This is an optimization exercise on Yosys and OpenROAD, whose aim is small area, not a production implementation.
At most, simulation tests tie the RTL to the original design; equivalence was not proved.
Some runs may be left out. An edit can pass the tests and still lose a function that they never use.
For run 4, only the layout was checked, not whether the RTL still works.
Power and IR drop assume default switching activity.

--- flow/design.v: outline only ---
// module SisArrayMM: 3687 lines
// module fa: 4 lines
// module ha: 4 lines
// module xor2: 3 lines
// module or2: 3 lines
module SisArrayMM #(
    parameter data_size = 16,
    parameter grid_size = 3
    ) (
    input  wire clk,
    input  wire reset,
    input  wire [data_size - 1 : 0] a1,
    input  wire [data_size - 1 : 0] a2,
    input  wire [data_size - 1 : 0] a3,
    input  wire [data_size - 1 : 0] b1,
    input  wire [data_size - 1 : 0] b2,
    input  wire [data_size - 1 : 0] b3,
    output wire [data_size - 1 : 0] c13,
    output wire [data_size - 1 : 0] c23,
    output wire [data_size - 1 : 0] c31,
    output wire [data_size - 1 : 0] c32,
    output wire [data_size - 1 : 0] c33
    );
  // ...
==> flow/run.sh <==
#!/bin/bash
# synth_recipe.tcl (not shown) runs the flow's synth.tcl, then flattens the netlist and writes it again
# the make line also repeats each setting of config.mk as NAME=value (left out here)
make -C /OpenROAD-flow-scripts/flow DESIGN_CONFIG=/design/flow/config.mk WORK_HOME=/design/flow/orfs CLKGATE_MAP_FILE= SYNTH_SCRIPT=/design/flow/synth_recipe.tcl finish
==> flow/config.mk <==
export PLATFORM = sky130hd
export DESIGN_NAME = SisArrayMM
export DESIGN_NICKNAME = SisArrayMM
export VERILOG_FILES = /design/flow/design.v
export SDC_FILE = /design/flow/constraint.sdc
export NUM_CORES = 4
export LEC_CHECK = 0
export CAP_MARGIN = 20
export CORE_MARGIN = 2
export CORE_UTILIZATION = 40
export SLEW_MARGIN = 20
export SYNTH_HIERARCHICAL = 1
export SYNTH_MINIMUM_KEEP_SIZE = 0
==> flow/constraint.sdc <==
create_clock -name core_clock -period 8.0 [get_ports {clk}]
set_input_delay 1.6000 -clock core_clock [delete_from_list [all_inputs] [get_ports {clk}]]
set_output_delay 1.6000 -clock core_clock [all_outputs]
set_load 0.01 [all_outputs]
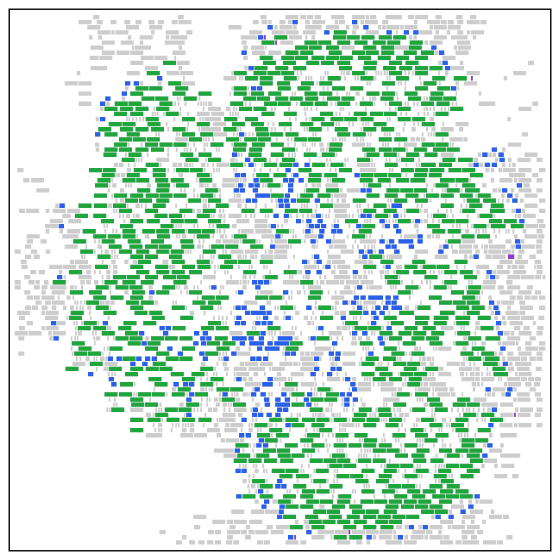
Run 1: logic cells by family
legend:
  xor and xnor cells:
    colour: blue
    cells: 324
    most_used: xnor2_1
  nor cells:
    colour: purple
    cells: 7
    most_used: nor2_1
  fa/ha/maj cells:
    colour: green
    cells: 879
    most_used: fa_1

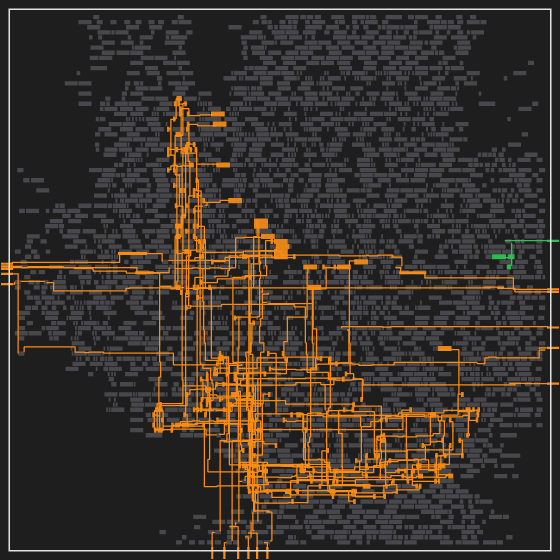
Run 1: wires at chosen ports, followed through buffers
legend:
  `a2`:
    colour: orange
    bits: 16
    direction: input
    edge: 6 south, 5 east, 5 west
    end_cells: 288
    buffers: 60
    wire: 8410 um
  `reset`:
    colour: green
    bits: 1
    direction: input
    edge: east
    end_cells: 3
    buffers: 1
    wire: 46.1 um

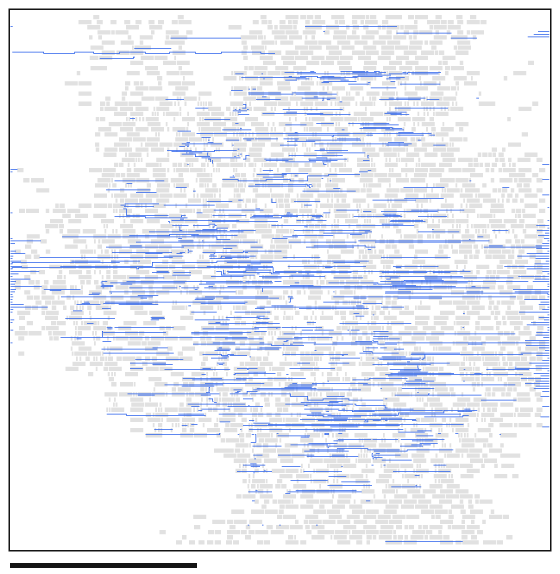
Run 1: the metal 3 layer
Bar = 100 um.
nets with wire on the layer: 491
wire length on this layer: 11700 um
longest straight run: 152 um

==> impl_metrics.yaml, run 1 <==
place:
  hpwl_mm: 86.8
  place_congestion: 0.954
  portBuffers: 177
  dp_slack_ps: -572
  dpl_cell_area_mm2: 0.0369
  dp_cells: 4344
worst_setup_path:
  worst_ep_required_time_ps: 8450
  cp.depth: 19
  critPathBufInv: 4
  end_kind: "flip-flop"
  cp_max_fo: 15
  crit_top_cell: "fa_1"
  critPathKind: "in2reg"
  cp.arrival_ps: 8210
  regToRegSetupSlack_ps: 1260
  critPathSlowestCell: "fa_1"
power:
  switching_power_w: 0.00701
  seq_power_share: 0.113
  powerSeq_w: 0.00188
  p_per_area_mw_per_mm2: 437
  p_int_w: 0.00964
  p_total_w: 0.0167
  p_sw_frac: 0.421
  comb_power_w: 0.0131
  combPwrFrac: 0.788
  clk-power_w: 0.00165
logic_synthesis:
  yosys_warnings: 7
  synth.ff_latch_count: 253
  syn_area_per_cell_um2: 10.4
  ys_seq_area_frac: 0.157
  synth_fa_ha_area_frac: 0.545
  ys_top_cells_by_area: "fa_1, dfxtp_1, nand2_1"
  async_reset_ff_frac: 0
  syn-num-nets: 4071
  synth_xor_area_frac: 0.0924
  synth_compound_area_frac: 0
  ys.flop_type: "dfxtp_1"
  synthSimpleGateAreaFrac: 0.171
timing:
  fmax_mhz: 129
  hold_viol_final: 0
  min_period_ps: 7760
  setup-tns-final_ps: 0
  setup_slack_ps: 235
  worst_slew_pin_slew_ps: 842
  maxSlewHeadroom: 0.438
  setup_viol: 0
layout:
  layout.nets: 4297
  finalInstanceArea_mm2: 0.0381
  clock_buffers: 45
  seq_share: 0.133
  final_cells: 4405
  area_share_nonclk_buffers: 0.115
  seq_cells: 253
  n_all_inverters: 8
  syn_to_final_growth_pct: 18.1
  fill_cells: 7402
  area.sequential_mm2: 0.00506
  final_cell_mix: "nand2_1, fa_1, dfxtp_1"
  layout-drive-gt1-share: 0.104
  multi_input_gates: 2578
global_route:
  use_met3: 0.0687
  grt_pass1_wl_mm: 165
  grt.busiest_layer: "met2"
  use_met1: 0.376
  grt_usage: 0.273
  grt_pass1_vias: 26100
  grt_start_max_net_pins: 77
  grt.overflow.total: 0
route:
  routedLengthMet1_mm: 44.3
  drt_iter0_markers: 2309
  drc: 0
  wl_met2_mm: 49.1
  drtAntennaViolNets: 0
  dr.max_layer_used: "met5"
floorplanning:
  pin_count: 178
  die_area_mm2: 0.0829
  die_w_um: 288
  die_h_um: 288
  core_mm2: 0.0802
  tapCellCount: 1060
run_status:
  run_status: "timing/DRC/antenna clean"
cts:
  tritoncts: "yes"
  path_clk_slew_ps: 60
  clock_sinks: 253
  post_cts_buffers: 0
  postCtsHoldBufs: 0
flow_run:
  drv_cap: 0
==> run 1 -> run 2 <==
--- a/flow/config.mk
+++ b/flow/config.mk
@@ -7,7 +7,7 @@
 export LEC_CHECK = 0
 export CAP_MARGIN = 20
 export CORE_MARGIN = 2
-export CORE_UTILIZATION = 40
+export CORE_UTILIZATION = 60
 export SLEW_MARGIN = 20
 export SYNTH_HIERARCHICAL = 1
 export SYNTH_MINIMUM_KEEP_SIZE = 0
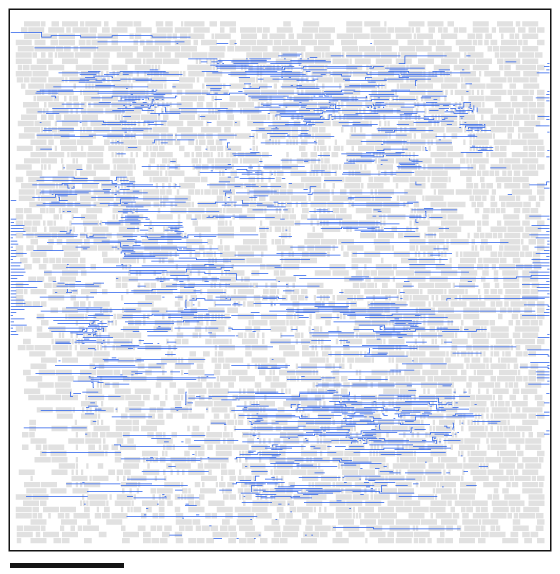
Run 2: the metal 3 layer
Bar = 50 um.
wire length on this layer: 13000 um
main direction: horizontal

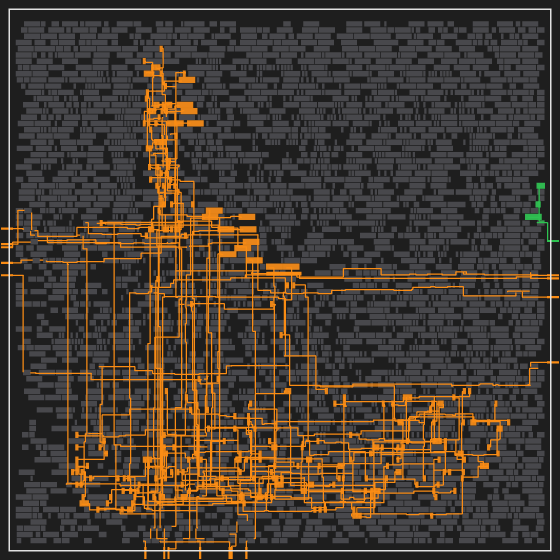
Run 2: wires at chosen ports, followed through buffers
legend:
  `reset`:
    colour: green
    bits: 1
    direction: input
    edge: east
    end_cells: 3
    buffers: 1
    wire: 36.8 um
  `a2`:
    colour: orange
    bits: 16
    direction: input
    edge: 7 south, 5 west, 4 east
    end_cells: 288
    buffers: 67
    wire: 8960 um

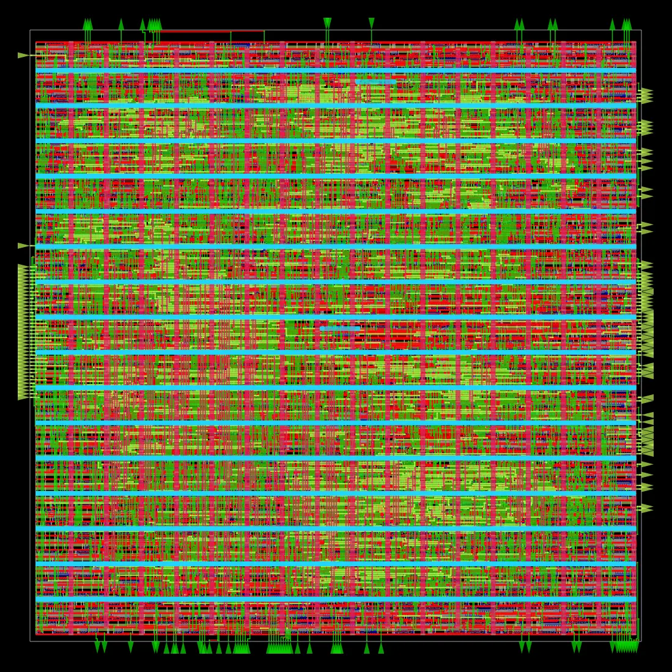
Run 2: finished layout with every layer on
final wirelength: 107 mm
Die Wd: 236 um
final instance area: 0.0375 mm2

==> impl_metrics.yaml, run 2 <==
logic_synthesis:
  ys_top_cells_by_area: "fa_1, dfxtp_1, nand2_1"
  synth.ff_latch_count: 253
  syn-num-nets: 4071
  ys_seq_area_frac: 0.157
  synth_compound_area_frac: 0
  syn_area_per_cell_um2: 10.4
  synthCells: 3094
  synth_fa_ha_area_frac: 0.545
  synth_xor_area_frac: 0.0924
  ys.flop_type: "dfxtp_1"
  synthSimpleGateAreaFrac: 0.171
  yosys_warnings: 7
  synth_area_leader_cell: "fa_1"
  synth_top_family_by_area: "adder cells"
  async_reset_ff_frac: 0
  synth_mux_area_frac: 0
worst_setup_path:
  critPathBufInv: 4
  cp.arrival_ps: 8330
  cp.depth: 19
  crit_top_cell: "fa_1"
  critPathSlowestCell: "fa_1"
  critPathKind: "in2reg"
  worst_ep_required_time_ps: 8480
  cp_max_fo: 29
  regToRegSetupSlack_ps: 1180
  end_kind: "flip-flop"
timing:
  maxSlewHeadroom: 0.411
  hold_viol_final: 0
  fin_worst_skew_ps: 10.8
  setup-tns-final_ps: 0
  fmax_mhz: 127
  setup_viol: 0
  setup_slack_ps: 154
  min_period_ps: 7850
  worst_slew_pin_slew_ps: 882
power:
  powerSeq_w: 0.00188
  seq_power_share: 0.111
  comb_power_w: 0.0135
  p_total_w: 0.0169
  p_int_w: 0.00968
  clk-power_w: 0.00153
  leakage_nw: 13.7
  combPwrFrac: 0.798
  p_sw_frac: 0.429
  switching_power_w: 0.00727
  p_per_area_mw_per_mm2: 451
route:
  routedLengthMet1_mm: 37.9
  drtAntennaViolNets: 0
  dr.max_layer_used: "met5"
  drt_iter0_markers: 2750
  drc: 0
  viasPerCell: 6.06
  num_vias: 24500
  wl_met2_mm: 49.2
global_route:
  grt_pass1_wl_mm: 164
  grt_start_max_net_pins: 77
  use_met1: 0.519
  grt_pass1_vias: 27400
  grt.overflow.total: 0
  use_met3: 0.0983
  grt.busiest_layer: "met2"
  grt_usage: 0.400
layout:
  layout.nets: 4310
  area_share_nonclk_buffers: 0.116
  clock_buffers: 38
  num_antenna_cells: 0
  layout-drive-gt1-share: 0.106
  seq_share: 0.135
  clkCellAreaFrac: 0.0295
  n_all_inverters: 8
  seq_cells: 253
  fill_cells: 3839
  area.sequential_mm2: 0.00506
  multi_input_gates: 2578
  final_cell_mix: "nand2_1, fa_1, dfxtp_1"
  syn_to_final_growth_pct: 16.4
  final_cells: 4043
floorplanning:
  die_area_mm2: 0.0556
  pin_count: 178
  tapCellCount: 688
  core_mm2: 0.0529
cts:
  clockBufferDepth: 3
  path_clk_slew_ps: 60
  ctsResizeCount: 1
  post_cts_buffers: 0
  tritoncts: "yes"
  numCtsBuffers: 30
  clock_sinks: 253
  postCtsHoldBufs: 0
place:
  dpl_cell_area_mm2: 0.0364
  place_congestion: 1.06
  dp_cells: 3989
  dp_slack_ps: -693
  hpwl_mm: 86.3
  portBuffers: 177
run_status:
  run_status: "timing/DRC/antenna clean"
worst_hold_path:
  holdPathStages: 0
flow_run:
  drv_cap: 0
Run 2, logic cells by family:
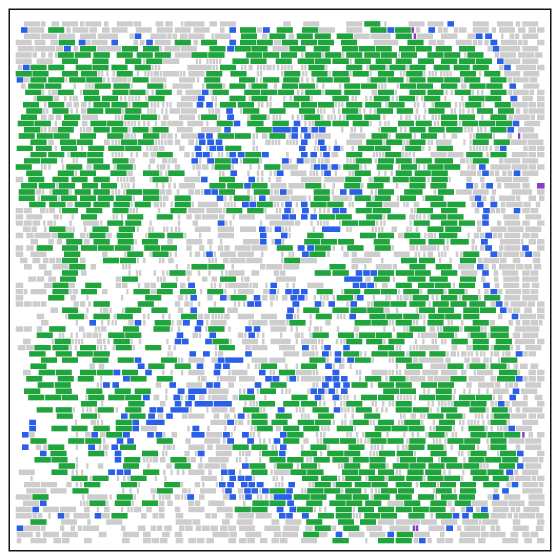

==> run 2 -> run 3 <==
==> flow/config.mk (replaced) <==
export PLATFORM = sky130hd
export DESIGN_NAME = SisArrayMM
export DESIGN_NICKNAME = SisArrayMM
export VERILOG_FILES = /design/flow/design.v
export SDC_FILE = /design/flow/constraint.sdc
export NUM_CORES = 4
export LEC_CHECK = 0
export CAP_MARGIN = 0
export CORE_MARGIN = 2
export CORE_UTILIZATION = 65
export CTS_BUF_LIST = sky130_fd_sc_hd__clkbuf_4 sky130_fd_sc_hd__clkbuf_8
export SLEW_MARGIN = 0
export SYNTH_HIERARCHICAL = 1
export SYNTH_MINIMUM_KEEP_SIZE = 0
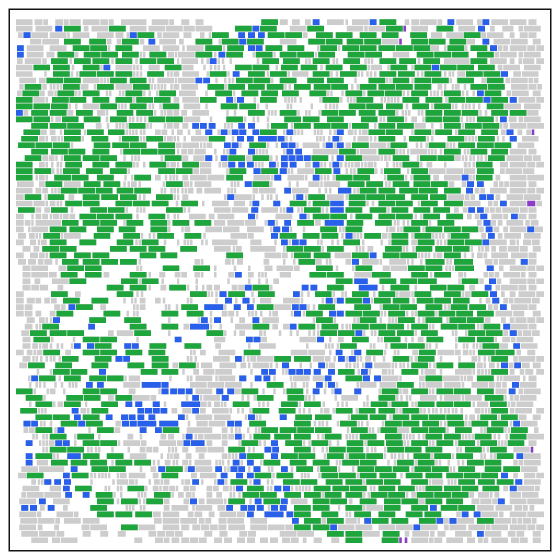
Run 3: logic cells by family
legend:
  xor and xnor cells:
    colour: blue
    cells: 324
    most_used: xnor2_1
    where: widely spread
  nor cells:
    colour: purple
    cells: 7
    most_used: nor2_1
  fa/ha/maj cells:
    colour: green
    cells: 879
    most_used: fa_1
    where: widely spread

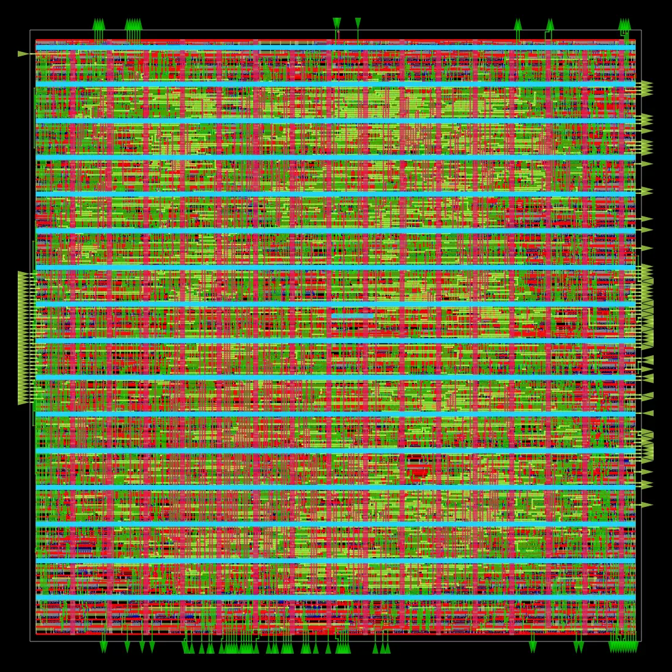
Run 3: finished layout with every layer on
Die Wd: 227 um
final instance area: 0.0375 mm2
row cnt: 81
die height: 227 um
final wirelength: 110 mm

==> impl_metrics.yaml, run 3 <==
run_status:
  run_status: "timing/DRC/antenna clean"
layout:
  layout-drive-gt1-share: 0.111
  clock_buffers: 58
  seq_share: 0.135
  area.sequential_mm2: 0.00506
  clkCellAreaFrac: 0.0300
  n_all_inverters: 8
  seq_cells: 253
  num_antenna_cells: 3
  syn_to_final_growth_pct: 16.3
  final_cells: 4033
  area_share_nonclk_buffers: 0.114
global_route:
  use_met3: 0.145
  grt_usage: 0.451
  grt_pass1_vias: 28300
  grt.busiest_layer: "met2"
  grt.overflow.total: 0
  grt_start_max_net_pins: 77
floorplanning:
  tapCellCount: 664
  pin_count: 178
  die_area_mm2: 0.0514
  core_mm2: 0.0490
route:
  wl_met2_mm: 49.9
  num_vias: 25100
  routedLengthMet1_mm: 35.8
  drtAntennaViolNets: 0
  drc: 0
  viasPerCell: 6.21
  dr.max_layer_used: "met5"
logic_synthesis:
  syn-num-nets: 4071
  ys.flop_type: "dfxtp_1"
  synth.ff_latch_count: 253
  ys_seq_area_frac: 0.157
  synthCells: 3094
  synthSimpleGateAreaFrac: 0.171
  synth_xor_area_frac: 0.0924
  synth_top_family_by_area: "adder cells"
  synth_fa_ha_area_frac: 0.545
  async_reset_ff_frac: 0
  synth_mux_area_frac: 0
  synth_compound_area_frac: 0
  ys_top_cells_by_area: "fa_1, dfxtp_1, nand2_1"
  synth_area_leader_cell: "fa_1"
power:
  clk-power_w: 0.00153
  combPwrFrac: 0.801
  seq_power_share: 0.110
  p_per_area_mw_per_mm2: 459
  switching_power_w: 0.00755
  comb_power_w: 0.0138
  p_total_w: 0.0172
  powerSeq_w: 0.00189
  leakage_nw: 13.6
  p_sw_frac: 0.439
  p_int_w: 0.00966
worst_hold_path:
  holdPathStages: 0
place:
  dp_slack_ps: -727
  portBuffers: 177
  hpwl_mm: 86.9
  dpl_cell_area_mm2: 0.0363
  dp_cells: 3947
  place_congestion: 1.09
timing:
  hold_viol_final: 0
  min_period_ps: 7810
  fmax_mhz: 128
  maxSlewHeadroom: 0.392
  setup_slack_ps: 193
  setup-tns-final_ps: 0
cts:
  tritoncts: "yes"
  numCtsBuffers: 46
  clockBufferDepth: 3
  path_clk_slew_ps: 60
  clock_sinks: 253
  ctsResizeCount: 0
  post_cts_buffers: 0
worst_setup_path:
  worst_ep_required_time_ps: 8530
  cp.depth: 22
  cp_max_fo: 6
  critPathBufInv: 2
  end_kind: "flip-flop"
  cp.arrival_ps: 8330
  critPathSlowestCell: "clkdlybuf4s50_1"
  regToRegSetupSlack_ps: 960
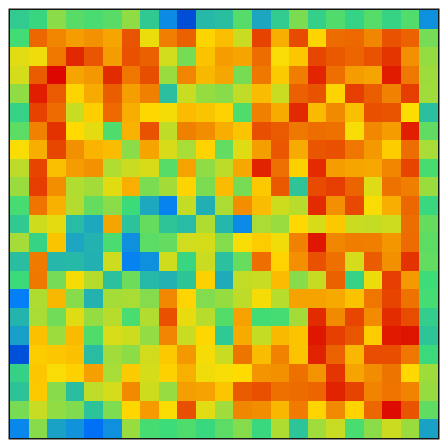
Run 3: cell area per tile
23 x 23 tiles, from dark blue (low) to red (high), 0 to 100% covered.
tiles over 75% full: 52%
mean over tiles: 71%
fullest tile: 99%

--- run 4: outline of the changes from run 3 ---
flow/design.v: 3701 -> 3585 lines; modules unchanged: 4
  SisArrayMM: edited, 3687 -> 3556 lines
  bpp: new, 3 lines
  oai22: new, 3 lines
  and2: new, 3 lines
  nor2: new, 3 lines
  bpp0: new, 3 lines
==> module and2 as of run 4 <==
module and2 (input wire a, input wire b, output wire y);
    assign y = a & b;
endmodule
==> module bpp as of run 4 <==
module bpp (input wire p1, input wire p0, input wire one, input wire two, input wire neg, output wire y);
    assign y = ~((one & p1) | (two & p0)) ^ neg;
endmodule
==> module nor2 as of run 4 <==
module nor2 (input wire a, input wire b, output wire y);
    assign y = ~(a | b);
endmodule
==> module bpp0 as of run 4 <==
module bpp0 (input wire p1, input wire one, input wire neg, output wire y);
    assign y = ~(one & p1) ^ neg;
endmodule
==> module oai22 as of run 4 <==
module oai22 (input wire a1, input wire a2, input wire b1, input wire b2, output wire y);
    assign y = ~((a1 | a2) & (b1 | b2));
endmodule
==> flow/flow/run.sh (new file) <==
#!/bin/bash
# Layout flow: the standard ORFS flow (standard.sh), unchanged except
# that the port buffers that global placement inserts are sky130 buf_1
# cells instead of the default delay buffer (clkdlybuf4s50_1); the resizer
# still resizes them as timing and slew need.
set -uo pipefail
bash standard.sh synth > synth.log 2>&1 || exit 1
bash standard.sh "BUFFER_PORTS_ARGS=-buffer_cell sky130_fd_sc_hd__buf_1" finish > layout.log 2>&1
==> flow/standard.sh (new file) <==
#!/bin/bash
# synth_recipe.tcl (not shown) runs the flow's synth.tcl, then flattens the netlist and writes it again
# the make line also repeats each setting of config.mk as NAME=value (left out here)
make -C /OpenROAD-flow-scripts/flow DESIGN_CONFIG=/design/flow/config.mk WORK_HOME=/design/flow/orfs CLKGATE_MAP_FILE= SYNTH_SCRIPT=/design/flow/synth_recipe.tcl "${@:-finish}"
==> flow/config.mk (replaced) <==
export PLATFORM = sky130hd
export DESIGN_NAME = SisArrayMM
export DESIGN_NICKNAME = SisArrayMM
export VERILOG_FILES = /design/flow/design.v
export SDC_FILE = /design/flow/constraint.sdc
export NUM_CORES = 4
export LEC_CHECK = 0
export CAP_MARGIN = 20
export CORE_MARGIN = 2
export CORE_UTILIZATION = 60
export CTS_CLUSTER_DIAMETER = 100
export CTS_CLUSTER_SIZE = 24
export SLEW_MARGIN = 20
export SYNTH_HIERARCHICAL = 1
export SYNTH_MINIMUM_KEEP_SIZE = 0
removed: flow/run.sh
==> impl_metrics.yaml, run 4 <==
power:
  powerSeq_w: 0.00186
  combPwrFrac: 0.820
  p_int_w: 0.00868
  clk-power_w: 0.000985
  switching_power_w: 0.00713
  p_total_w: 0.0158
  leakage_nw: 12.7
  p_sw_frac: 0.451
  p_per_area_mw_per_mm2: 511
  seq_power_share: 0.118
  comb_power_w: 0.0130
layout:
  area.sequential_mm2: 0.00485
  fill_cells: 3711
  area_share_nonclk_buffers: 0.0637
  finalInstanceArea_mm2: 0.0310
  clkCellAreaFrac: 0.0185
  multi_input_gates: 2187
  layout.nets: 3557
  layout-drive-gt1-share: 0.0766
  seq_share: 0.157
  clock_buffers: 18
  num_antenna_cells: 2
  final_cell_mix: "o22ai_1, xor2_1, fa_1"
  seq_cells: 242
  n_all_inverters: 110
  syn_to_final_growth_pct: 12.0
run_status:
  run_status: "timing/DRC/antenna clean"
logic_synthesis:
  synthCells: 2562
  synth_area_mm2: 0.0276
  synth_compound_area_frac: 0.137
  async_reset_ff_frac: 0
  synth_fa_ha_area_frac: 0.387
  synth_xor_area_frac: 0.232
  ys.flop_type: "dfxtp_1"
  synth.ff_latch_count: 242
  yosys_warnings: 7
  ys_seq_area_frac: 0.175
  syn-num-nets: 3216
  synth_top_family_by_area: "adder cells"
  synth_mux_area_frac: 0
  syn_area_per_cell_um2: 10.8
  ys_top_cells_by_area: "fa_1, dfxtp_1, xor2_1"
  synthSimpleGateAreaFrac: 0.0511
  synth_area_leader_cell: "fa_1"
route:
  wl_met2_mm: 42.8
  drt_iter0_markers: 2811
  dr.max_layer_used: "met5"
  routedLengthMet1_mm: 34.5
  drtAntennaViolNets: 0
  num_vias: 22900
  drc: 0
  viasPerCell: 6.53
cts:
  clock_sinks: 242
  tritoncts: "yes"
  numCtsBuffers: 17
  ctsResizeCount: 0
  clockBufferDepth: 3
  clockRootBuffer: "clkbuf_16"
  path_clk_slew_ps: 90
  post_cts_buffers: 0
  postCtsHoldBufs: 0
global_route:
  grt_start_max_net_pins: 77
  grt_pass1_vias: 23600
  grt_pass1_wl_mm: 141
  grt.busiest_layer: "met2"
  use_met3: 0.0955
  grt.overflow.total: 0
  use_met1: 0.516
  grt_usage: 0.396
worst_setup_path:
  crit_top_cell: "fa_1"
  critPathBufInv: 2
  worst_ep_required_time_ps: 8440
  critPathSlowestCell: "dfxtp_1"
  cp.depth: 23
  cp_max_fo: 28
  critPathKind: "reg2reg"
  regToRegSetupSlack_ps: 550
  reg2reg_depth: 23
  end_kind: "flip-flop"
  path_cells: "clkinvlp_4 -> buf_4 -> xor2_1 -> fa_1 -> fa_1 -> fa_1 -> fa_1 -> ha_1 -> fa_1 -> ha_1 -> fa_1 -> ha_1 -> fa_1 -> ha_1 -> fa_1 -> ha_1 -> fa_1 -> ha_1 -> xnor2_1 -> xnor2_1 -> xnor2_1 -> xnor2_1 -> xnor3_1"
  cp.arrival_ps: 7890
  crit_family: "adder cells"
floorplanning:
  pin_count: 178
  core_mm2: 0.0454
  die_w_um: 219
  placementRows: 78
  tapCellCount: 600
timing:
  setup_viol: 0
  setup-tns-final_ps: 0
  setup_slack_ps: 547
  worst_slew_pin_slew_ps: 1080
  fin_worst_skew_ps: 18.4
  hold_viol_final: 0
  min_period_ps: 7450
  fmax_mhz: 134
  maxSlewHeadroom: 0.277
place:
  dp_cells: 3484
  portBuffers: 177
  hpwl_mm: 70.5
  dpl_cell_area_mm2: 0.0304
  place_congestion: 1.01
  dp_slack_ps: 284
flow_run:
  drv_cap: 0
worst_hold_path:
  holdPathStages: 0
  hp-class: "reg2reg"
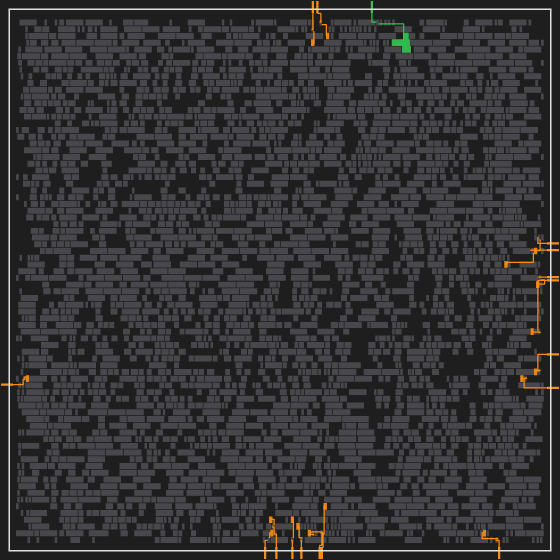
Run 4: wires at chosen ports, followed through buffers
legend:
  `reset`:
    colour: green
    bits: 1
    direction: input
    edge: north
    end_cells: 3
    buffers: 1
    wire: 31.0 um
  `a2`:
    colour: orange
    bits: 16
    direction: input
    edge: 7 south, 6 east, 2 north, 1 west
    end_cells: 16
    buffers: 16
    wire: 237 um

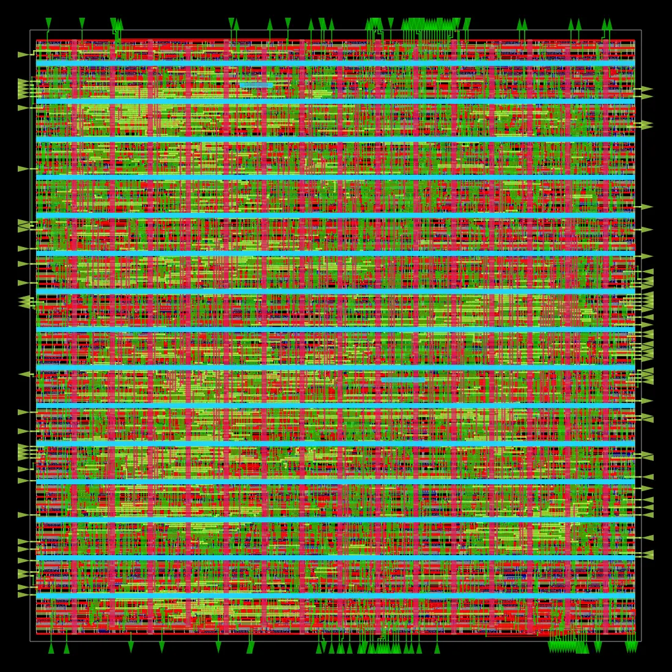
Run 4: finished layout with every layer on
die height: 219 um
Final Non-Filler Cells: 3513
die area: 0.0478 mm2
final wirelength: 93.0 mm

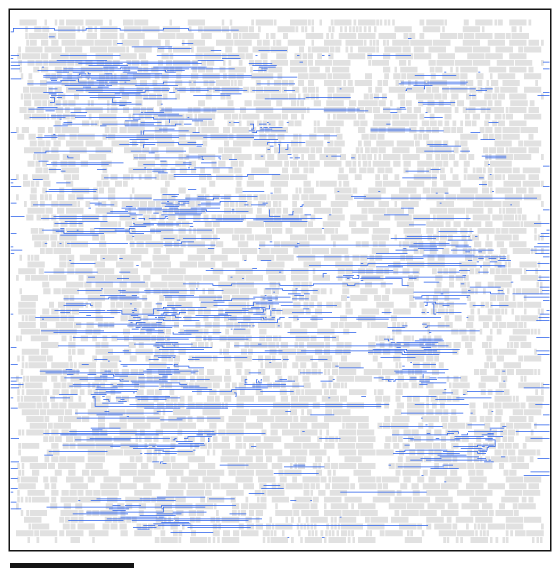
Run 4: the metal 3 layer
Bar = 50 um.
share of all routed wire: 11%
wire length on this layer: 9870 um

--- run 5: outline of the changes from run 4 ---
flow/design.v: 3585 -> 3540 lines; modules unchanged: 8
  SisArrayMM: edited, 3556 -> 3514 lines
  removed: and2
--- a/flow/config.mk
+++ b/flow/config.mk
@@ -9,6 +9,5 @@
 export CORE_MARGIN = 2
 export CORE_UTILIZATION = 60
-export CTS_CLUSTER_DIAMETER = 100
-export CTS_CLUSTER_SIZE = 24
+export GPL_TIMING_DRIVEN = 0
 export SLEW_MARGIN = 20
 export SYNTH_HIERARCHICAL = 1
==> impl_metrics.yaml, run 5 <==
run_status:
  run_status: "timing/DRC/antenna clean"
logic_synthesis:
  synth_xor_area_frac: 0.231
  syn-num-nets: 3194
  synth_compound_area_frac: 0.137
  yosys_warnings: 7
  ys_top_cells_by_area: "fa_1, dfxtp_1, xor2_1"
  synth_mux_area_frac: 0
  synth_top_family_by_area: "adder cells"
  ys.flop_type: "dfxtp_1"
  synthCells: 2565
route:
  dr.max_layer_used: "met5"
  drtAntennaViolNets: 0
  drc: 0
  routedLengthMet1_mm: 36.4
  wl_met2_mm: 41.9
  num_vias: 23100
cts:
  numCtsBuffers: 29
timing:
  setup-tns-final_ps: 0
  hold_viol_final: 0
  setup_slack_ps: 130
  worst_slew_pin_slew_ps: 1030
  fmax_mhz: 127
  setup_viol: 0
  min_period_ps: 7870
global_route:
  grt.busiest_layer: "met2"
  grt_pass1_wl_mm: 146
worst_setup_path:
  critPathKind: "in2reg"
  reg2reg_depth: 14
  regToRegSetupSlack_ps: 2290
  cp.arrival_ps: 8350
  critPathBufInv: 4
  path_cells: "clkbuf_4 -> buf_12 -> xnor2_2 -> buf_6 -> buf_6 -> o22ai_1 -> xor2_1 -> fa_1 -> fa_1 -> fa_1 -> fa_1 -> fa_1 -> fa_1 -> ha_1 -> fa_1 -> fa_1 -> xor2_1 -> xnor2_1 -> xnor2_1 -> xnor3_1 -> xnor3_1"
floorplanning:
  die_h_um: 219
  placementRows: 78
place:
  place_congestion: 0.978
  dp_cells: 3382
  portBuffers: 177
power:
  p_int_w: 0.00930
  combPwrFrac: 0.796
  switching_power_w: 0.00748
  p_per_area_mw_per_mm2: 531
  comb_power_w: 0.0134
  powerSeq_w: 0.00196
layout:
  n_all_inverters: 91
  seq_cells: 250
  syn_to_final_growth_pct: 14.2
  area.sequential_mm2: 0.00500
  final_cells: 3463
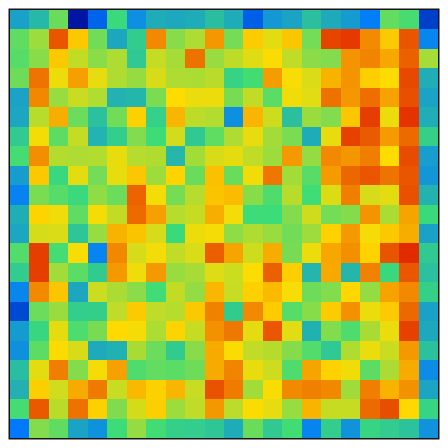
Run 5: cell area per tile
22 x 22 tiles, from dark blue (low) to red (high), 0 to 100% covered.
tiles over 75% full: 31%
mean over tiles: 64%
fullest tile: 95%

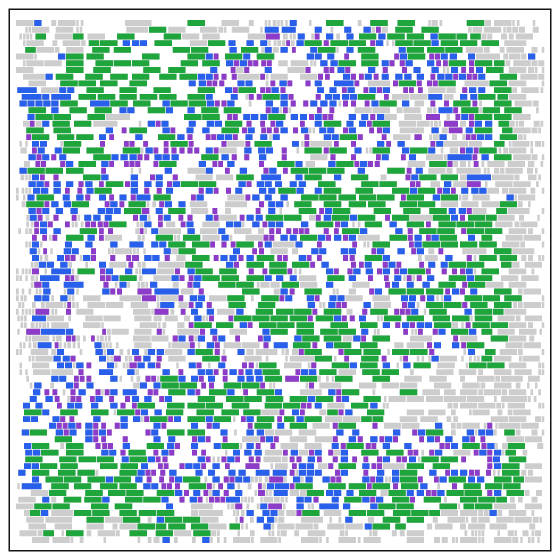
Run 5: logic cells by family
legend:
  xor and xnor cells:
    colour: blue
    cells: 714
    most_used: xor2_1
    where: widely spread
  fa/ha/maj cells:
    colour: green
    cells: 531
    most_used: fa_1
    where: widely spread
  aoi and oai cells:
    colour: purple
    cells: 612
    most_used: o22ai_1
    where: widely spread

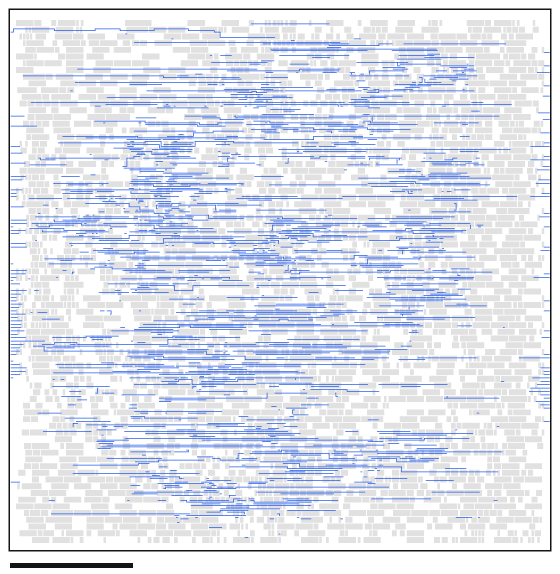
Run 5: the metal 3 layer
Bar = 50 um.
longest straight run: 102 um
main direction: horizontal
wire length on this layer: 13300 um
nets with wire on the layer: 541
share of all routed wire: 14%

Run 5, finished layout with every layer on:
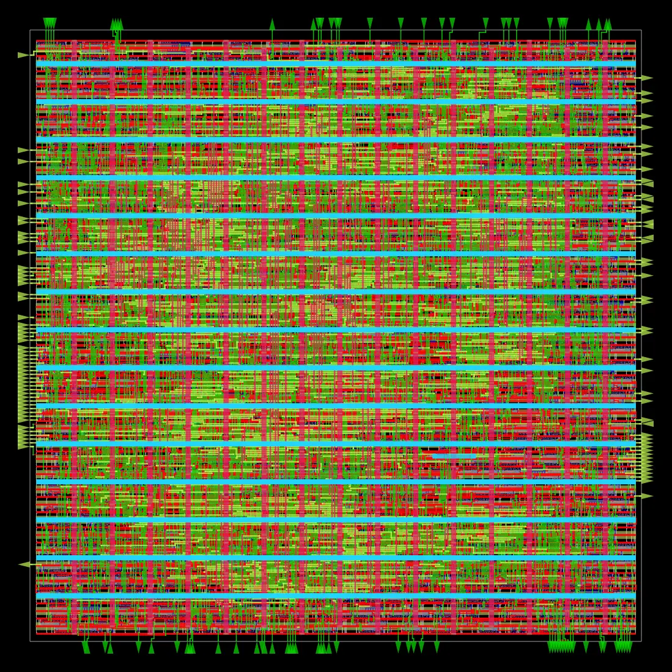

==> run 5 -> run 6 <==
--- a/flow/config.mk
+++ b/flow/config.mk
@@ -8,7 +8,6 @@
 export CAP_MARGIN = 20
 export CORE_MARGIN = 2
 export CORE_UTILIZATION = 60
-export GPL_TIMING_DRIVEN = 0
 export SLEW_MARGIN = 20
 export SYNTH_HIERARCHICAL = 1
 export SYNTH_MINIMUM_KEEP_SIZE = 0
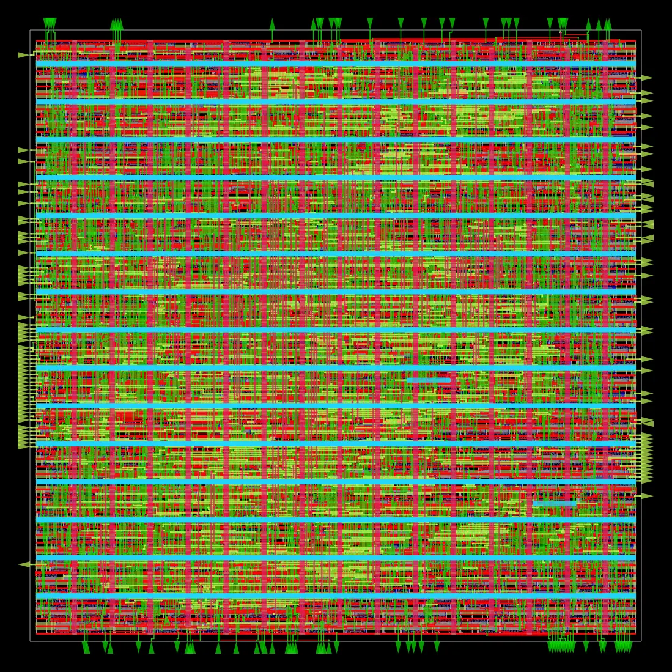
Run 6: finished layout with every layer on
row cnt: 78
final instance area: 0.0314 mm2
num ports: 178
final wirelength: 99.0 mm
die area: 0.0479 mm2

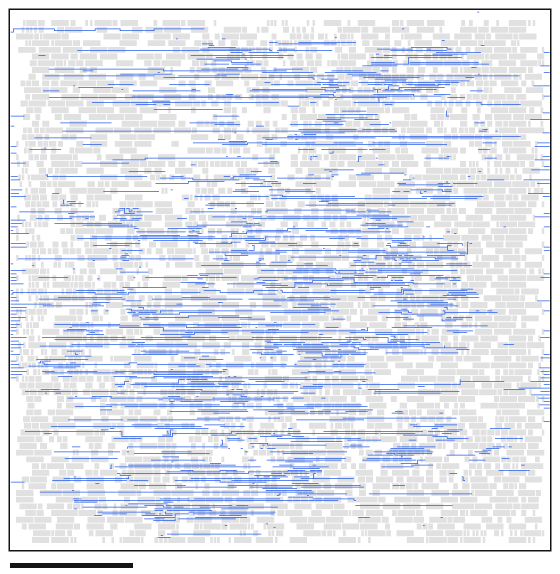
Run 6: the metal 3 layer
Bar = 50 um.
share of all routed wire: 14%
longest straight run: 135 um
main direction: horizontal
wire length on this layer: 13400 um
nets with wire on the layer: 578

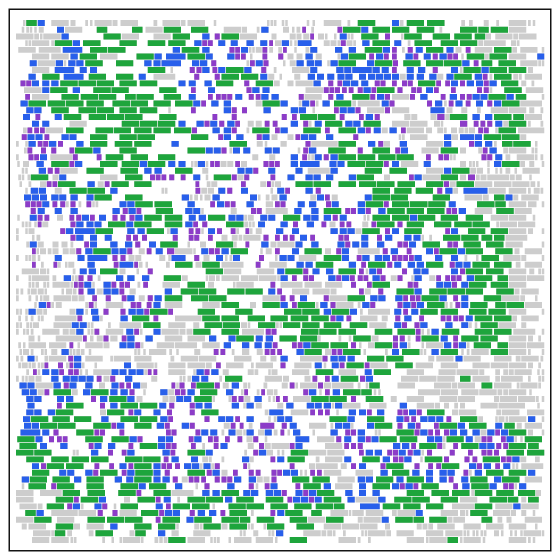
Run 6: logic cells by family
legend:
  fa/ha/maj cells:
    colour: green
    cells: 531
    most_used: fa_1
    where: widely spread
  xor and xnor cells:
    colour: blue
    cells: 714
    most_used: xor2_1
    where: widely spread
  aoi and oai cells:
    colour: purple
    cells: 611
    most_used: o22ai_1
    where: widely spread

==> impl_metrics.yaml, run 6 <==
logic_synthesis:
  synth_xor_area_frac: 0.231
  syn_area_per_cell_um2: 10.8
  synth.ff_latch_count: 250
  synth_area_mm2: 0.0277
  synth_mux_area_frac: 0
  ys_seq_area_frac: 0.181
  ys_top_cells_by_area: "fa_1, dfxtp_1, xor2_1"
  synth_compound_area_frac: 0.137
  async_reset_ff_frac: 0
  synth_fa_ha_area_frac: 0.375
  synth_top_family_by_area: "adder cells"
route:
  viasPerCell: 6.59
  drc: 0
  routedLengthMet1_mm: 37.9
  drtAntennaViolNets: 0
  dr.max_layer_used: "met5"
  num_vias: 23200
global_route:
  grt_start_max_net_pins: 79
  use_met1: 0.581
  grt_pass1_wl_mm: 148
  use_met3: 0.120
  grt_usage: 0.420
  grt.overflow.total: 0
  grt.busiest_layer: "met2"
layout:
  syn_to_final_growth_pct: 13.5
  seq_cells: 250
  area_share_nonclk_buffers: 0.0697
  multi_input_gates: 2159
  final_cell_mix: "o22ai_1, xor2_1, fa_1"
  final_cells: 3525
  layout.nets: 3529
  clock_buffers: 32
  layout-drive-gt1-share: 0.0934
run_status:
  run_status: "timing/DRC/antenna clean"
cts:
  clockBufferDepth: 3
  tritoncts: "yes"
  clock_sinks: 250
  path_clk_slew_ps: 60
  postCtsHoldBufs: 0
  numCtsBuffers: 30
  ctsResizeCount: 0
  clockRootBuffer: "clkbuf_16"
timing:
  setup-tns-final_ps: 0
  maxSlewHeadroom: 0.213
  worst_slew_pin_slew_ps: 1170
  setup_viol: 0
  fmax_mhz: 132
place:
  dpl_cell_area_mm2: 0.0303
  dp_cells: 3468
  portBuffers: 177
power:
  comb_power_w: 0.0134
  p_per_area_mw_per_mm2: 537
  combPwrFrac: 0.795
  clk-power_w: 0.00150
  p_int_w: 0.00933
  switching_power_w: 0.00753
floorplanning:
  tapCellCount: 600
  core_mm2: 0.0455
  die_h_um: 219
worst_setup_path:
  worst_ep_required_time_ps: 8480
  crit_family: "adder cells"
  cp.arrival_ps: 8030
  critPathBufInv: 1
  critPathKind: "in2reg"
  cp.depth: 19
  critPathSlowestCell: "a21oi_1"
  cp_max_fo: 9
flow_run:
  drv_cap: 0
## Run 7: large edit since run 6, in outline
flow/design.v: 3540 -> 3534 lines; modules unchanged: 8
  SisArrayMM: edited, 3514 -> 3508 lines
--- a/flow/config.mk
+++ b/flow/config.mk
@@ -9,4 +9,6 @@
 export CORE_MARGIN = 2
 export CORE_UTILIZATION = 60
+export CTS_CLUSTER_DIAMETER = 70
+export CTS_CLUSTER_SIZE = 30
 export SLEW_MARGIN = 20
 export SYNTH_HIERARCHICAL = 1
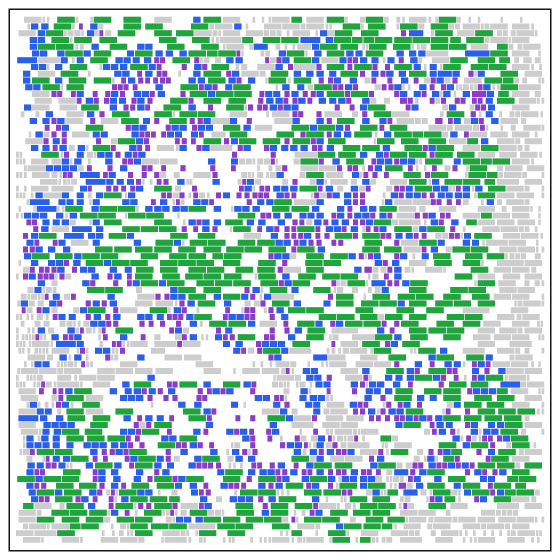
Run 7: logic cells by family
legend:
  xor and xnor cells:
    colour: blue
    cells: 714
    most_used: xor2_1
    where: widely spread
  aoi and oai cells:
    colour: purple
    cells: 611
    most_used: o22ai_1
    where: widely spread
  fa/ha/maj cells:
    colour: green
    cells: 530
    most_used: fa_1
    where: widely spread

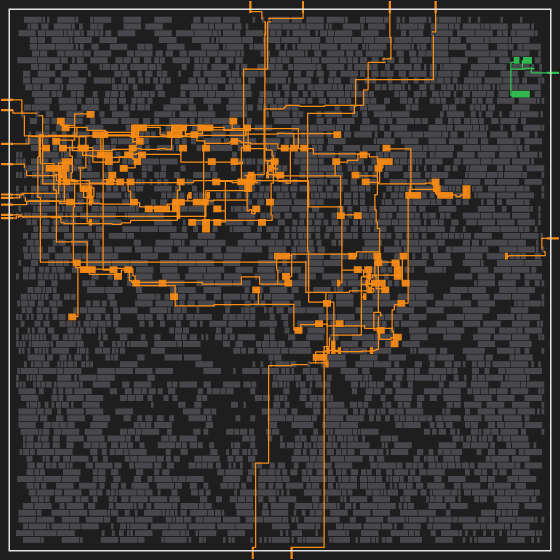
Run 7: wires at chosen ports, followed through buffers
legend:
  `reset`:
    colour: green
    bits: 1
    direction: input
    edge: east
    end_cells: 3
    buffers: 1
    wire: 40.7 um
  `a2`:
    colour: orange
    bits: 16
    direction: input
    edge: 9 west, 4 north, 2 south, 1 east
    end_cells: 161
    buffers: 30
    wire: 3760 um

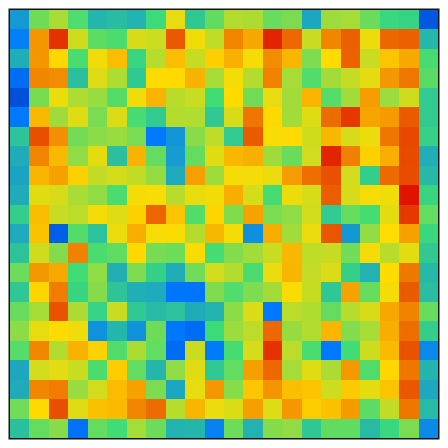
Run 7: cell area per tile
22 x 22 tiles, from dark blue (low) to red (high), 0 to 100% covered.
tiles over 75% full: 29%
fullest tile: 98%
mean over tiles: 64%

==> impl_metrics.yaml, run 7 <==
power:
  combPwrFrac: 0.809
  clk-power_w: 0.00143
  p_int_w: 0.00943
  powerSeq_w: 0.00191
  leakage_nw: 12.6
  p_sw_frac: 0.463
  comb_power_w: 0.0142
  switching_power_w: 0.00813
  p_total_w: 0.0176
  seq_power_share: 0.109
logic_synthesis:
  yosys_warnings: 7
  async_reset_ff_frac: 0
  syn-num-nets: 3154
  ys.flop_type: "dfxtp_1"
  synth_top_family_by_area: "adder cells"
  synth_compound_area_frac: 0.138
  synthSimpleGateAreaFrac: 0.0503
  synth_xor_area_frac: 0.234
  ys_seq_area_frac: 0.180
  synthCells: 2526
  ys_top_cells_by_area: "fa_1, dfxtp_1, xor2_1"
  synth.ff_latch_count: 246
  synth_area_mm2: 0.0273
  synth_fa_ha_area_frac: 0.379
  synth_area_leader_cell: "fa_1"
floorplanning:
  pin_count: 178
  placementRows: 78
  die_h_um: 217
  die_area_mm2: 0.0473
  tapCellCount: 600
worst_setup_path:
  crit_family: "adder cells"
  cp.arrival_ps: 7740
  critPathSlowestCell: "fa_1"
  worst_ep_required_time_ps: 8480
  path_cells: "buf_1 -> nor3_1 -> a21oi_1 -> buf_4 -> o22ai_1 -> xor2_1 -> fa_1 -> fa_1 -> fa_1 -> fa_1 -> fa_1 -> fa_1 -> ha_1 -> fa_1 -> xor2_1 -> xnor2_1 -> xnor2_1 -> xnor3_1 -> xnor3_1"
  critPathBufInv: 2
  cp.depth: 19
  critPathKind: "in2reg"
  cp_max_fo: 6
  reg2reg_depth: 21
  regToRegSetupSlack_ps: 1750
  crit_top_cell: "fa_1"
layout:
  multi_input_gates: 2156
  final_cells: 3484
  layout-drive-gt1-share: 0.0839
  layout.nets: 3493
  clock_buffers: 25
  utilization: 0.688
  fill_cells: 3478
  seq_cells: 246
  syn_to_final_growth_pct: 13.7
  clkCellAreaFrac: 0.0328
  area_share_nonclk_buffers: 0.0645
  num_antenna_cells: 1
  final_cell_mix: "o22ai_1, xor2_1, fa_1"
  area.sequential_mm2: 0.00492
timing:
  hold_viol_final: 0
  setup_slack_ps: 737
  fmax_mhz: 138
  worst_slew_pin_slew_ps: 939
  min_period_ps: 7260
  maxSlewHeadroom: 0.370
  setup-tns-final_ps: 0
route:
  wl_met2_mm: 40.2
  drc: 0
  drt_iter0_markers: 3286
  viasPerCell: 6.66
  routedLengthMet1_mm: 39.5
  num_vias: 23200
  routed_wl_mm: 98.9
global_route:
  grt_pass1_wl_mm: 150
  use_met3: 0.145
  use_met1: 0.614
  grt_start_max_net_pins: 77
  grt.overflow.total: 0
place:
  hpwl_mm: 78.5
  place_congestion: 1.06
  dpl_cell_area_mm2: 0.0300
  dp_cells: 3438
  portBuffers: 177
run_status:
  run_status: "timing/DRC/antenna clean"
cts:
  post_cts_buffers: 0
  path_clk_slew_ps: 90
  numCtsBuffers: 25
  clockBufferDepth: 3
  ctsResizeCount: 0
  tritoncts: "yes"
  clock_sinks: 246
worst_hold_path:
  hp-class: "reg2reg"
  holdPathStages: 0
flow_run:
  drv_cap: 0
Run 7, the metal 3 layer:
Bar = 50 um.
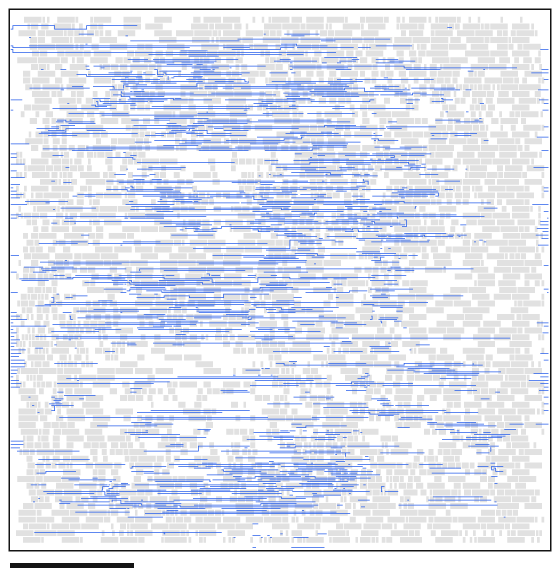

==> run 7 -> run 8 <==
--- a/flow/config.mk
+++ b/flow/config.mk
@@ -8,8 +8,8 @@
 export CAP_MARGIN = 20
 export CORE_MARGIN = 2
 export CORE_UTILIZATION = 60
-export CTS_CLUSTER_DIAMETER = 70
-export CTS_CLUSTER_SIZE = 30
+export CTS_CLUSTER_DIAMETER = 100
+export CTS_CLUSTER_SIZE = 24
 export SLEW_MARGIN = 20
 export SYNTH_HIERARCHICAL = 1
 export SYNTH_MINIMUM_KEEP_SIZE = 0
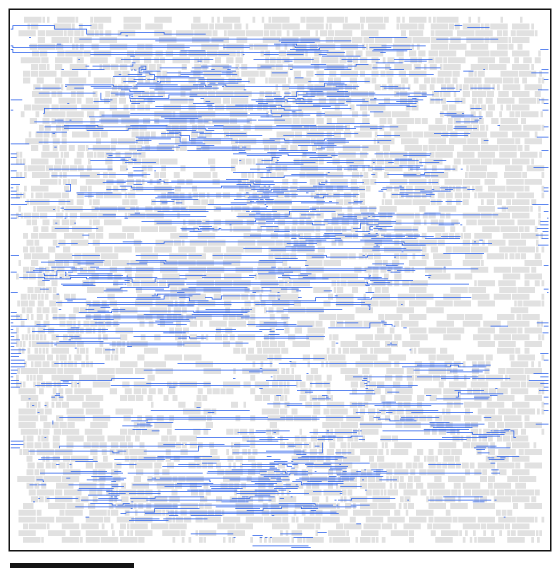
Run 8: the metal 3 layer
Bar = 50 um.
nets with wire on the layer: 579
wire length on this layer: 14300 um

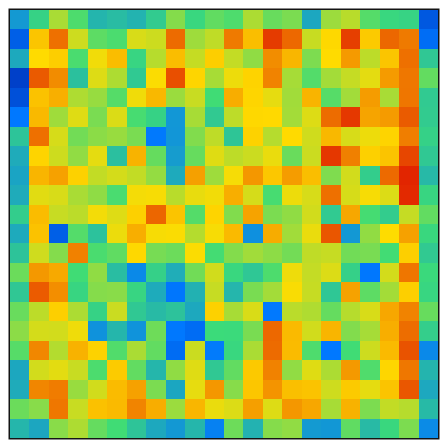
Run 8: cell area per tile
22 x 22 tiles, from dark blue (low) to red (high), 0 to 100% covered.
fullest tile: 96%
tiles over 75% full: 29%
mean over tiles: 63%

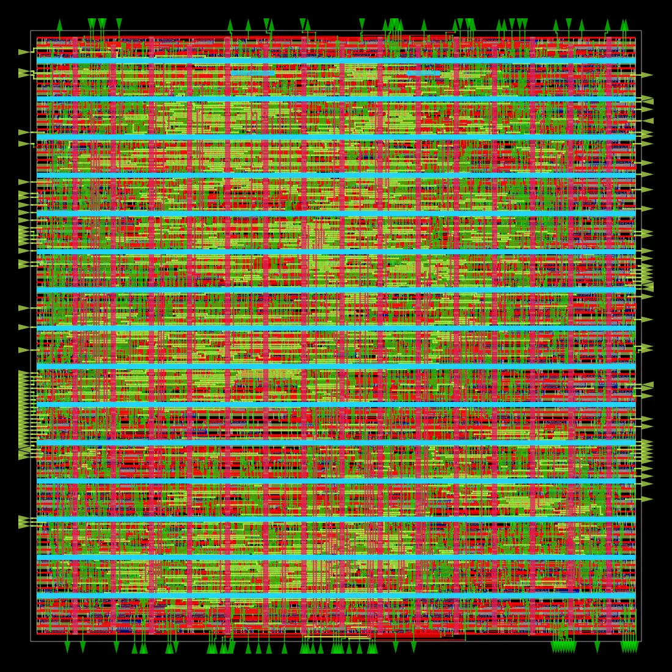
Run 8: finished layout with every layer on
final instance area: 0.0306 mm2
final wirelength: 98.1 mm
die height: 217 um
Final Non-Filler Cells: 3466
die area: 0.0473 mm2

==> impl_metrics.yaml, run 8 <==
run_status:
  run_status: "timing/DRC/antenna clean"
layout:
  layout.nets: 3485
  syn_to_final_growth_pct: 12.0
  utilization: 0.677
  clock_buffers: 17
  n_all_inverters: 89
  clkCellAreaFrac: 0.0183
  seq_cells: 246
  seq_share: 0.161
  multi_input_gates: 2156
  area.sequential_mm2: 0.00492
  layout-drive-gt1-share: 0.0779
worst_setup_path:
  cp.arrival_ps: 7740
  crit_top_cell: "fa_1"
  worst_ep_required_time_ps: 8410
  critPathBufInv: 3
  end_kind: "flip-flop"
  reg2reg_depth: 21
  regToRegSetupSlack_ps: 1740
  critPathKind: "in2reg"
  cp.depth: 20
timing:
  min_period_ps: 7330
  setup-tns-final_ps: 0
  fin_worst_skew_ps: 29.9
  setup_slack_ps: 672
  fmax_mhz: 136
  setup_viol: 0
  worst_slew_pin_slew_ps: 934
global_route:
  grt_start_max_net_pins: 77
  grt.overflow.total: 0
  grt_pass1_vias: 23800
  grt_usage: 0.424
  grt.busiest_layer: "met1"
  use_met1: 0.611
  grt_pass1_wl_mm: 148
cts:
  path_clk_slew_ps: 110
  clock_sinks: 246
  tritoncts: "yes"
  clockRootBuffer: "clkbuf_16"
  post_cts_buffers: 0
floorplanning:
  placementRows: 78
  tapCellCount: 600
power:
  p_per_area_mw_per_mm2: 550
  p_int_w: 0.00910
  clk-power_w: 0.000967
  p_total_w: 0.0168
  switching_power_w: 0.00773
  seq_power_share: 0.114
  combPwrFrac: 0.829
  powerSeq_w: 0.00191
logic_synthesis:
  synthCells: 2526
  synth_xor_area_frac: 0.234
  synth_area_mm2: 0.0273
  synth.ff_latch_count: 246
  async_reset_ff_frac: 0
  syn_area_per_cell_um2: 10.8
  synth_mux_area_frac: 0
  synth_area_leader_cell: "fa_1"
  yosys_warnings: 7
  synth_top_family_by_area: "adder cells"
  syn-num-nets: 3154
  ys_seq_area_frac: 0.180
  synthSimpleGateAreaFrac: 0.0503
worst_hold_path:
  holdPathStages: 0
  hp-class: "reg2reg"
flow_run:
  drv_cap: 0
route:
  wl_met2_mm: 39.7
  drtAntennaViolNets: 0
place:
  dp_cells: 3438
  portBuffers: 177
==> run 8 -> run 9 <==
--- a/flow/config.mk
+++ b/flow/config.mk
@@ -7,7 +7,7 @@
 export LEC_CHECK = 0
 export CAP_MARGIN = 20
 export CORE_MARGIN = 2
-export CORE_UTILIZATION = 60
+export CORE_UTILIZATION = 70
 export CTS_CLUSTER_DIAMETER = 100
 export CTS_CLUSTER_SIZE = 24
 export SLEW_MARGIN = 20
==> impl_metrics.yaml, run 9 <==
run_status:
  run_status: "timing/DRC/antenna clean"
layout:
  seq_share: 0.162
  final_cell_mix: "o22ai_1, xor2_1, fa_1"
  multi_input_gates: 2156
  layout.nets: 3482
  utilization: 0.789
  area.sequential_mm2: 0.00492
  num_antenna_cells: 5
  syn_to_final_growth_pct: 11.3
  clock_buffers: 18
  clkCellAreaFrac: 0.0167
  fill_cells: 2538
  n_all_inverters: 89
  seq_cells: 246
  final_cells: 3384
cts:
  tritoncts: "yes"
  ctsResizeCount: 0
  numCtsBuffers: 16
  path_clk_slew_ps: 100
  postCtsHoldBufs: 0
  clock_sinks: 246
  post_cts_buffers: 0
  clockBufferDepth: 3
logic_synthesis:
  yosys_warnings: 7
  ys_top_cells_by_area: "fa_1, dfxtp_1, xor2_1"
  synth_fa_ha_area_frac: 0.379
  ys.flop_type: "dfxtp_1"
  synth_top_family_by_area: "adder cells"
  ys_seq_area_frac: 0.180
  synthCells: 2526
  syn-num-nets: 3154
  async_reset_ff_frac: 0
  synthSimpleGateAreaFrac: 0.0503
  synth_compound_area_frac: 0.138
  synth_area_leader_cell: "fa_1"
  synth_mux_area_frac: 0
  synth.ff_latch_count: 246
  syn_area_per_cell_um2: 10.8
  synth_xor_area_frac: 0.234
  synth_area_mm2: 0.0273
timing:
  hold_viol_final: 0
  fmax_mhz: 134
  worst_slew_pin_slew_ps: 994
  setup-tns-final_ps: 0
  setup_viol: 0
  fin_worst_skew_ps: 24.5
  maxSlewHeadroom: 0.333
  min_period_ps: 7440
  setup_slack_ps: 561
flow_run:
  drv_cap: 0
global_route:
  grt_usage: 0.500
  grt_pass1_wl_mm: 151
  grt_pass1_vias: 24800
  grt_start_max_net_pins: 77
  use_met3: 0.207
  grt.overflow.total: 0
  grt.busiest_layer: "met2"
  use_met1: 0.670
power:
  leakage_nw: 12.3
  powerSeq_w: 0.00193
  p_total_w: 0.0173
  combPwrFrac: 0.836
  seq_power_share: 0.112
  clk-power_w: 0.000909
  comb_power_w: 0.0144
  p_int_w: 0.00921
  switching_power_w: 0.00808
  p_per_area_mw_per_mm2: 568
  p_sw_frac: 0.468
route:
  wl_met2_mm: 41.3
  routedLengthMet1_mm: 35.5
  drtAntennaViolNets: 0
  viasPerCell: 7.13
  drc: 0
  dr.max_layer_used: "met5"
  routed_wl_mm: 100
  num_vias: 24100
floorplanning:
  die_w_um: 202
  pin_count: 178
  core_mm2: 0.0386
worst_setup_path:
  cp-start-kind: "primary input"
  end_kind: "flip-flop"
  crit_top_cell: "fa_1"
  cp_max_fo: 9
  crit_family: "adder cells"
  worst_ep_required_time_ps: 8430
  cp.arrival_ps: 7870
  critPathKind: "in2reg"
  regToRegSetupSlack_ps: 1560
  critPathBufInv: 2
  cp.depth: 16
  critPathSlowestCell: "nor2_1"
worst_hold_path:
  hp-class: "reg2reg"
place:
  hpwl_mm: 78.2
  dpl_cell_area_mm2: 0.0299
  place_congestion: 1.09
  dp_cells: 3354
  dp_slack_ps: 143
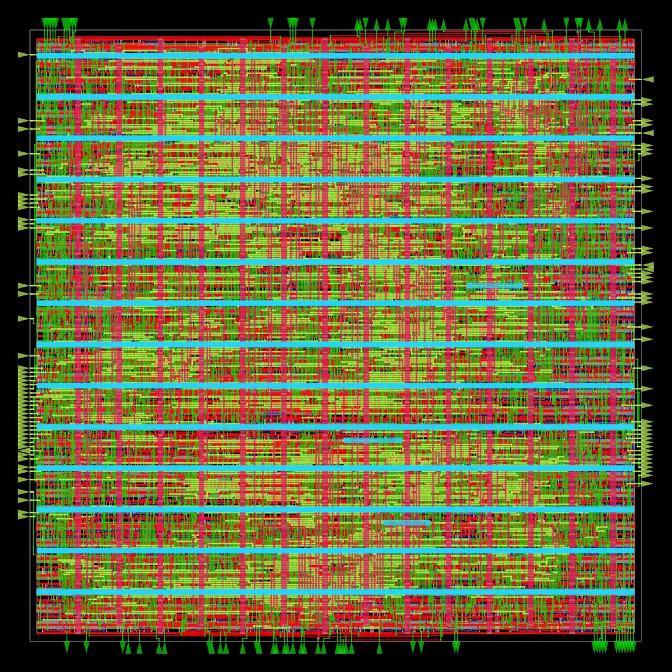
Run 9: finished layout with every layer on
die height: 202 um
die area: 0.0406 mm2
final instance area: 0.0304 mm2

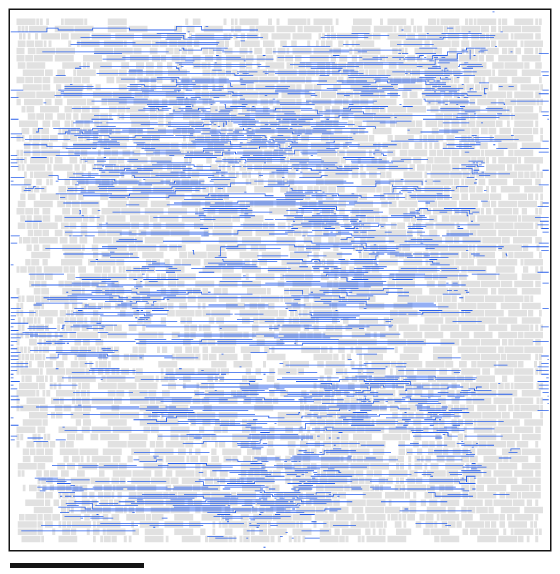
Run 9: the metal 3 layer
Bar = 50 um.
main direction: horizontal
wire length on this layer: 17100 um
share of all routed wire: 17%

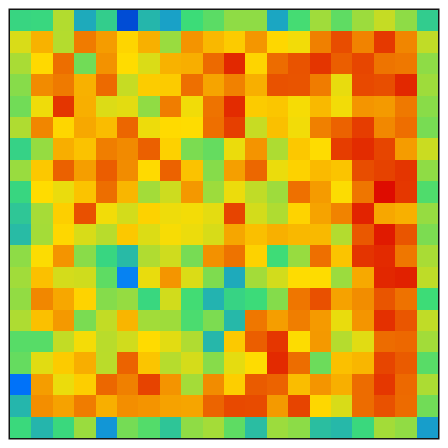
Run 9: cell area per tile
20 x 20 tiles, from dark blue (low) to red (high), 0 to 100% covered.
mean over tiles: 73%
tiles over 75% full: 53%
fullest tile: 99%

==> run 9 -> run 10 <==
--- a/flow/config.mk
+++ b/flow/config.mk
@@ -7,9 +7,10 @@
 export LEC_CHECK = 0
 export CAP_MARGIN = 20
 export CORE_MARGIN = 2
-export CORE_UTILIZATION = 70
+export CORE_UTILIZATION = 75
 export CTS_CLUSTER_DIAMETER = 100
 export CTS_CLUSTER_SIZE = 24
+export PLACE_DENSITY = 0.8
 export SLEW_MARGIN = 20
 export SYNTH_HIERARCHICAL = 1
 export SYNTH_MINIMUM_KEEP_SIZE = 0
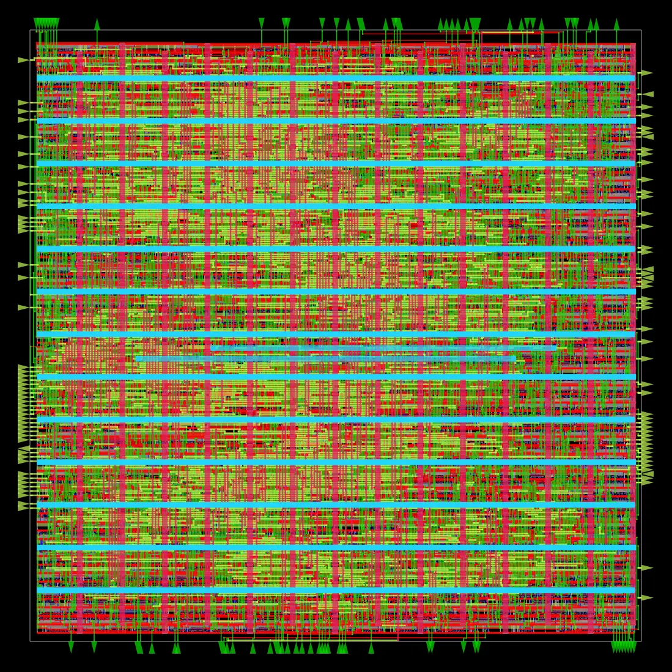
Run 10: finished layout with every layer on
Core Util, Final: 0.844
die area: 0.0380 mm2
Final Non-Filler Cells: 3307

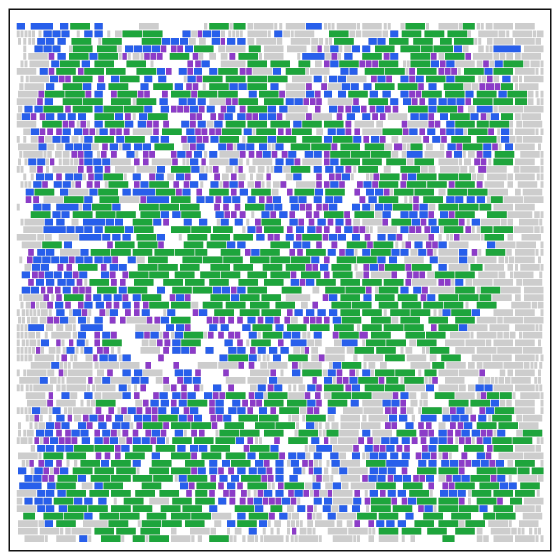
Run 10: logic cells by family
legend:
  aoi and oai cells:
    colour: purple
    cells: 611
    most_used: o22ai_1
    where: widely spread
  xor and xnor cells:
    colour: blue
    cells: 714
    most_used: xor2_1
    where: widely spread
  fa/ha/maj cells:
    colour: green
    cells: 530
    most_used: fa_1
    where: widely spread

==> impl_metrics.yaml, run 10 <==
global_route:
  grt_pass1_vias: 24800
  grt.busiest_layer: "met2"
  grt_pass1_wl_mm: 145
  use_met1: 0.675
  grt.overflow.total: 0
worst_setup_path:
  end_kind: "flip-flop"
  path_cells: "buf_1 -> inv_1 -> nor2_1 -> nor2_1 -> fa_1 -> fa_1 -> fa_1 -> fa_1 -> fa_1 -> fa_1 -> fa_1 -> fa_1 -> fa_1 -> fa_1 -> fa_1 -> fa_1"
  cp.depth: 16
  reg2reg_depth: 21
  cp.arrival_ps: 8220
  critPathKind: "in2reg"
  critPathBufInv: 2
  crit_family: "adder cells"
  cp-start-kind: "primary input"
  critPathSlowestCell: "nor2_1"
  cp_max_fo: 7
power:
  powerSeq_w: 0.00193
  p_per_area_mw_per_mm2: 565
  p_total_w: 0.0170
  p_sw_frac: 0.465
  seq_power_share: 0.114
  combPwrFrac: 0.837
cts:
  post_cts_buffers: 0
  clockRootBuffer: "clkbuf_16"
  ctsResizeCount: 0
  path_clk_slew_ps: 100
logic_synthesis:
  synth_top_family_by_area: "adder cells"
  ys_top_cells_by_area: "fa_1, dfxtp_1, xor2_1"
  synth_compound_area_frac: 0.138
  synth_area_mm2: 0.0273
  syn_area_per_cell_um2: 10.8
  ys_seq_area_frac: 0.180
  yosys_warnings: 7
  synthCells: 2526
  synthSimpleGateAreaFrac: 0.0503
  ys.flop_type: "dfxtp_1"
  async_reset_ff_frac: 0
  syn-num-nets: 3154
  synth_fa_ha_area_frac: 0.379
  synth_area_leader_cell: "fa_1"
layout:
  finalInstanceArea_mm2: 0.0302
  seq_cells: 246
  area_share_nonclk_buffers: 0.0614
  syn_to_final_growth_pct: 10.4
  final_cell_mix: "o22ai_1, xor2_1, fa_1"
  num_antenna_cells: 2
  fill_cells: 2016
  multi_input_gates: 2156
  layout-drive-gt1-share: 0.0714
  clkCellAreaFrac: 0.0148
  n_all_inverters: 89
floorplanning:
  tapCellCount: 461
  die_h_um: 195
  placementRows: 69
  pin_count: 178
flow_run:
  drv_cap: 0
route:
  wl_met2_mm: 38.7
  routed_wl_mm: 96.2
  routedLengthMet1_mm: 32.3
  num_vias: 24400
  dr.max_layer_used: "met5"
worst_hold_path:
  hp-class: "reg2reg"
  holdPathStages: 0
timing:
  min_period_ps: 7790
  setup_slack_ps: 205
  setup-tns-final_ps: 0
place:
  dp_slack_ps: -42.8
run_status:
  run_status: "timing/DRC/antenna clean"
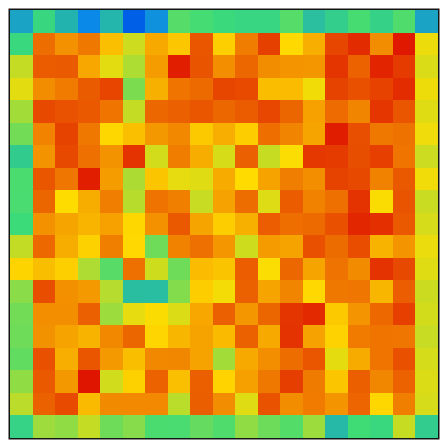
Run 10: cell area per tile
19 x 19 tiles, from dark blue (low) to red (high), 0 to 100% covered.
mean over tiles: 78%
fullest tile: 98%
tiles over 75% full: 70%

==> run 10 -> run 11 <==
--- a/flow/config.mk
+++ b/flow/config.mk
@@ -10,7 +10,6 @@
 export CORE_UTILIZATION = 75
 export CTS_CLUSTER_DIAMETER = 100
 export CTS_CLUSTER_SIZE = 24
-export PLACE_DENSITY = 0.8
 export SLEW_MARGIN = 20
 export SYNTH_HIERARCHICAL = 1
 export SYNTH_MINIMUM_KEEP_SIZE = 0
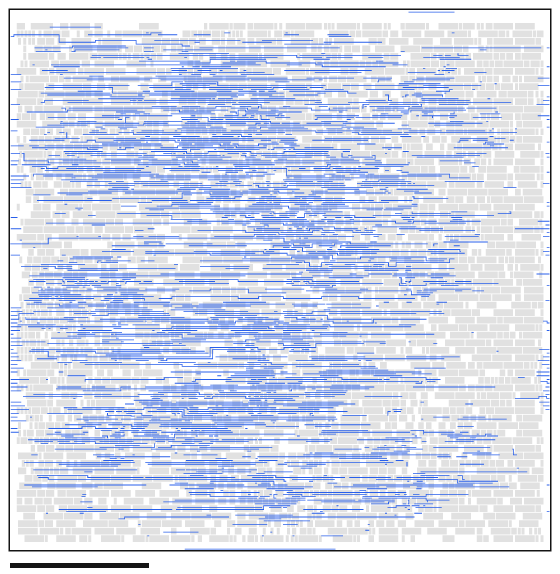
Run 11: the metal 3 layer
Bar = 50 um.
share of all routed wire: 18%
main direction: horizontal
wire length on this layer: 17800 um
longest straight run: 85.1 um
nets with wire on the layer: 763

==> impl_metrics.yaml, run 11 <==
logic_synthesis:
  synth.ff_latch_count: 246
  synthCells: 2526
  ys_seq_area_frac: 0.180
  synthSimpleGateAreaFrac: 0.0503
  synth_xor_area_frac: 0.234
  ys_top_cells_by_area: "fa_1, dfxtp_1, xor2_1"
  syn-num-nets: 3154
  synth_fa_ha_area_frac: 0.379
  synth_top_family_by_area: "adder cells"
global_route:
  use_met1: 0.675
  grt_pass1_wl_mm: 145
  grt_start_max_net_pins: 77
  grt.overflow.total: 0
worst_setup_path:
  cp-start-kind: "primary input"
  cp.arrival_ps: 8220
  crit_top_cell: "fa_1"
  cp.depth: 16
  end_kind: "flip-flop"
  critPathKind: "in2reg"
  path_cells: "buf_1 -> inv_1 -> nor2_1 -> nor2_1 -> fa_1 -> fa_1 -> fa_1 -> fa_1 -> fa_1 -> fa_1 -> fa_1 -> fa_1 -> fa_1 -> fa_1 -> fa_1 -> fa_1"
  reg2reg_depth: 21
  regToRegSetupSlack_ps: 1530
  cp_max_fo: 7
route:
  drt_iter0_markers: 3913
  routedLengthMet1_mm: 32.3
  routed_wl_mm: 96.2
  wl_met2_mm: 38.7
timing:
  min_period_ps: 7790
  setup-tns-final_ps: 0
  hold_viol_final: 0
  fin_worst_skew_ps: 17.7
  setup_viol: 0
  worst_slew_pin_slew_ps: 1170
floorplanning:
  tapCellCount: 461
  die_w_um: 195
  placementRows: 69
  core_mm2: 0.0357
power:
  combPwrFrac: 0.837
  comb_power_w: 0.0143
  seq_power_share: 0.114
  p_per_area_mw_per_mm2: 565
  p_sw_frac: 0.465
  p_int_w: 0.00911
  powerSeq_w: 0.00193
layout:
  final_cells: 3307
  seq_cells: 246
  area_share_nonclk_buffers: 0.0614
  seq_share: 0.163
  finalInstanceArea_mm2: 0.0302
  layout-drive-gt1-share: 0.0714
  fill_cells: 2016
  area.sequential_mm2: 0.00492
  syn_to_final_growth_pct: 10.4
  clock_buffers: 17
  num_antenna_cells: 2
cts:
  post_cts_buffers: 0
  tritoncts: "yes"
  clock_sinks: 246
  path_clk_slew_ps: 100
  clockRootBuffer: "clkbuf_16"
  postCtsHoldBufs: 0
run_status:
  run_status: "timing/DRC/antenna clean"
worst_hold_path:
  hp-class: "reg2reg"
  holdPathStages: 0
place:
  hpwl_mm: 74.6
flow_run:
  drv_cap: 0
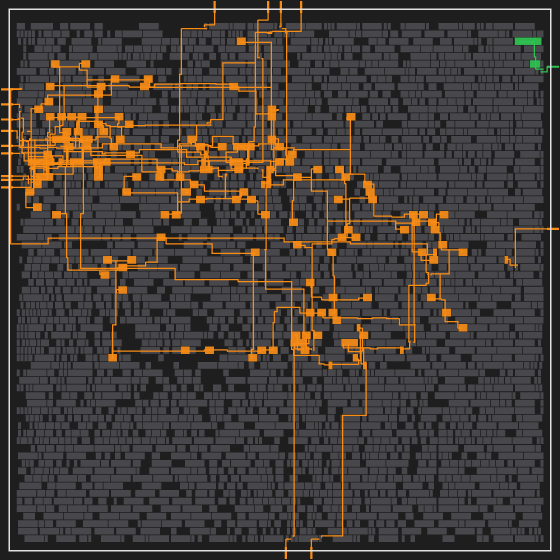
Run 11: wires at chosen ports, followed through buffers
legend:
  `reset`:
    colour: green
    bits: 1
    direction: input
    edge: east
    end_cells: 3
    buffers: 1
    wire: 25.0 um
  `a2`:
    colour: orange
    bits: 16
    direction: input
    edge: 9 west, 4 north, 2 south, 1 east
    end_cells: 161
    buffers: 30
    wire: 3670 um

==> run 11 -> run 12 <==
--- a/flow/config.mk
+++ b/flow/config.mk
@@ -7,7 +7,7 @@
 export LEC_CHECK = 0
 export CAP_MARGIN = 20
 export CORE_MARGIN = 2
-export CORE_UTILIZATION = 75
+export CORE_UTILIZATION = 78
 export CTS_CLUSTER_DIAMETER = 100
 export CTS_CLUSTER_SIZE = 24
 export SLEW_MARGIN = 20
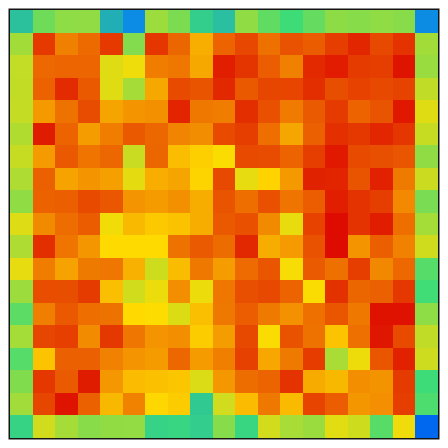
Run 12: cell area per tile
19 x 19 tiles, from dark blue (low) to red (high), 0 to 100% covered.
tiles over 75% full: 73%
fullest tile: 99%
mean over tiles: 81%

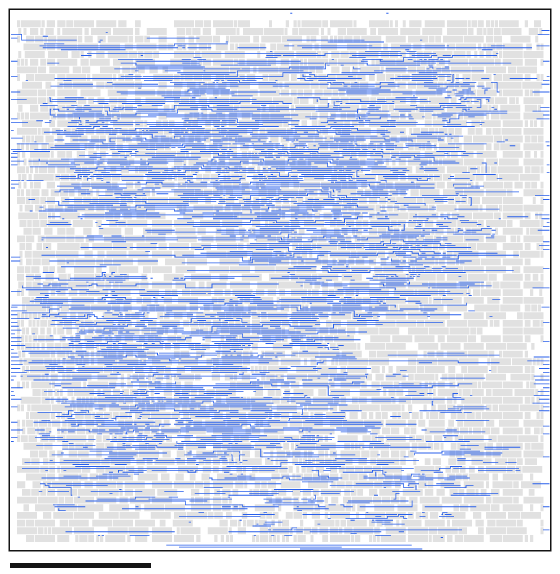
Run 12: the metal 3 layer
Bar = 50 um.
main direction: horizontal
nets with wire on the layer: 878
wire length on this layer: 19600 um
share of all routed wire: 19%
longest straight run: 137 um

==> impl_metrics.yaml, run 12 <==
run_status:
  run_status: "timing/DRC/antenna clean"
layout:
  syn_to_final_growth_pct: 10.2
  fill_cells: 1739
  final_cell_mix: "o22ai_1, xor2_1, fa_1"
  area_share_nonclk_buffers: 0.0604
  multi_input_gates: 2156
  n_all_inverters: 89
  seq_cells: 246
  final_cells: 3294
cts:
  post_cts_buffers: 0
  clockBufferDepth: 3
  path_clk_slew_ps: 110
  ctsResizeCount: 0
  numCtsBuffers: 15
  tritoncts: "yes"
global_route:
  grt_usage: 0.570
  grt_pass1_wl_mm: 153
  use_met1: 0.698
  grt_start_max_net_pins: 77
  grt_pass1_vias: 25900
  grt.busiest_layer: "met2"
  use_met3: 0.303
route:
  routed_wl_mm: 102
  viasPerCell: 7.63
  num_vias: 25100
  drc: 0
  drtAntennaViolNets: 0
power:
  p_per_area_mw_per_mm2: 568
  switching_power_w: 0.00805
  combPwrFrac: 0.836
  p_total_w: 0.0171
logic_synthesis:
  ys_seq_area_frac: 0.180
  synth_mux_area_frac: 0
  async_reset_ff_frac: 0
  synth_area_mm2: 0.0273
  ys.flop_type: "dfxtp_1"
  ys_top_cells_by_area: "fa_1, dfxtp_1, xor2_1"
  synth_xor_area_frac: 0.234
  synthSimpleGateAreaFrac: 0.0503
  synth_area_leader_cell: "fa_1"
  yosys_warnings: 7
place:
  dp_slack_ps: 106
  dpl_cell_area_mm2: 0.0297
  dp_cells: 3270
  hpwl_mm: 76.4
worst_setup_path:
  cp_max_fo: 21
  cp.arrival_ps: 8300
  path_cells: "clkbuf_2 -> inv_1 -> nor2_1 -> a21oi_2 -> buf_4 -> o22ai_1 -> xor2_1 -> fa_1 -> fa_1 -> fa_1 -> ha_1 -> fa_1 -> ha_1 -> fa_1 -> ha_1 -> fa_1 -> ha_1 -> fa_1 -> xnor2_1 -> xnor2_1 -> xnor2_1 -> xnor3_1 -> nor2_1"
  cp.depth: 23
  crit_family: "adder cells"
  reg2reg_depth: 21
timing:
  setup_slack_ps: 174
  setup_viol: 0
  worst_slew_pin_slew_ps: 1150
  hold_viol_final: 0
floorplanning:
  tapCellCount: 455
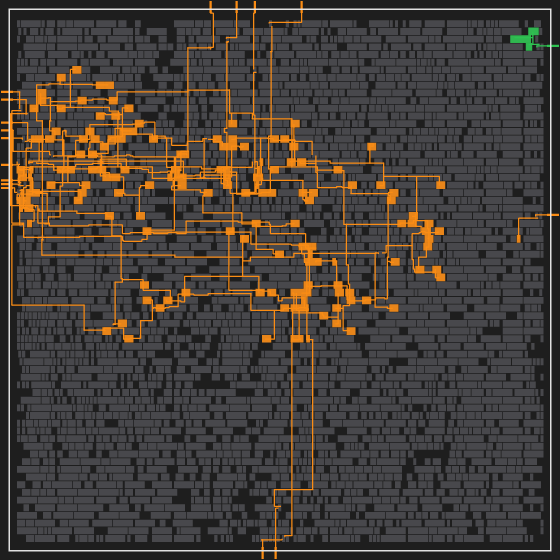
Run 12: wires at chosen ports, followed through buffers
legend:
  `a2`:
    colour: orange
    bits: 16
    direction: input
    edge: 9 west, 4 north, 2 south, 1 east
    end_cells: 161
    buffers: 29
    wire: 3480 um
  `reset`:
    colour: green
    bits: 1
    direction: input
    edge: east
    end_cells: 3
    buffers: 1
    wire: 19.5 um

Run 12, finished layout with every layer on:
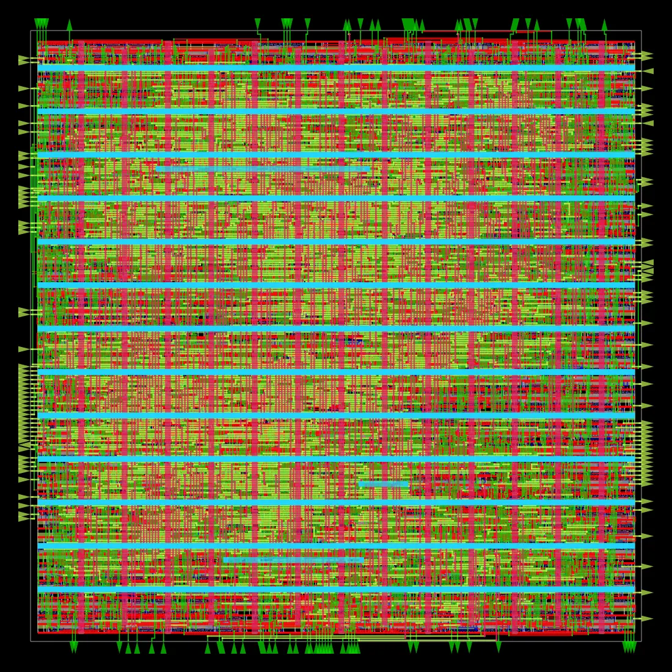

==> run 12 -> run 13 <==
--- a/flow/config.mk
+++ b/flow/config.mk
@@ -7,9 +7,9 @@
 export LEC_CHECK = 0
 export CAP_MARGIN = 20
 export CORE_MARGIN = 2
-export CORE_UTILIZATION = 78
-export CTS_CLUSTER_DIAMETER = 100
-export CTS_CLUSTER_SIZE = 24
+export CORE_UTILIZATION = 75
+export CTS_CLUSTER_DIAMETER = 80
+export CTS_CLUSTER_SIZE = 28
 export SLEW_MARGIN = 20
 export SYNTH_HIERARCHICAL = 1
 export SYNTH_MINIMUM_KEEP_SIZE = 0
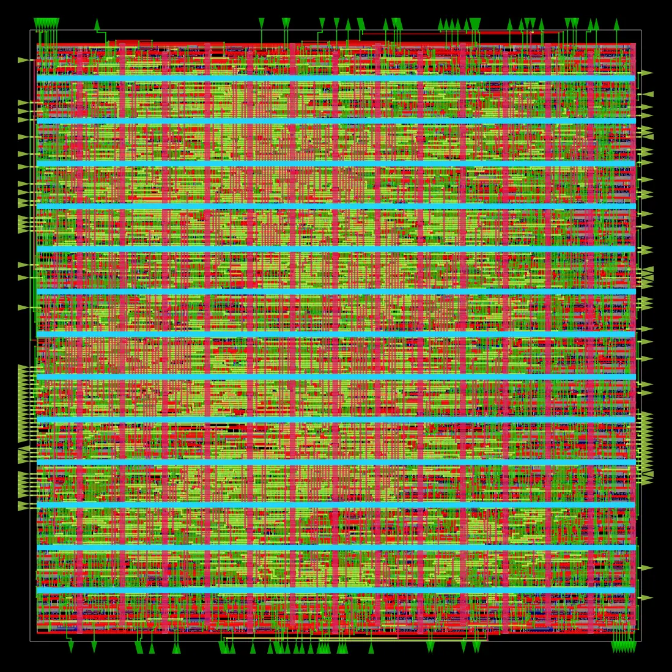
Run 13: finished layout with every layer on
Core Util, Final: 0.850
final wirelength: 97.2 mm
final instance area: 0.0304 mm2
Final Non-Filler Cells: 3320
Die Wd: 195 um

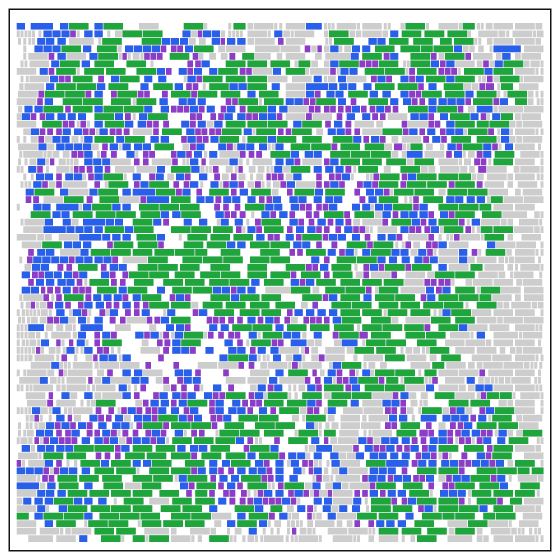
Run 13: logic cells by family
legend:
  fa/ha/maj cells:
    colour: green
    cells: 530
    most_used: fa_1
    where: widely spread
  xor and xnor cells:
    colour: blue
    cells: 714
    most_used: xor2_1
    where: widely spread
  aoi and oai cells:
    colour: purple
    cells: 611
    most_used: o22ai_1
    where: widely spread

==> impl_metrics.yaml, run 13 <==
worst_setup_path:
  crit_family: "adder cells"
  critPathKind: "in2reg"
  cp-start-kind: "primary input"
  crit_top_cell: "fa_1"
  end_kind: "flip-flop"
  cp_max_fo: 7
  cp.arrival_ps: 8310
  critPathBufInv: 2
global_route:
  grt.busiest_layer: "met2"
  grt_usage: 0.517
  grt_pass1_vias: 25100
  grt_pass1_wl_mm: 147
cts:
  postCtsHoldBufs: 0
  ctsResizeCount: 0
  clockRootBuffer: "clkbuf_16"
route:
  drtAntennaViolNets: 0
  num_vias: 24400
  wl_met2_mm: 39.0
  drc: 0
  viasPerCell: 7.36
  drt_iter0_markers: 3945
power:
  p_per_area_mw_per_mm2: 571
  p_sw_frac: 0.467
  combPwrFrac: 0.829
  p_total_w: 0.0174
  comb_power_w: 0.0144
  seq_power_share: 0.112
  clk-power_w: 0.00104
  leakage_nw: 12.3
logic_synthesis:
  synthSimpleGateAreaFrac: 0.0503
  synth_top_family_by_area: "adder cells"
  async_reset_ff_frac: 0
  synth_compound_area_frac: 0.138
  synth_mux_area_frac: 0
  ys_top_cells_by_area: "fa_1, dfxtp_1, xor2_1"
  syn_area_per_cell_um2: 10.8
  synth_fa_ha_area_frac: 0.379
timing:
  fin_worst_skew_ps: 41.1
  hold_viol_final: 0
  setup_viol: 0
  fmax_mhz: 127
  maxSlewHeadroom: 0.246
  setup_slack_ps: 150
layout:
  clkCellAreaFrac: 0.0209
  seq_cells: 246
  num_antenna_cells: 6
  seq_share: 0.162
  multi_input_gates: 2156
  n_all_inverters: 89
  final_cell_mix: "o22ai_1, xor2_1, fa_1"
  area.sequential_mm2: 0.00492
place:
  dp_slack_ps: -42.8
  place_congestion: 1.13
run_status:
  run_status: "timing/DRC/antenna clean"
worst_hold_path:
  hp-class: "reg2reg"
floorplanning:
  placementRows: 69
flow_run:
  drv_cap: 0
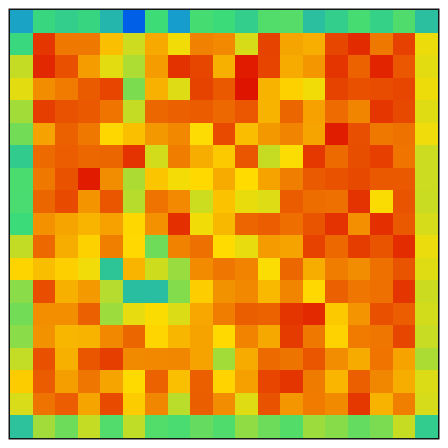
Run 13: cell area per tile
19 x 19 tiles, from dark blue (low) to red (high), 0 to 100% covered.
mean over tiles: 78%
tiles over 75% full: 70%
fullest tile: 98%

==> run 13 -> run 14 <==
--- a/flow/flow/run.sh
+++ b/flow/flow/run.sh
@@ -5,4 +5,4 @@
 # still resizes them as timing and slew need.
 set -uo pipefail
 bash standard.sh synth > synth.log 2>&1 || exit 1
-bash standard.sh "BUFFER_PORTS_ARGS=-buffer_cell sky130_fd_sc_hd__buf_1" finish > layout.log 2>&1
+bash standard.sh "BUFFER_PORTS_ARGS=-buffer_cell sky130_fd_sc_hd__buf_1" GPL_KEEP_OVERFLOW=0 finish > layout.log 2>&1
--- a/flow/config.mk
+++ b/flow/config.mk
@@ -8,8 +8,8 @@
 export CAP_MARGIN = 20
 export CORE_MARGIN = 2
 export CORE_UTILIZATION = 75
-export CTS_CLUSTER_DIAMETER = 80
-export CTS_CLUSTER_SIZE = 28
+export CTS_CLUSTER_DIAMETER = 100
+export CTS_CLUSTER_SIZE = 24
 export SLEW_MARGIN = 20
 export SYNTH_HIERARCHICAL = 1
 export SYNTH_MINIMUM_KEEP_SIZE = 0
==> impl_metrics.yaml, run 14 <==
logic_synthesis:
  synth_xor_area_frac: 0.234
  synth_top_family_by_area: "adder cells"
  syn-num-nets: 3154
  yosys_warnings: 7
  synth_edf_count: 0
  synth.ff_latch_count: 246
  synth_compound_area_frac: 0.138
  synth_top_area_frac: 0.364
  ys_top_cells_by_area: "fa_1, dfxtp_1, xor2_1"
  yosys-top-cells-count: "o22ai_1, xor2_1, fa_1"
  synthSimpleGateAreaFrac: 0.0503
  synth_fa_ha_area_frac: 0.379
  synth_mux_area_frac: 0
  synthCells: 2526
  ys.flop_type: "dfxtp_1"
  synth_area_leader_cell: "fa_1"
  synth.most_common_cell: "o22ai_1"
  ys_seq_area_frac: 0.180
  synth_area_mm2: 0.0273
  async_reset_ff_frac: 0
  syn_area_per_cell_um2: 10.8
  yosysUniqueCellTypes: 19
place:
  dpl_cell_area_mm2: 0.0293
  hpwl_mm: 77.6
  dp_slack_ps: -1490
  place_congestion: 1.04
  portBuffers: 177
  dp_cells: 3165
cts:
  ctsResizeCount: 14
  post_cts_buffers: 4
  numCtsBuffers: 15
  clockRootBuffer: "clkbuf_16"
  htree_levels: 1
  clock_sinks: 246
  clockBufferDepth: 3
  postCtsHoldBufs: 0
floorplanning:
  pin_count: 178
  die_h_um: 195
  placementRows: 69
  start_util: 0.765
  die_w_um: 195
run_status:
  run_status: "aborted with a tool error"
  failed_stage: "global routing"
  error: "[ERROR GRT-0232] Routing congestion too high. Check the congestion heatmap in the GUI."
global_route:
  grt_start_max_net_pins: 46
timing:
  worst_endpoint_kind: "register input"
--- run 15: outline of the changes from run 14 ---
flow/design.v: 3534 -> 3579 lines; modules unchanged: 8
  SisArrayMM: edited, 3508 -> 3553 lines
==> flow/run.sh (new file) <==
#!/bin/bash
# synth_recipe.tcl (not shown) runs the flow's synth.tcl, then flattens the netlist and writes it again
# the make line also repeats each setting of config.mk as NAME=value (left out here)
make -C /OpenROAD-flow-scripts/flow DESIGN_CONFIG=/design/flow/config.mk WORK_HOME=/design/flow/orfs CLKGATE_MAP_FILE= SYNTH_SCRIPT=/design/flow/synth_recipe.tcl finish
--- a/flow/config.mk
+++ b/flow/config.mk
@@ -8,7 +8,6 @@
 export CAP_MARGIN = 20
 export CORE_MARGIN = 2
-export CORE_UTILIZATION = 75
-export CTS_CLUSTER_DIAMETER = 100
-export CTS_CLUSTER_SIZE = 24
+export CORE_UTILIZATION = 60
+export GPL_TIMING_DRIVEN = 0
 export SLEW_MARGIN = 20
 export SYNTH_HIERARCHICAL = 1
removed: flow/flow/run.sh
removed: flow/standard.sh
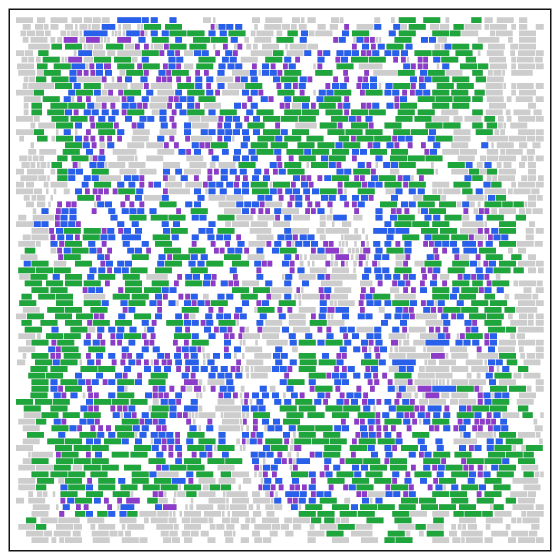
Run 15: logic cells by family
legend:
  xor and xnor cells:
    colour: blue
    cells: 821
    most_used: xor2_1
    where: widely spread
  aoi and oai cells:
    colour: purple
    cells: 611
    most_used: o22ai_1
    where: widely spread
  fa/ha/maj cells:
    colour: green
    cells: 576
    most_used: fa_1
    where: widely spread

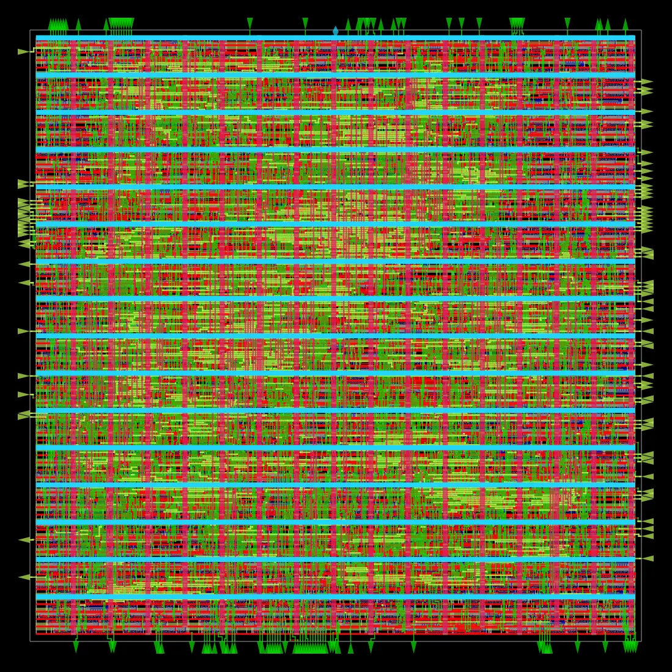
Run 15: finished layout with every layer on
row cnt: 80
final instance area: 0.0339 mm2

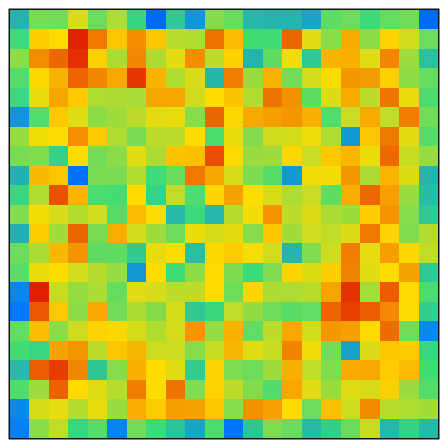
Run 15: cell area per tile
22 x 22 tiles, from dark blue (low) to red (high), 0 to 100% covered.
fullest tile: 97%
tiles over 75% full: 33%
mean over tiles: 67%

==> impl_metrics.yaml, run 15 <==
logic_synthesis:
  synthSimpleGateAreaFrac: 0.0400
  synth_top_family_by_area: "adder cells"
  async_reset_ff_frac: 0
  synth_fa_ha_area_frac: 0.381
  synth_compound_area_frac: 0.131
  synth.ff_latch_count: 257
  ys.flop_type: "dfxtp_1"
  yosysUniqueCellTypes: 16
  synth_xor_area_frac: 0.250
  synth_edf_count: 0
  synth_mux_area_frac: 0
  syn_area_per_cell_um2: 11.0
  yosys-top-cells-count: "xor2_1, o22ai_1, fa_1"
timing:
  maxSlewHeadroom: 0.253
  setup-tns-final_ps: 0
  setup_slack_ps: 182
  fin_worst_skew_ps: 43.1
  fmax_mhz: 128
  hold_viol_final: 0
  min_period_ps: 7820
floorplanning:
  die_area_mm2: 0.0498
  die_w_um: 223
  pin_count: 178
  core_mm2: 0.0475
route:
  routed_wl_mm: 97.3
  viasPerCell: 6.65
  routedLengthMet1_mm: 35.9
  wl_met2_mm: 43.6
  drc: 0
power:
  combPwrFrac: 0.792
  p_sw_frac: 0.452
  powerSeq_w: 0.00199
  leakage_nw: 13.8
  seq_power_share: 0.118
  switching_power_w: 0.00767
  p_int_w: 0.00930
global_route:
  grt_pass1_vias: 25100
  grt.overflow.total: 0
  grt.busiest_layer: "met2"
  grt_usage: 0.397
  grt_pass1_wl_mm: 149
  grt_start_max_net_pins: 46
place:
  dp_cells: 3469
  portBuffers: 177
  hpwl_mm: 69.5
  dpl_cell_area_mm2: 0.0324
  dp_slack_ps: -1760
  place_congestion: 0.971
cts:
  ctsResizeCount: 16
  tritoncts: "yes"
  clockBufferDepth: 3
  post_cts_buffers: 2
  numCtsBuffers: 31
layout:
  layout.nets: 3585
  area_share_nonclk_buffers: 0.0874
  clock_buffers: 39
  area.sequential_mm2: 0.00514
  multi_input_gates: 2250
  seq_share: 0.152
  clkCellAreaFrac: 0.0323
  final_cell_mix: "xor2_1, o22ai_1, fa_1"
  layout-drive-gt1-share: 0.0828
  fill_cells: 3584
  final_cells: 3550
  n_all_inverters: 85
worst_setup_path:
  end_kind: "flip-flop"
  critPathBufInv: 2
  cp-start-kind: "primary input"
  crit_family: "adder cells"
  worst_ep_required_time_ps: 8480
  path_cells: "clkdlybuf4s50_1 -> inv_1 -> o22ai_1 -> xor2_1 -> fa_1 -> fa_1 -> fa_1 -> fa_1 -> fa_1 -> fa_1 -> fa_1 -> fa_1 -> xnor2_1 -> xnor2_1 -> xnor2_1 -> xnor2_1 -> xnor3_1"
run_status:
  run_status: "timing/DRC/antenna clean"
flow_run:
  drv_cap: 0
worst_hold_path:
  holdPathStages: 0
==> run 15 -> run 16 <==
--- a/flow/config.mk
+++ b/flow/config.mk
@@ -8,7 +8,6 @@
 export CAP_MARGIN = 20
 export CORE_MARGIN = 2
 export CORE_UTILIZATION = 60
-export GPL_TIMING_DRIVEN = 0
 export SLEW_MARGIN = 20
 export SYNTH_HIERARCHICAL = 1
 export SYNTH_MINIMUM_KEEP_SIZE = 0
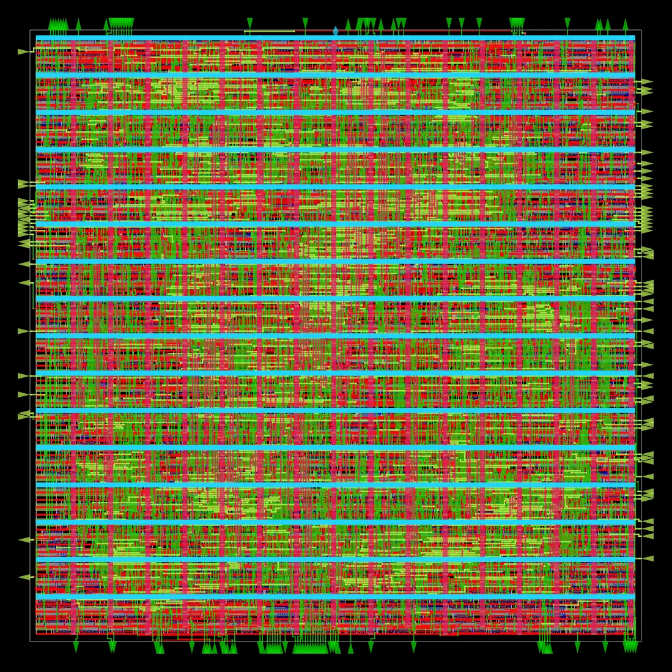
Run 16: finished layout with every layer on
die height: 223 um
final wirelength: 97.9 mm
Core Util, Final: 0.714

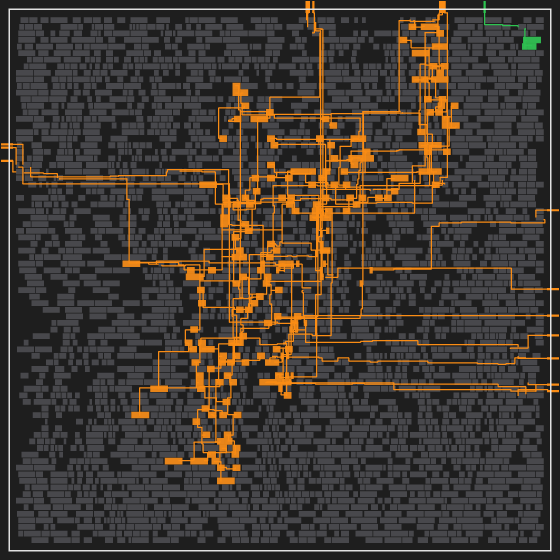
Run 16: wires at chosen ports, followed through buffers
legend:
  `reset`:
    colour: green
    bits: 1
    direction: input
    edge: north
    end_cells: 3
    buffers: 1
    wire: 33.0 um
  `a2`:
    colour: orange
    bits: 16
    direction: input
    edge: 7 east, 6 north, 3 west
    end_cells: 205
    buffers: 28
    wire: 5060 um

==> impl_metrics.yaml, run 16 <==
timing:
  setup-tns-final_ps: 0
  maxSlewHeadroom: 0.334
  min_period_ps: 7580
  setup_slack_ps: 416
  setup_viol: 0
logic_synthesis:
  ys_top_cells_by_area: "fa_1, xor2_1, dfxtp_1"
  yosys-top-cells-count: "xor2_1, o22ai_1, fa_1"
  synthCells: 2628
  synth_mux_area_frac: 0
  synth_compound_area_frac: 0.131
  synth_fa_ha_area_frac: 0.381
  ys.flop_type: "dfxtp_1"
  synth_top_family_by_area: "adder cells"
  syn_area_per_cell_um2: 11.0
  async_reset_ff_frac: 0
  syn-num-nets: 3302
  synth.most_common_cell: "xor2_1"
  yosysUniqueCellTypes: 16
power:
  clk-power_w: 0.00151
  leakage_nw: 14.0
  powerSeq_w: 0.00198
  p_per_area_mw_per_mm2: 509
  p_total_w: 0.0173
  p_int_w: 0.00950
  combPwrFrac: 0.798
floorplanning:
  placementRows: 80
  core_mm2: 0.0475
  start_util: 0.606
  pin_count: 178
worst_hold_path:
  holdPathStages: 0
global_route:
  use_met3: 0.0913
  grt_pass1_wl_mm: 150
  grt.overflow.total: 0
  use_met1: 0.522
  grt_pass1_vias: 25100
  grt.busiest_layer: "met2"
layout:
  layout-drive-gt1-share: 0.0973
  multi_input_gates: 2250
  seq_share: 0.152
  syn_to_final_growth_pct: 17.8
  n_all_inverters: 81
flow_run:
  drv_cap: 0
route:
  drc: 0
  drt_iter0_markers: 2664
place:
  dpl_cell_area_mm2: 0.0328
  dp_slack_ps: -155
  hpwl_mm: 76.1
worst_setup_path:
  crit_top_cell: "fa_1"
  critPathSlowestCell: "xnor2_1"
  cp.arrival_ps: 8070
  end_kind: "flip-flop"
  regToRegSetupSlack_ps: 1730
  critPathBufInv: 1
run_status:
  run_status: "timing/DRC/antenna clean"
cts:
  clock_sinks: 257
  path_clk_slew_ps: 60
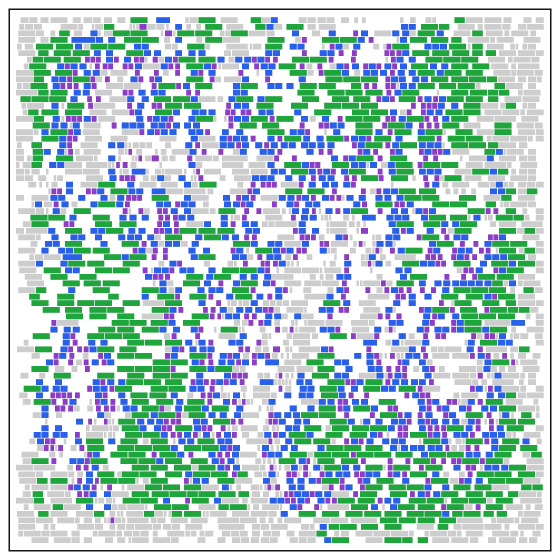
Run 16: logic cells by family
legend:
  aoi and oai cells:
    colour: purple
    cells: 611
    most_used: o22ai_1
    where: widely spread
  xor and xnor cells:
    colour: blue
    cells: 821
    most_used: xor2_1
    where: widely spread
  fa/ha/maj cells:
    colour: green
    cells: 576
    most_used: fa_1
    where: widely spread


==> notes/layouts.md <==
Pictures saved along the way, in no particular order.

Cell area per tile.
(a)
22 x 22 tiles, from dark blue (low) to red (high), 0 to 100% covered.
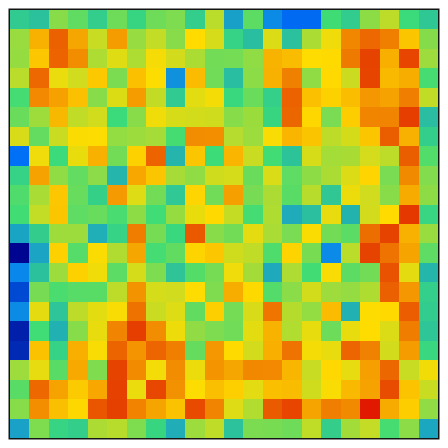
(b)
22 x 22 tiles, from dark blue (low) to red (high), 0 to 100% covered.
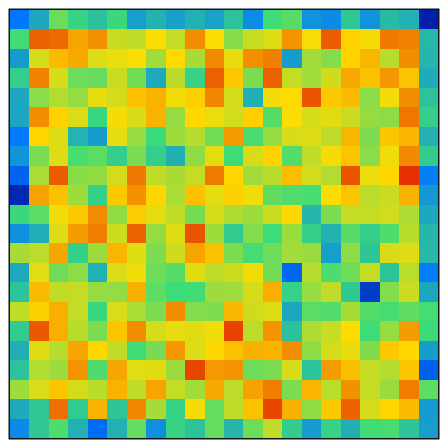
(c)
22 x 22 tiles, from dark blue (low) to red (high), 0 to 100% covered.
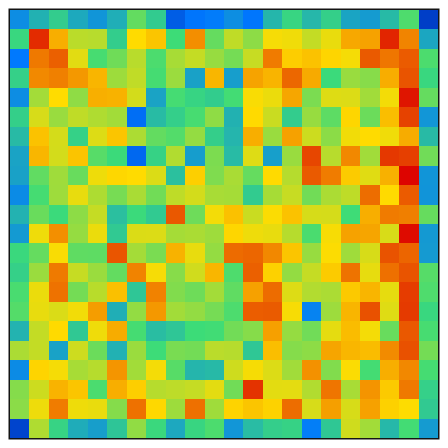
(d)
29 x 29 tiles, from dark blue (low) to red (high), 0 to 100% covered.
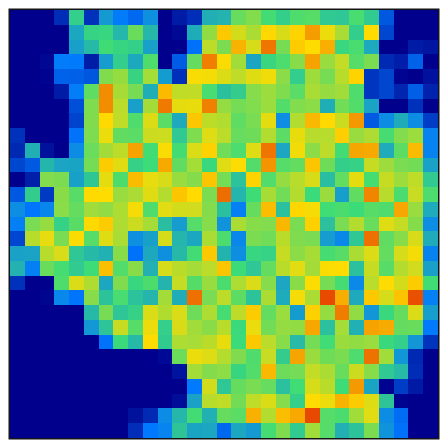
(e)
24 x 24 tiles, from dark blue (low) to red (high), 0 to 100% covered.
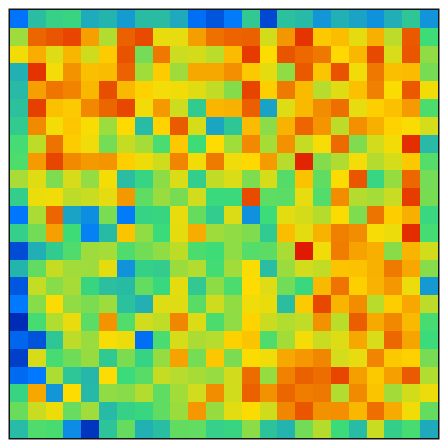
For run 1, see (d).
For run 16, see (a).
For run 6, see (c).
For run 2, see (e).
For run 4, see (b).
Of these, lowest utilization: (d)


==> gallery <==
Wires at chosen ports, followed through buffers.
panel A
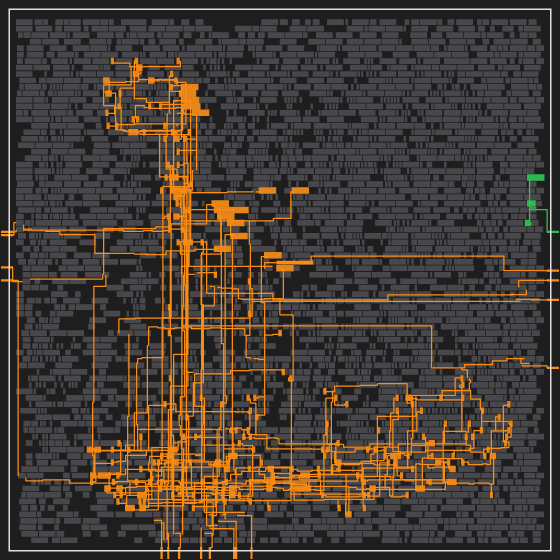
panel B
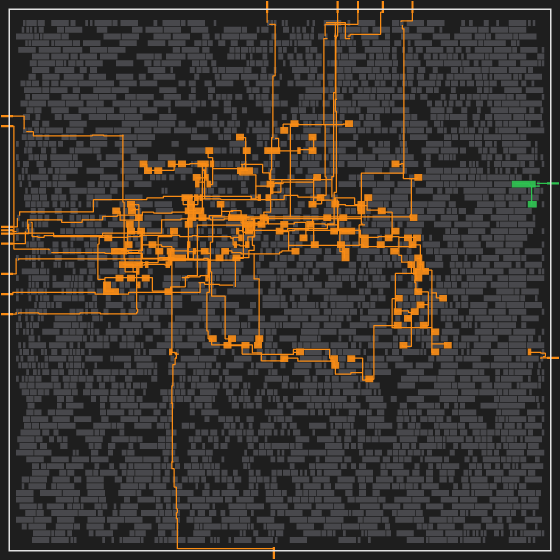
panel C
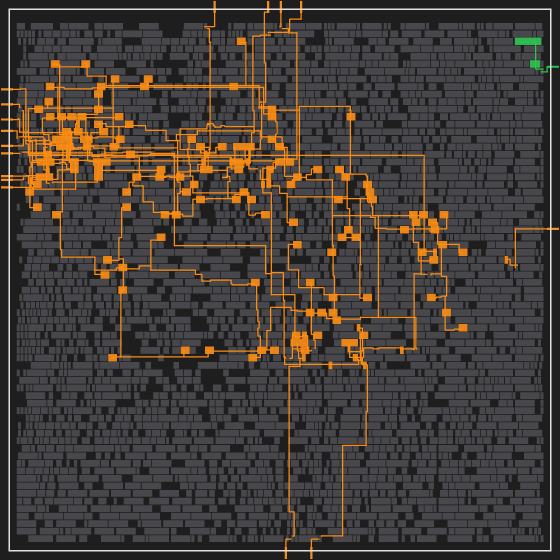
panel D
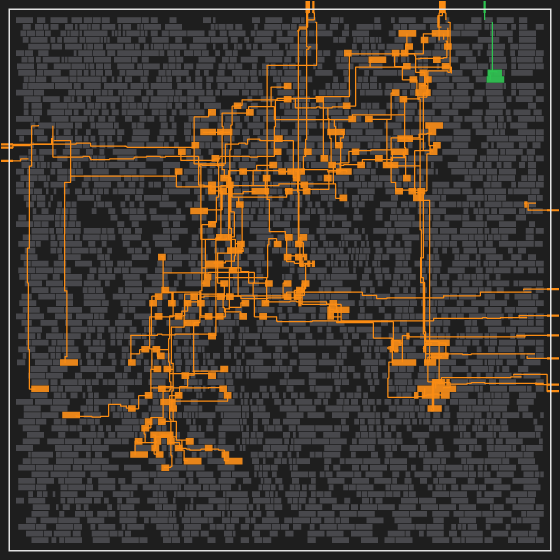
panel E
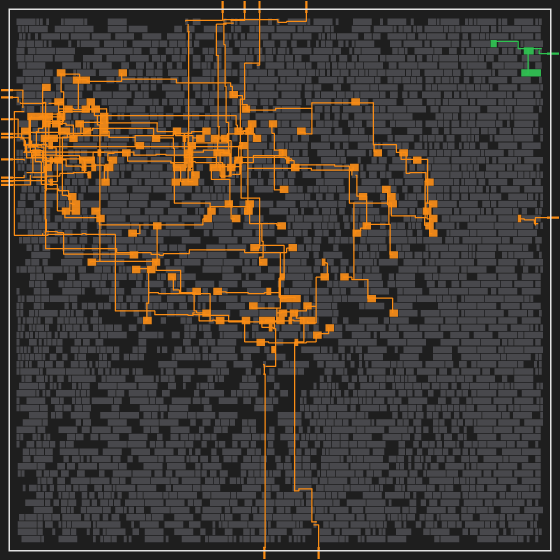
panel F
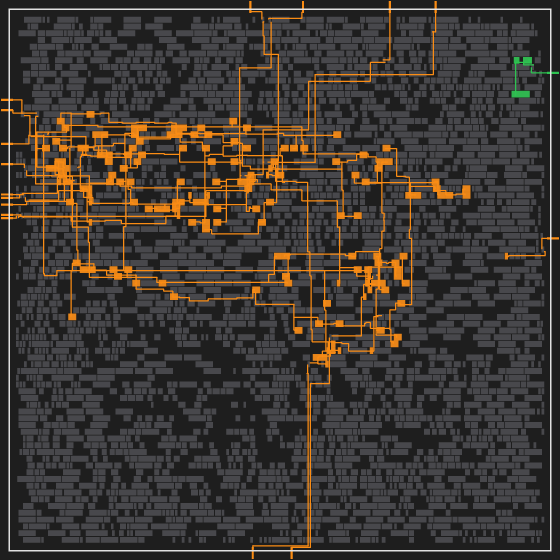
run 3 -> panel A
run 13 -> panel C
run 15 -> panel D
run 8 -> panel F
run 9 -> panel E
run 6 -> panel B

==> afterwards: timing with drivers on the ports <==
The flow's constraints put no driver on any port. The routed layouts listed below were extracted and timed again, unchanged, in two steps. Step 1: set_driving_cell puts a clkbuf_16 on clk and a buf_2 on each other input, an assumption about the parent block. Step 2 moves the port delays by t, midway between the first and last clock arrival at a register: inputs arrive t later, outputs are due t later. That takes back most of the time a late clock gives input paths. a / b / c = ideal / step 1 / step 2; a / b = the first two.
run	t, ns	setup slack, ns	worst setup path at the end	latest minus earliest clock arrival (ns)
run 1	0.627	0.235 / 0.276 / -0.352	input to register	0.026 / 0.025
run 2	0.653	0.154 / 0.187 / -0.466	input to register	0.015 / 0.016
run 3	0.714	0.193 / 0.221 / -0.493	input to register	0.065 / 0.065
run 4	0.617	0.547 / 0.547 / 0.120	input to register	0.019 / 0.019
run 5	0.657	0.130 / 0.159 / -0.498	input to register	0.024 / 0.024
run 6	0.665	0.449 / 0.487 / -0.178	input to register	0.016 / 0.015
run 7	0.649	0.737 / 0.763 / 0.113	input to register	0.022 / 0.023
run 8	0.597	0.672 / 0.710 / 0.113	input to register	0.030 / 0.030
run 9	0.593	0.561 / 0.598 / 0.005	input to register	0.039 / 0.039
run 10	0.591	0.205 / 0.240 / -0.351	input to register	0.021 / 0.020
run 11	0.591	0.205 / 0.240 / -0.351	input to register	0.021 / 0.020
run 12	0.588	0.174 / 0.202 / -0.386	input to register	0.024 / 0.024
run 13	0.609	0.150 / 0.181 / -0.428	input to register	0.049 / 0.049
run 15	0.663	0.182 / 0.223 / -0.441	input to register	0.044 / 0.045
run 16	0.657	0.416 / 0.451 / -0.206	input to register	0.029 / 0.029
With both steps, setup timing fails in 11 of these runs, where it was met with ideal ports. For run 3, which loses most, drivers alone change the setup slack by +0.028 ns; drivers and shift together by -0.686 ns.
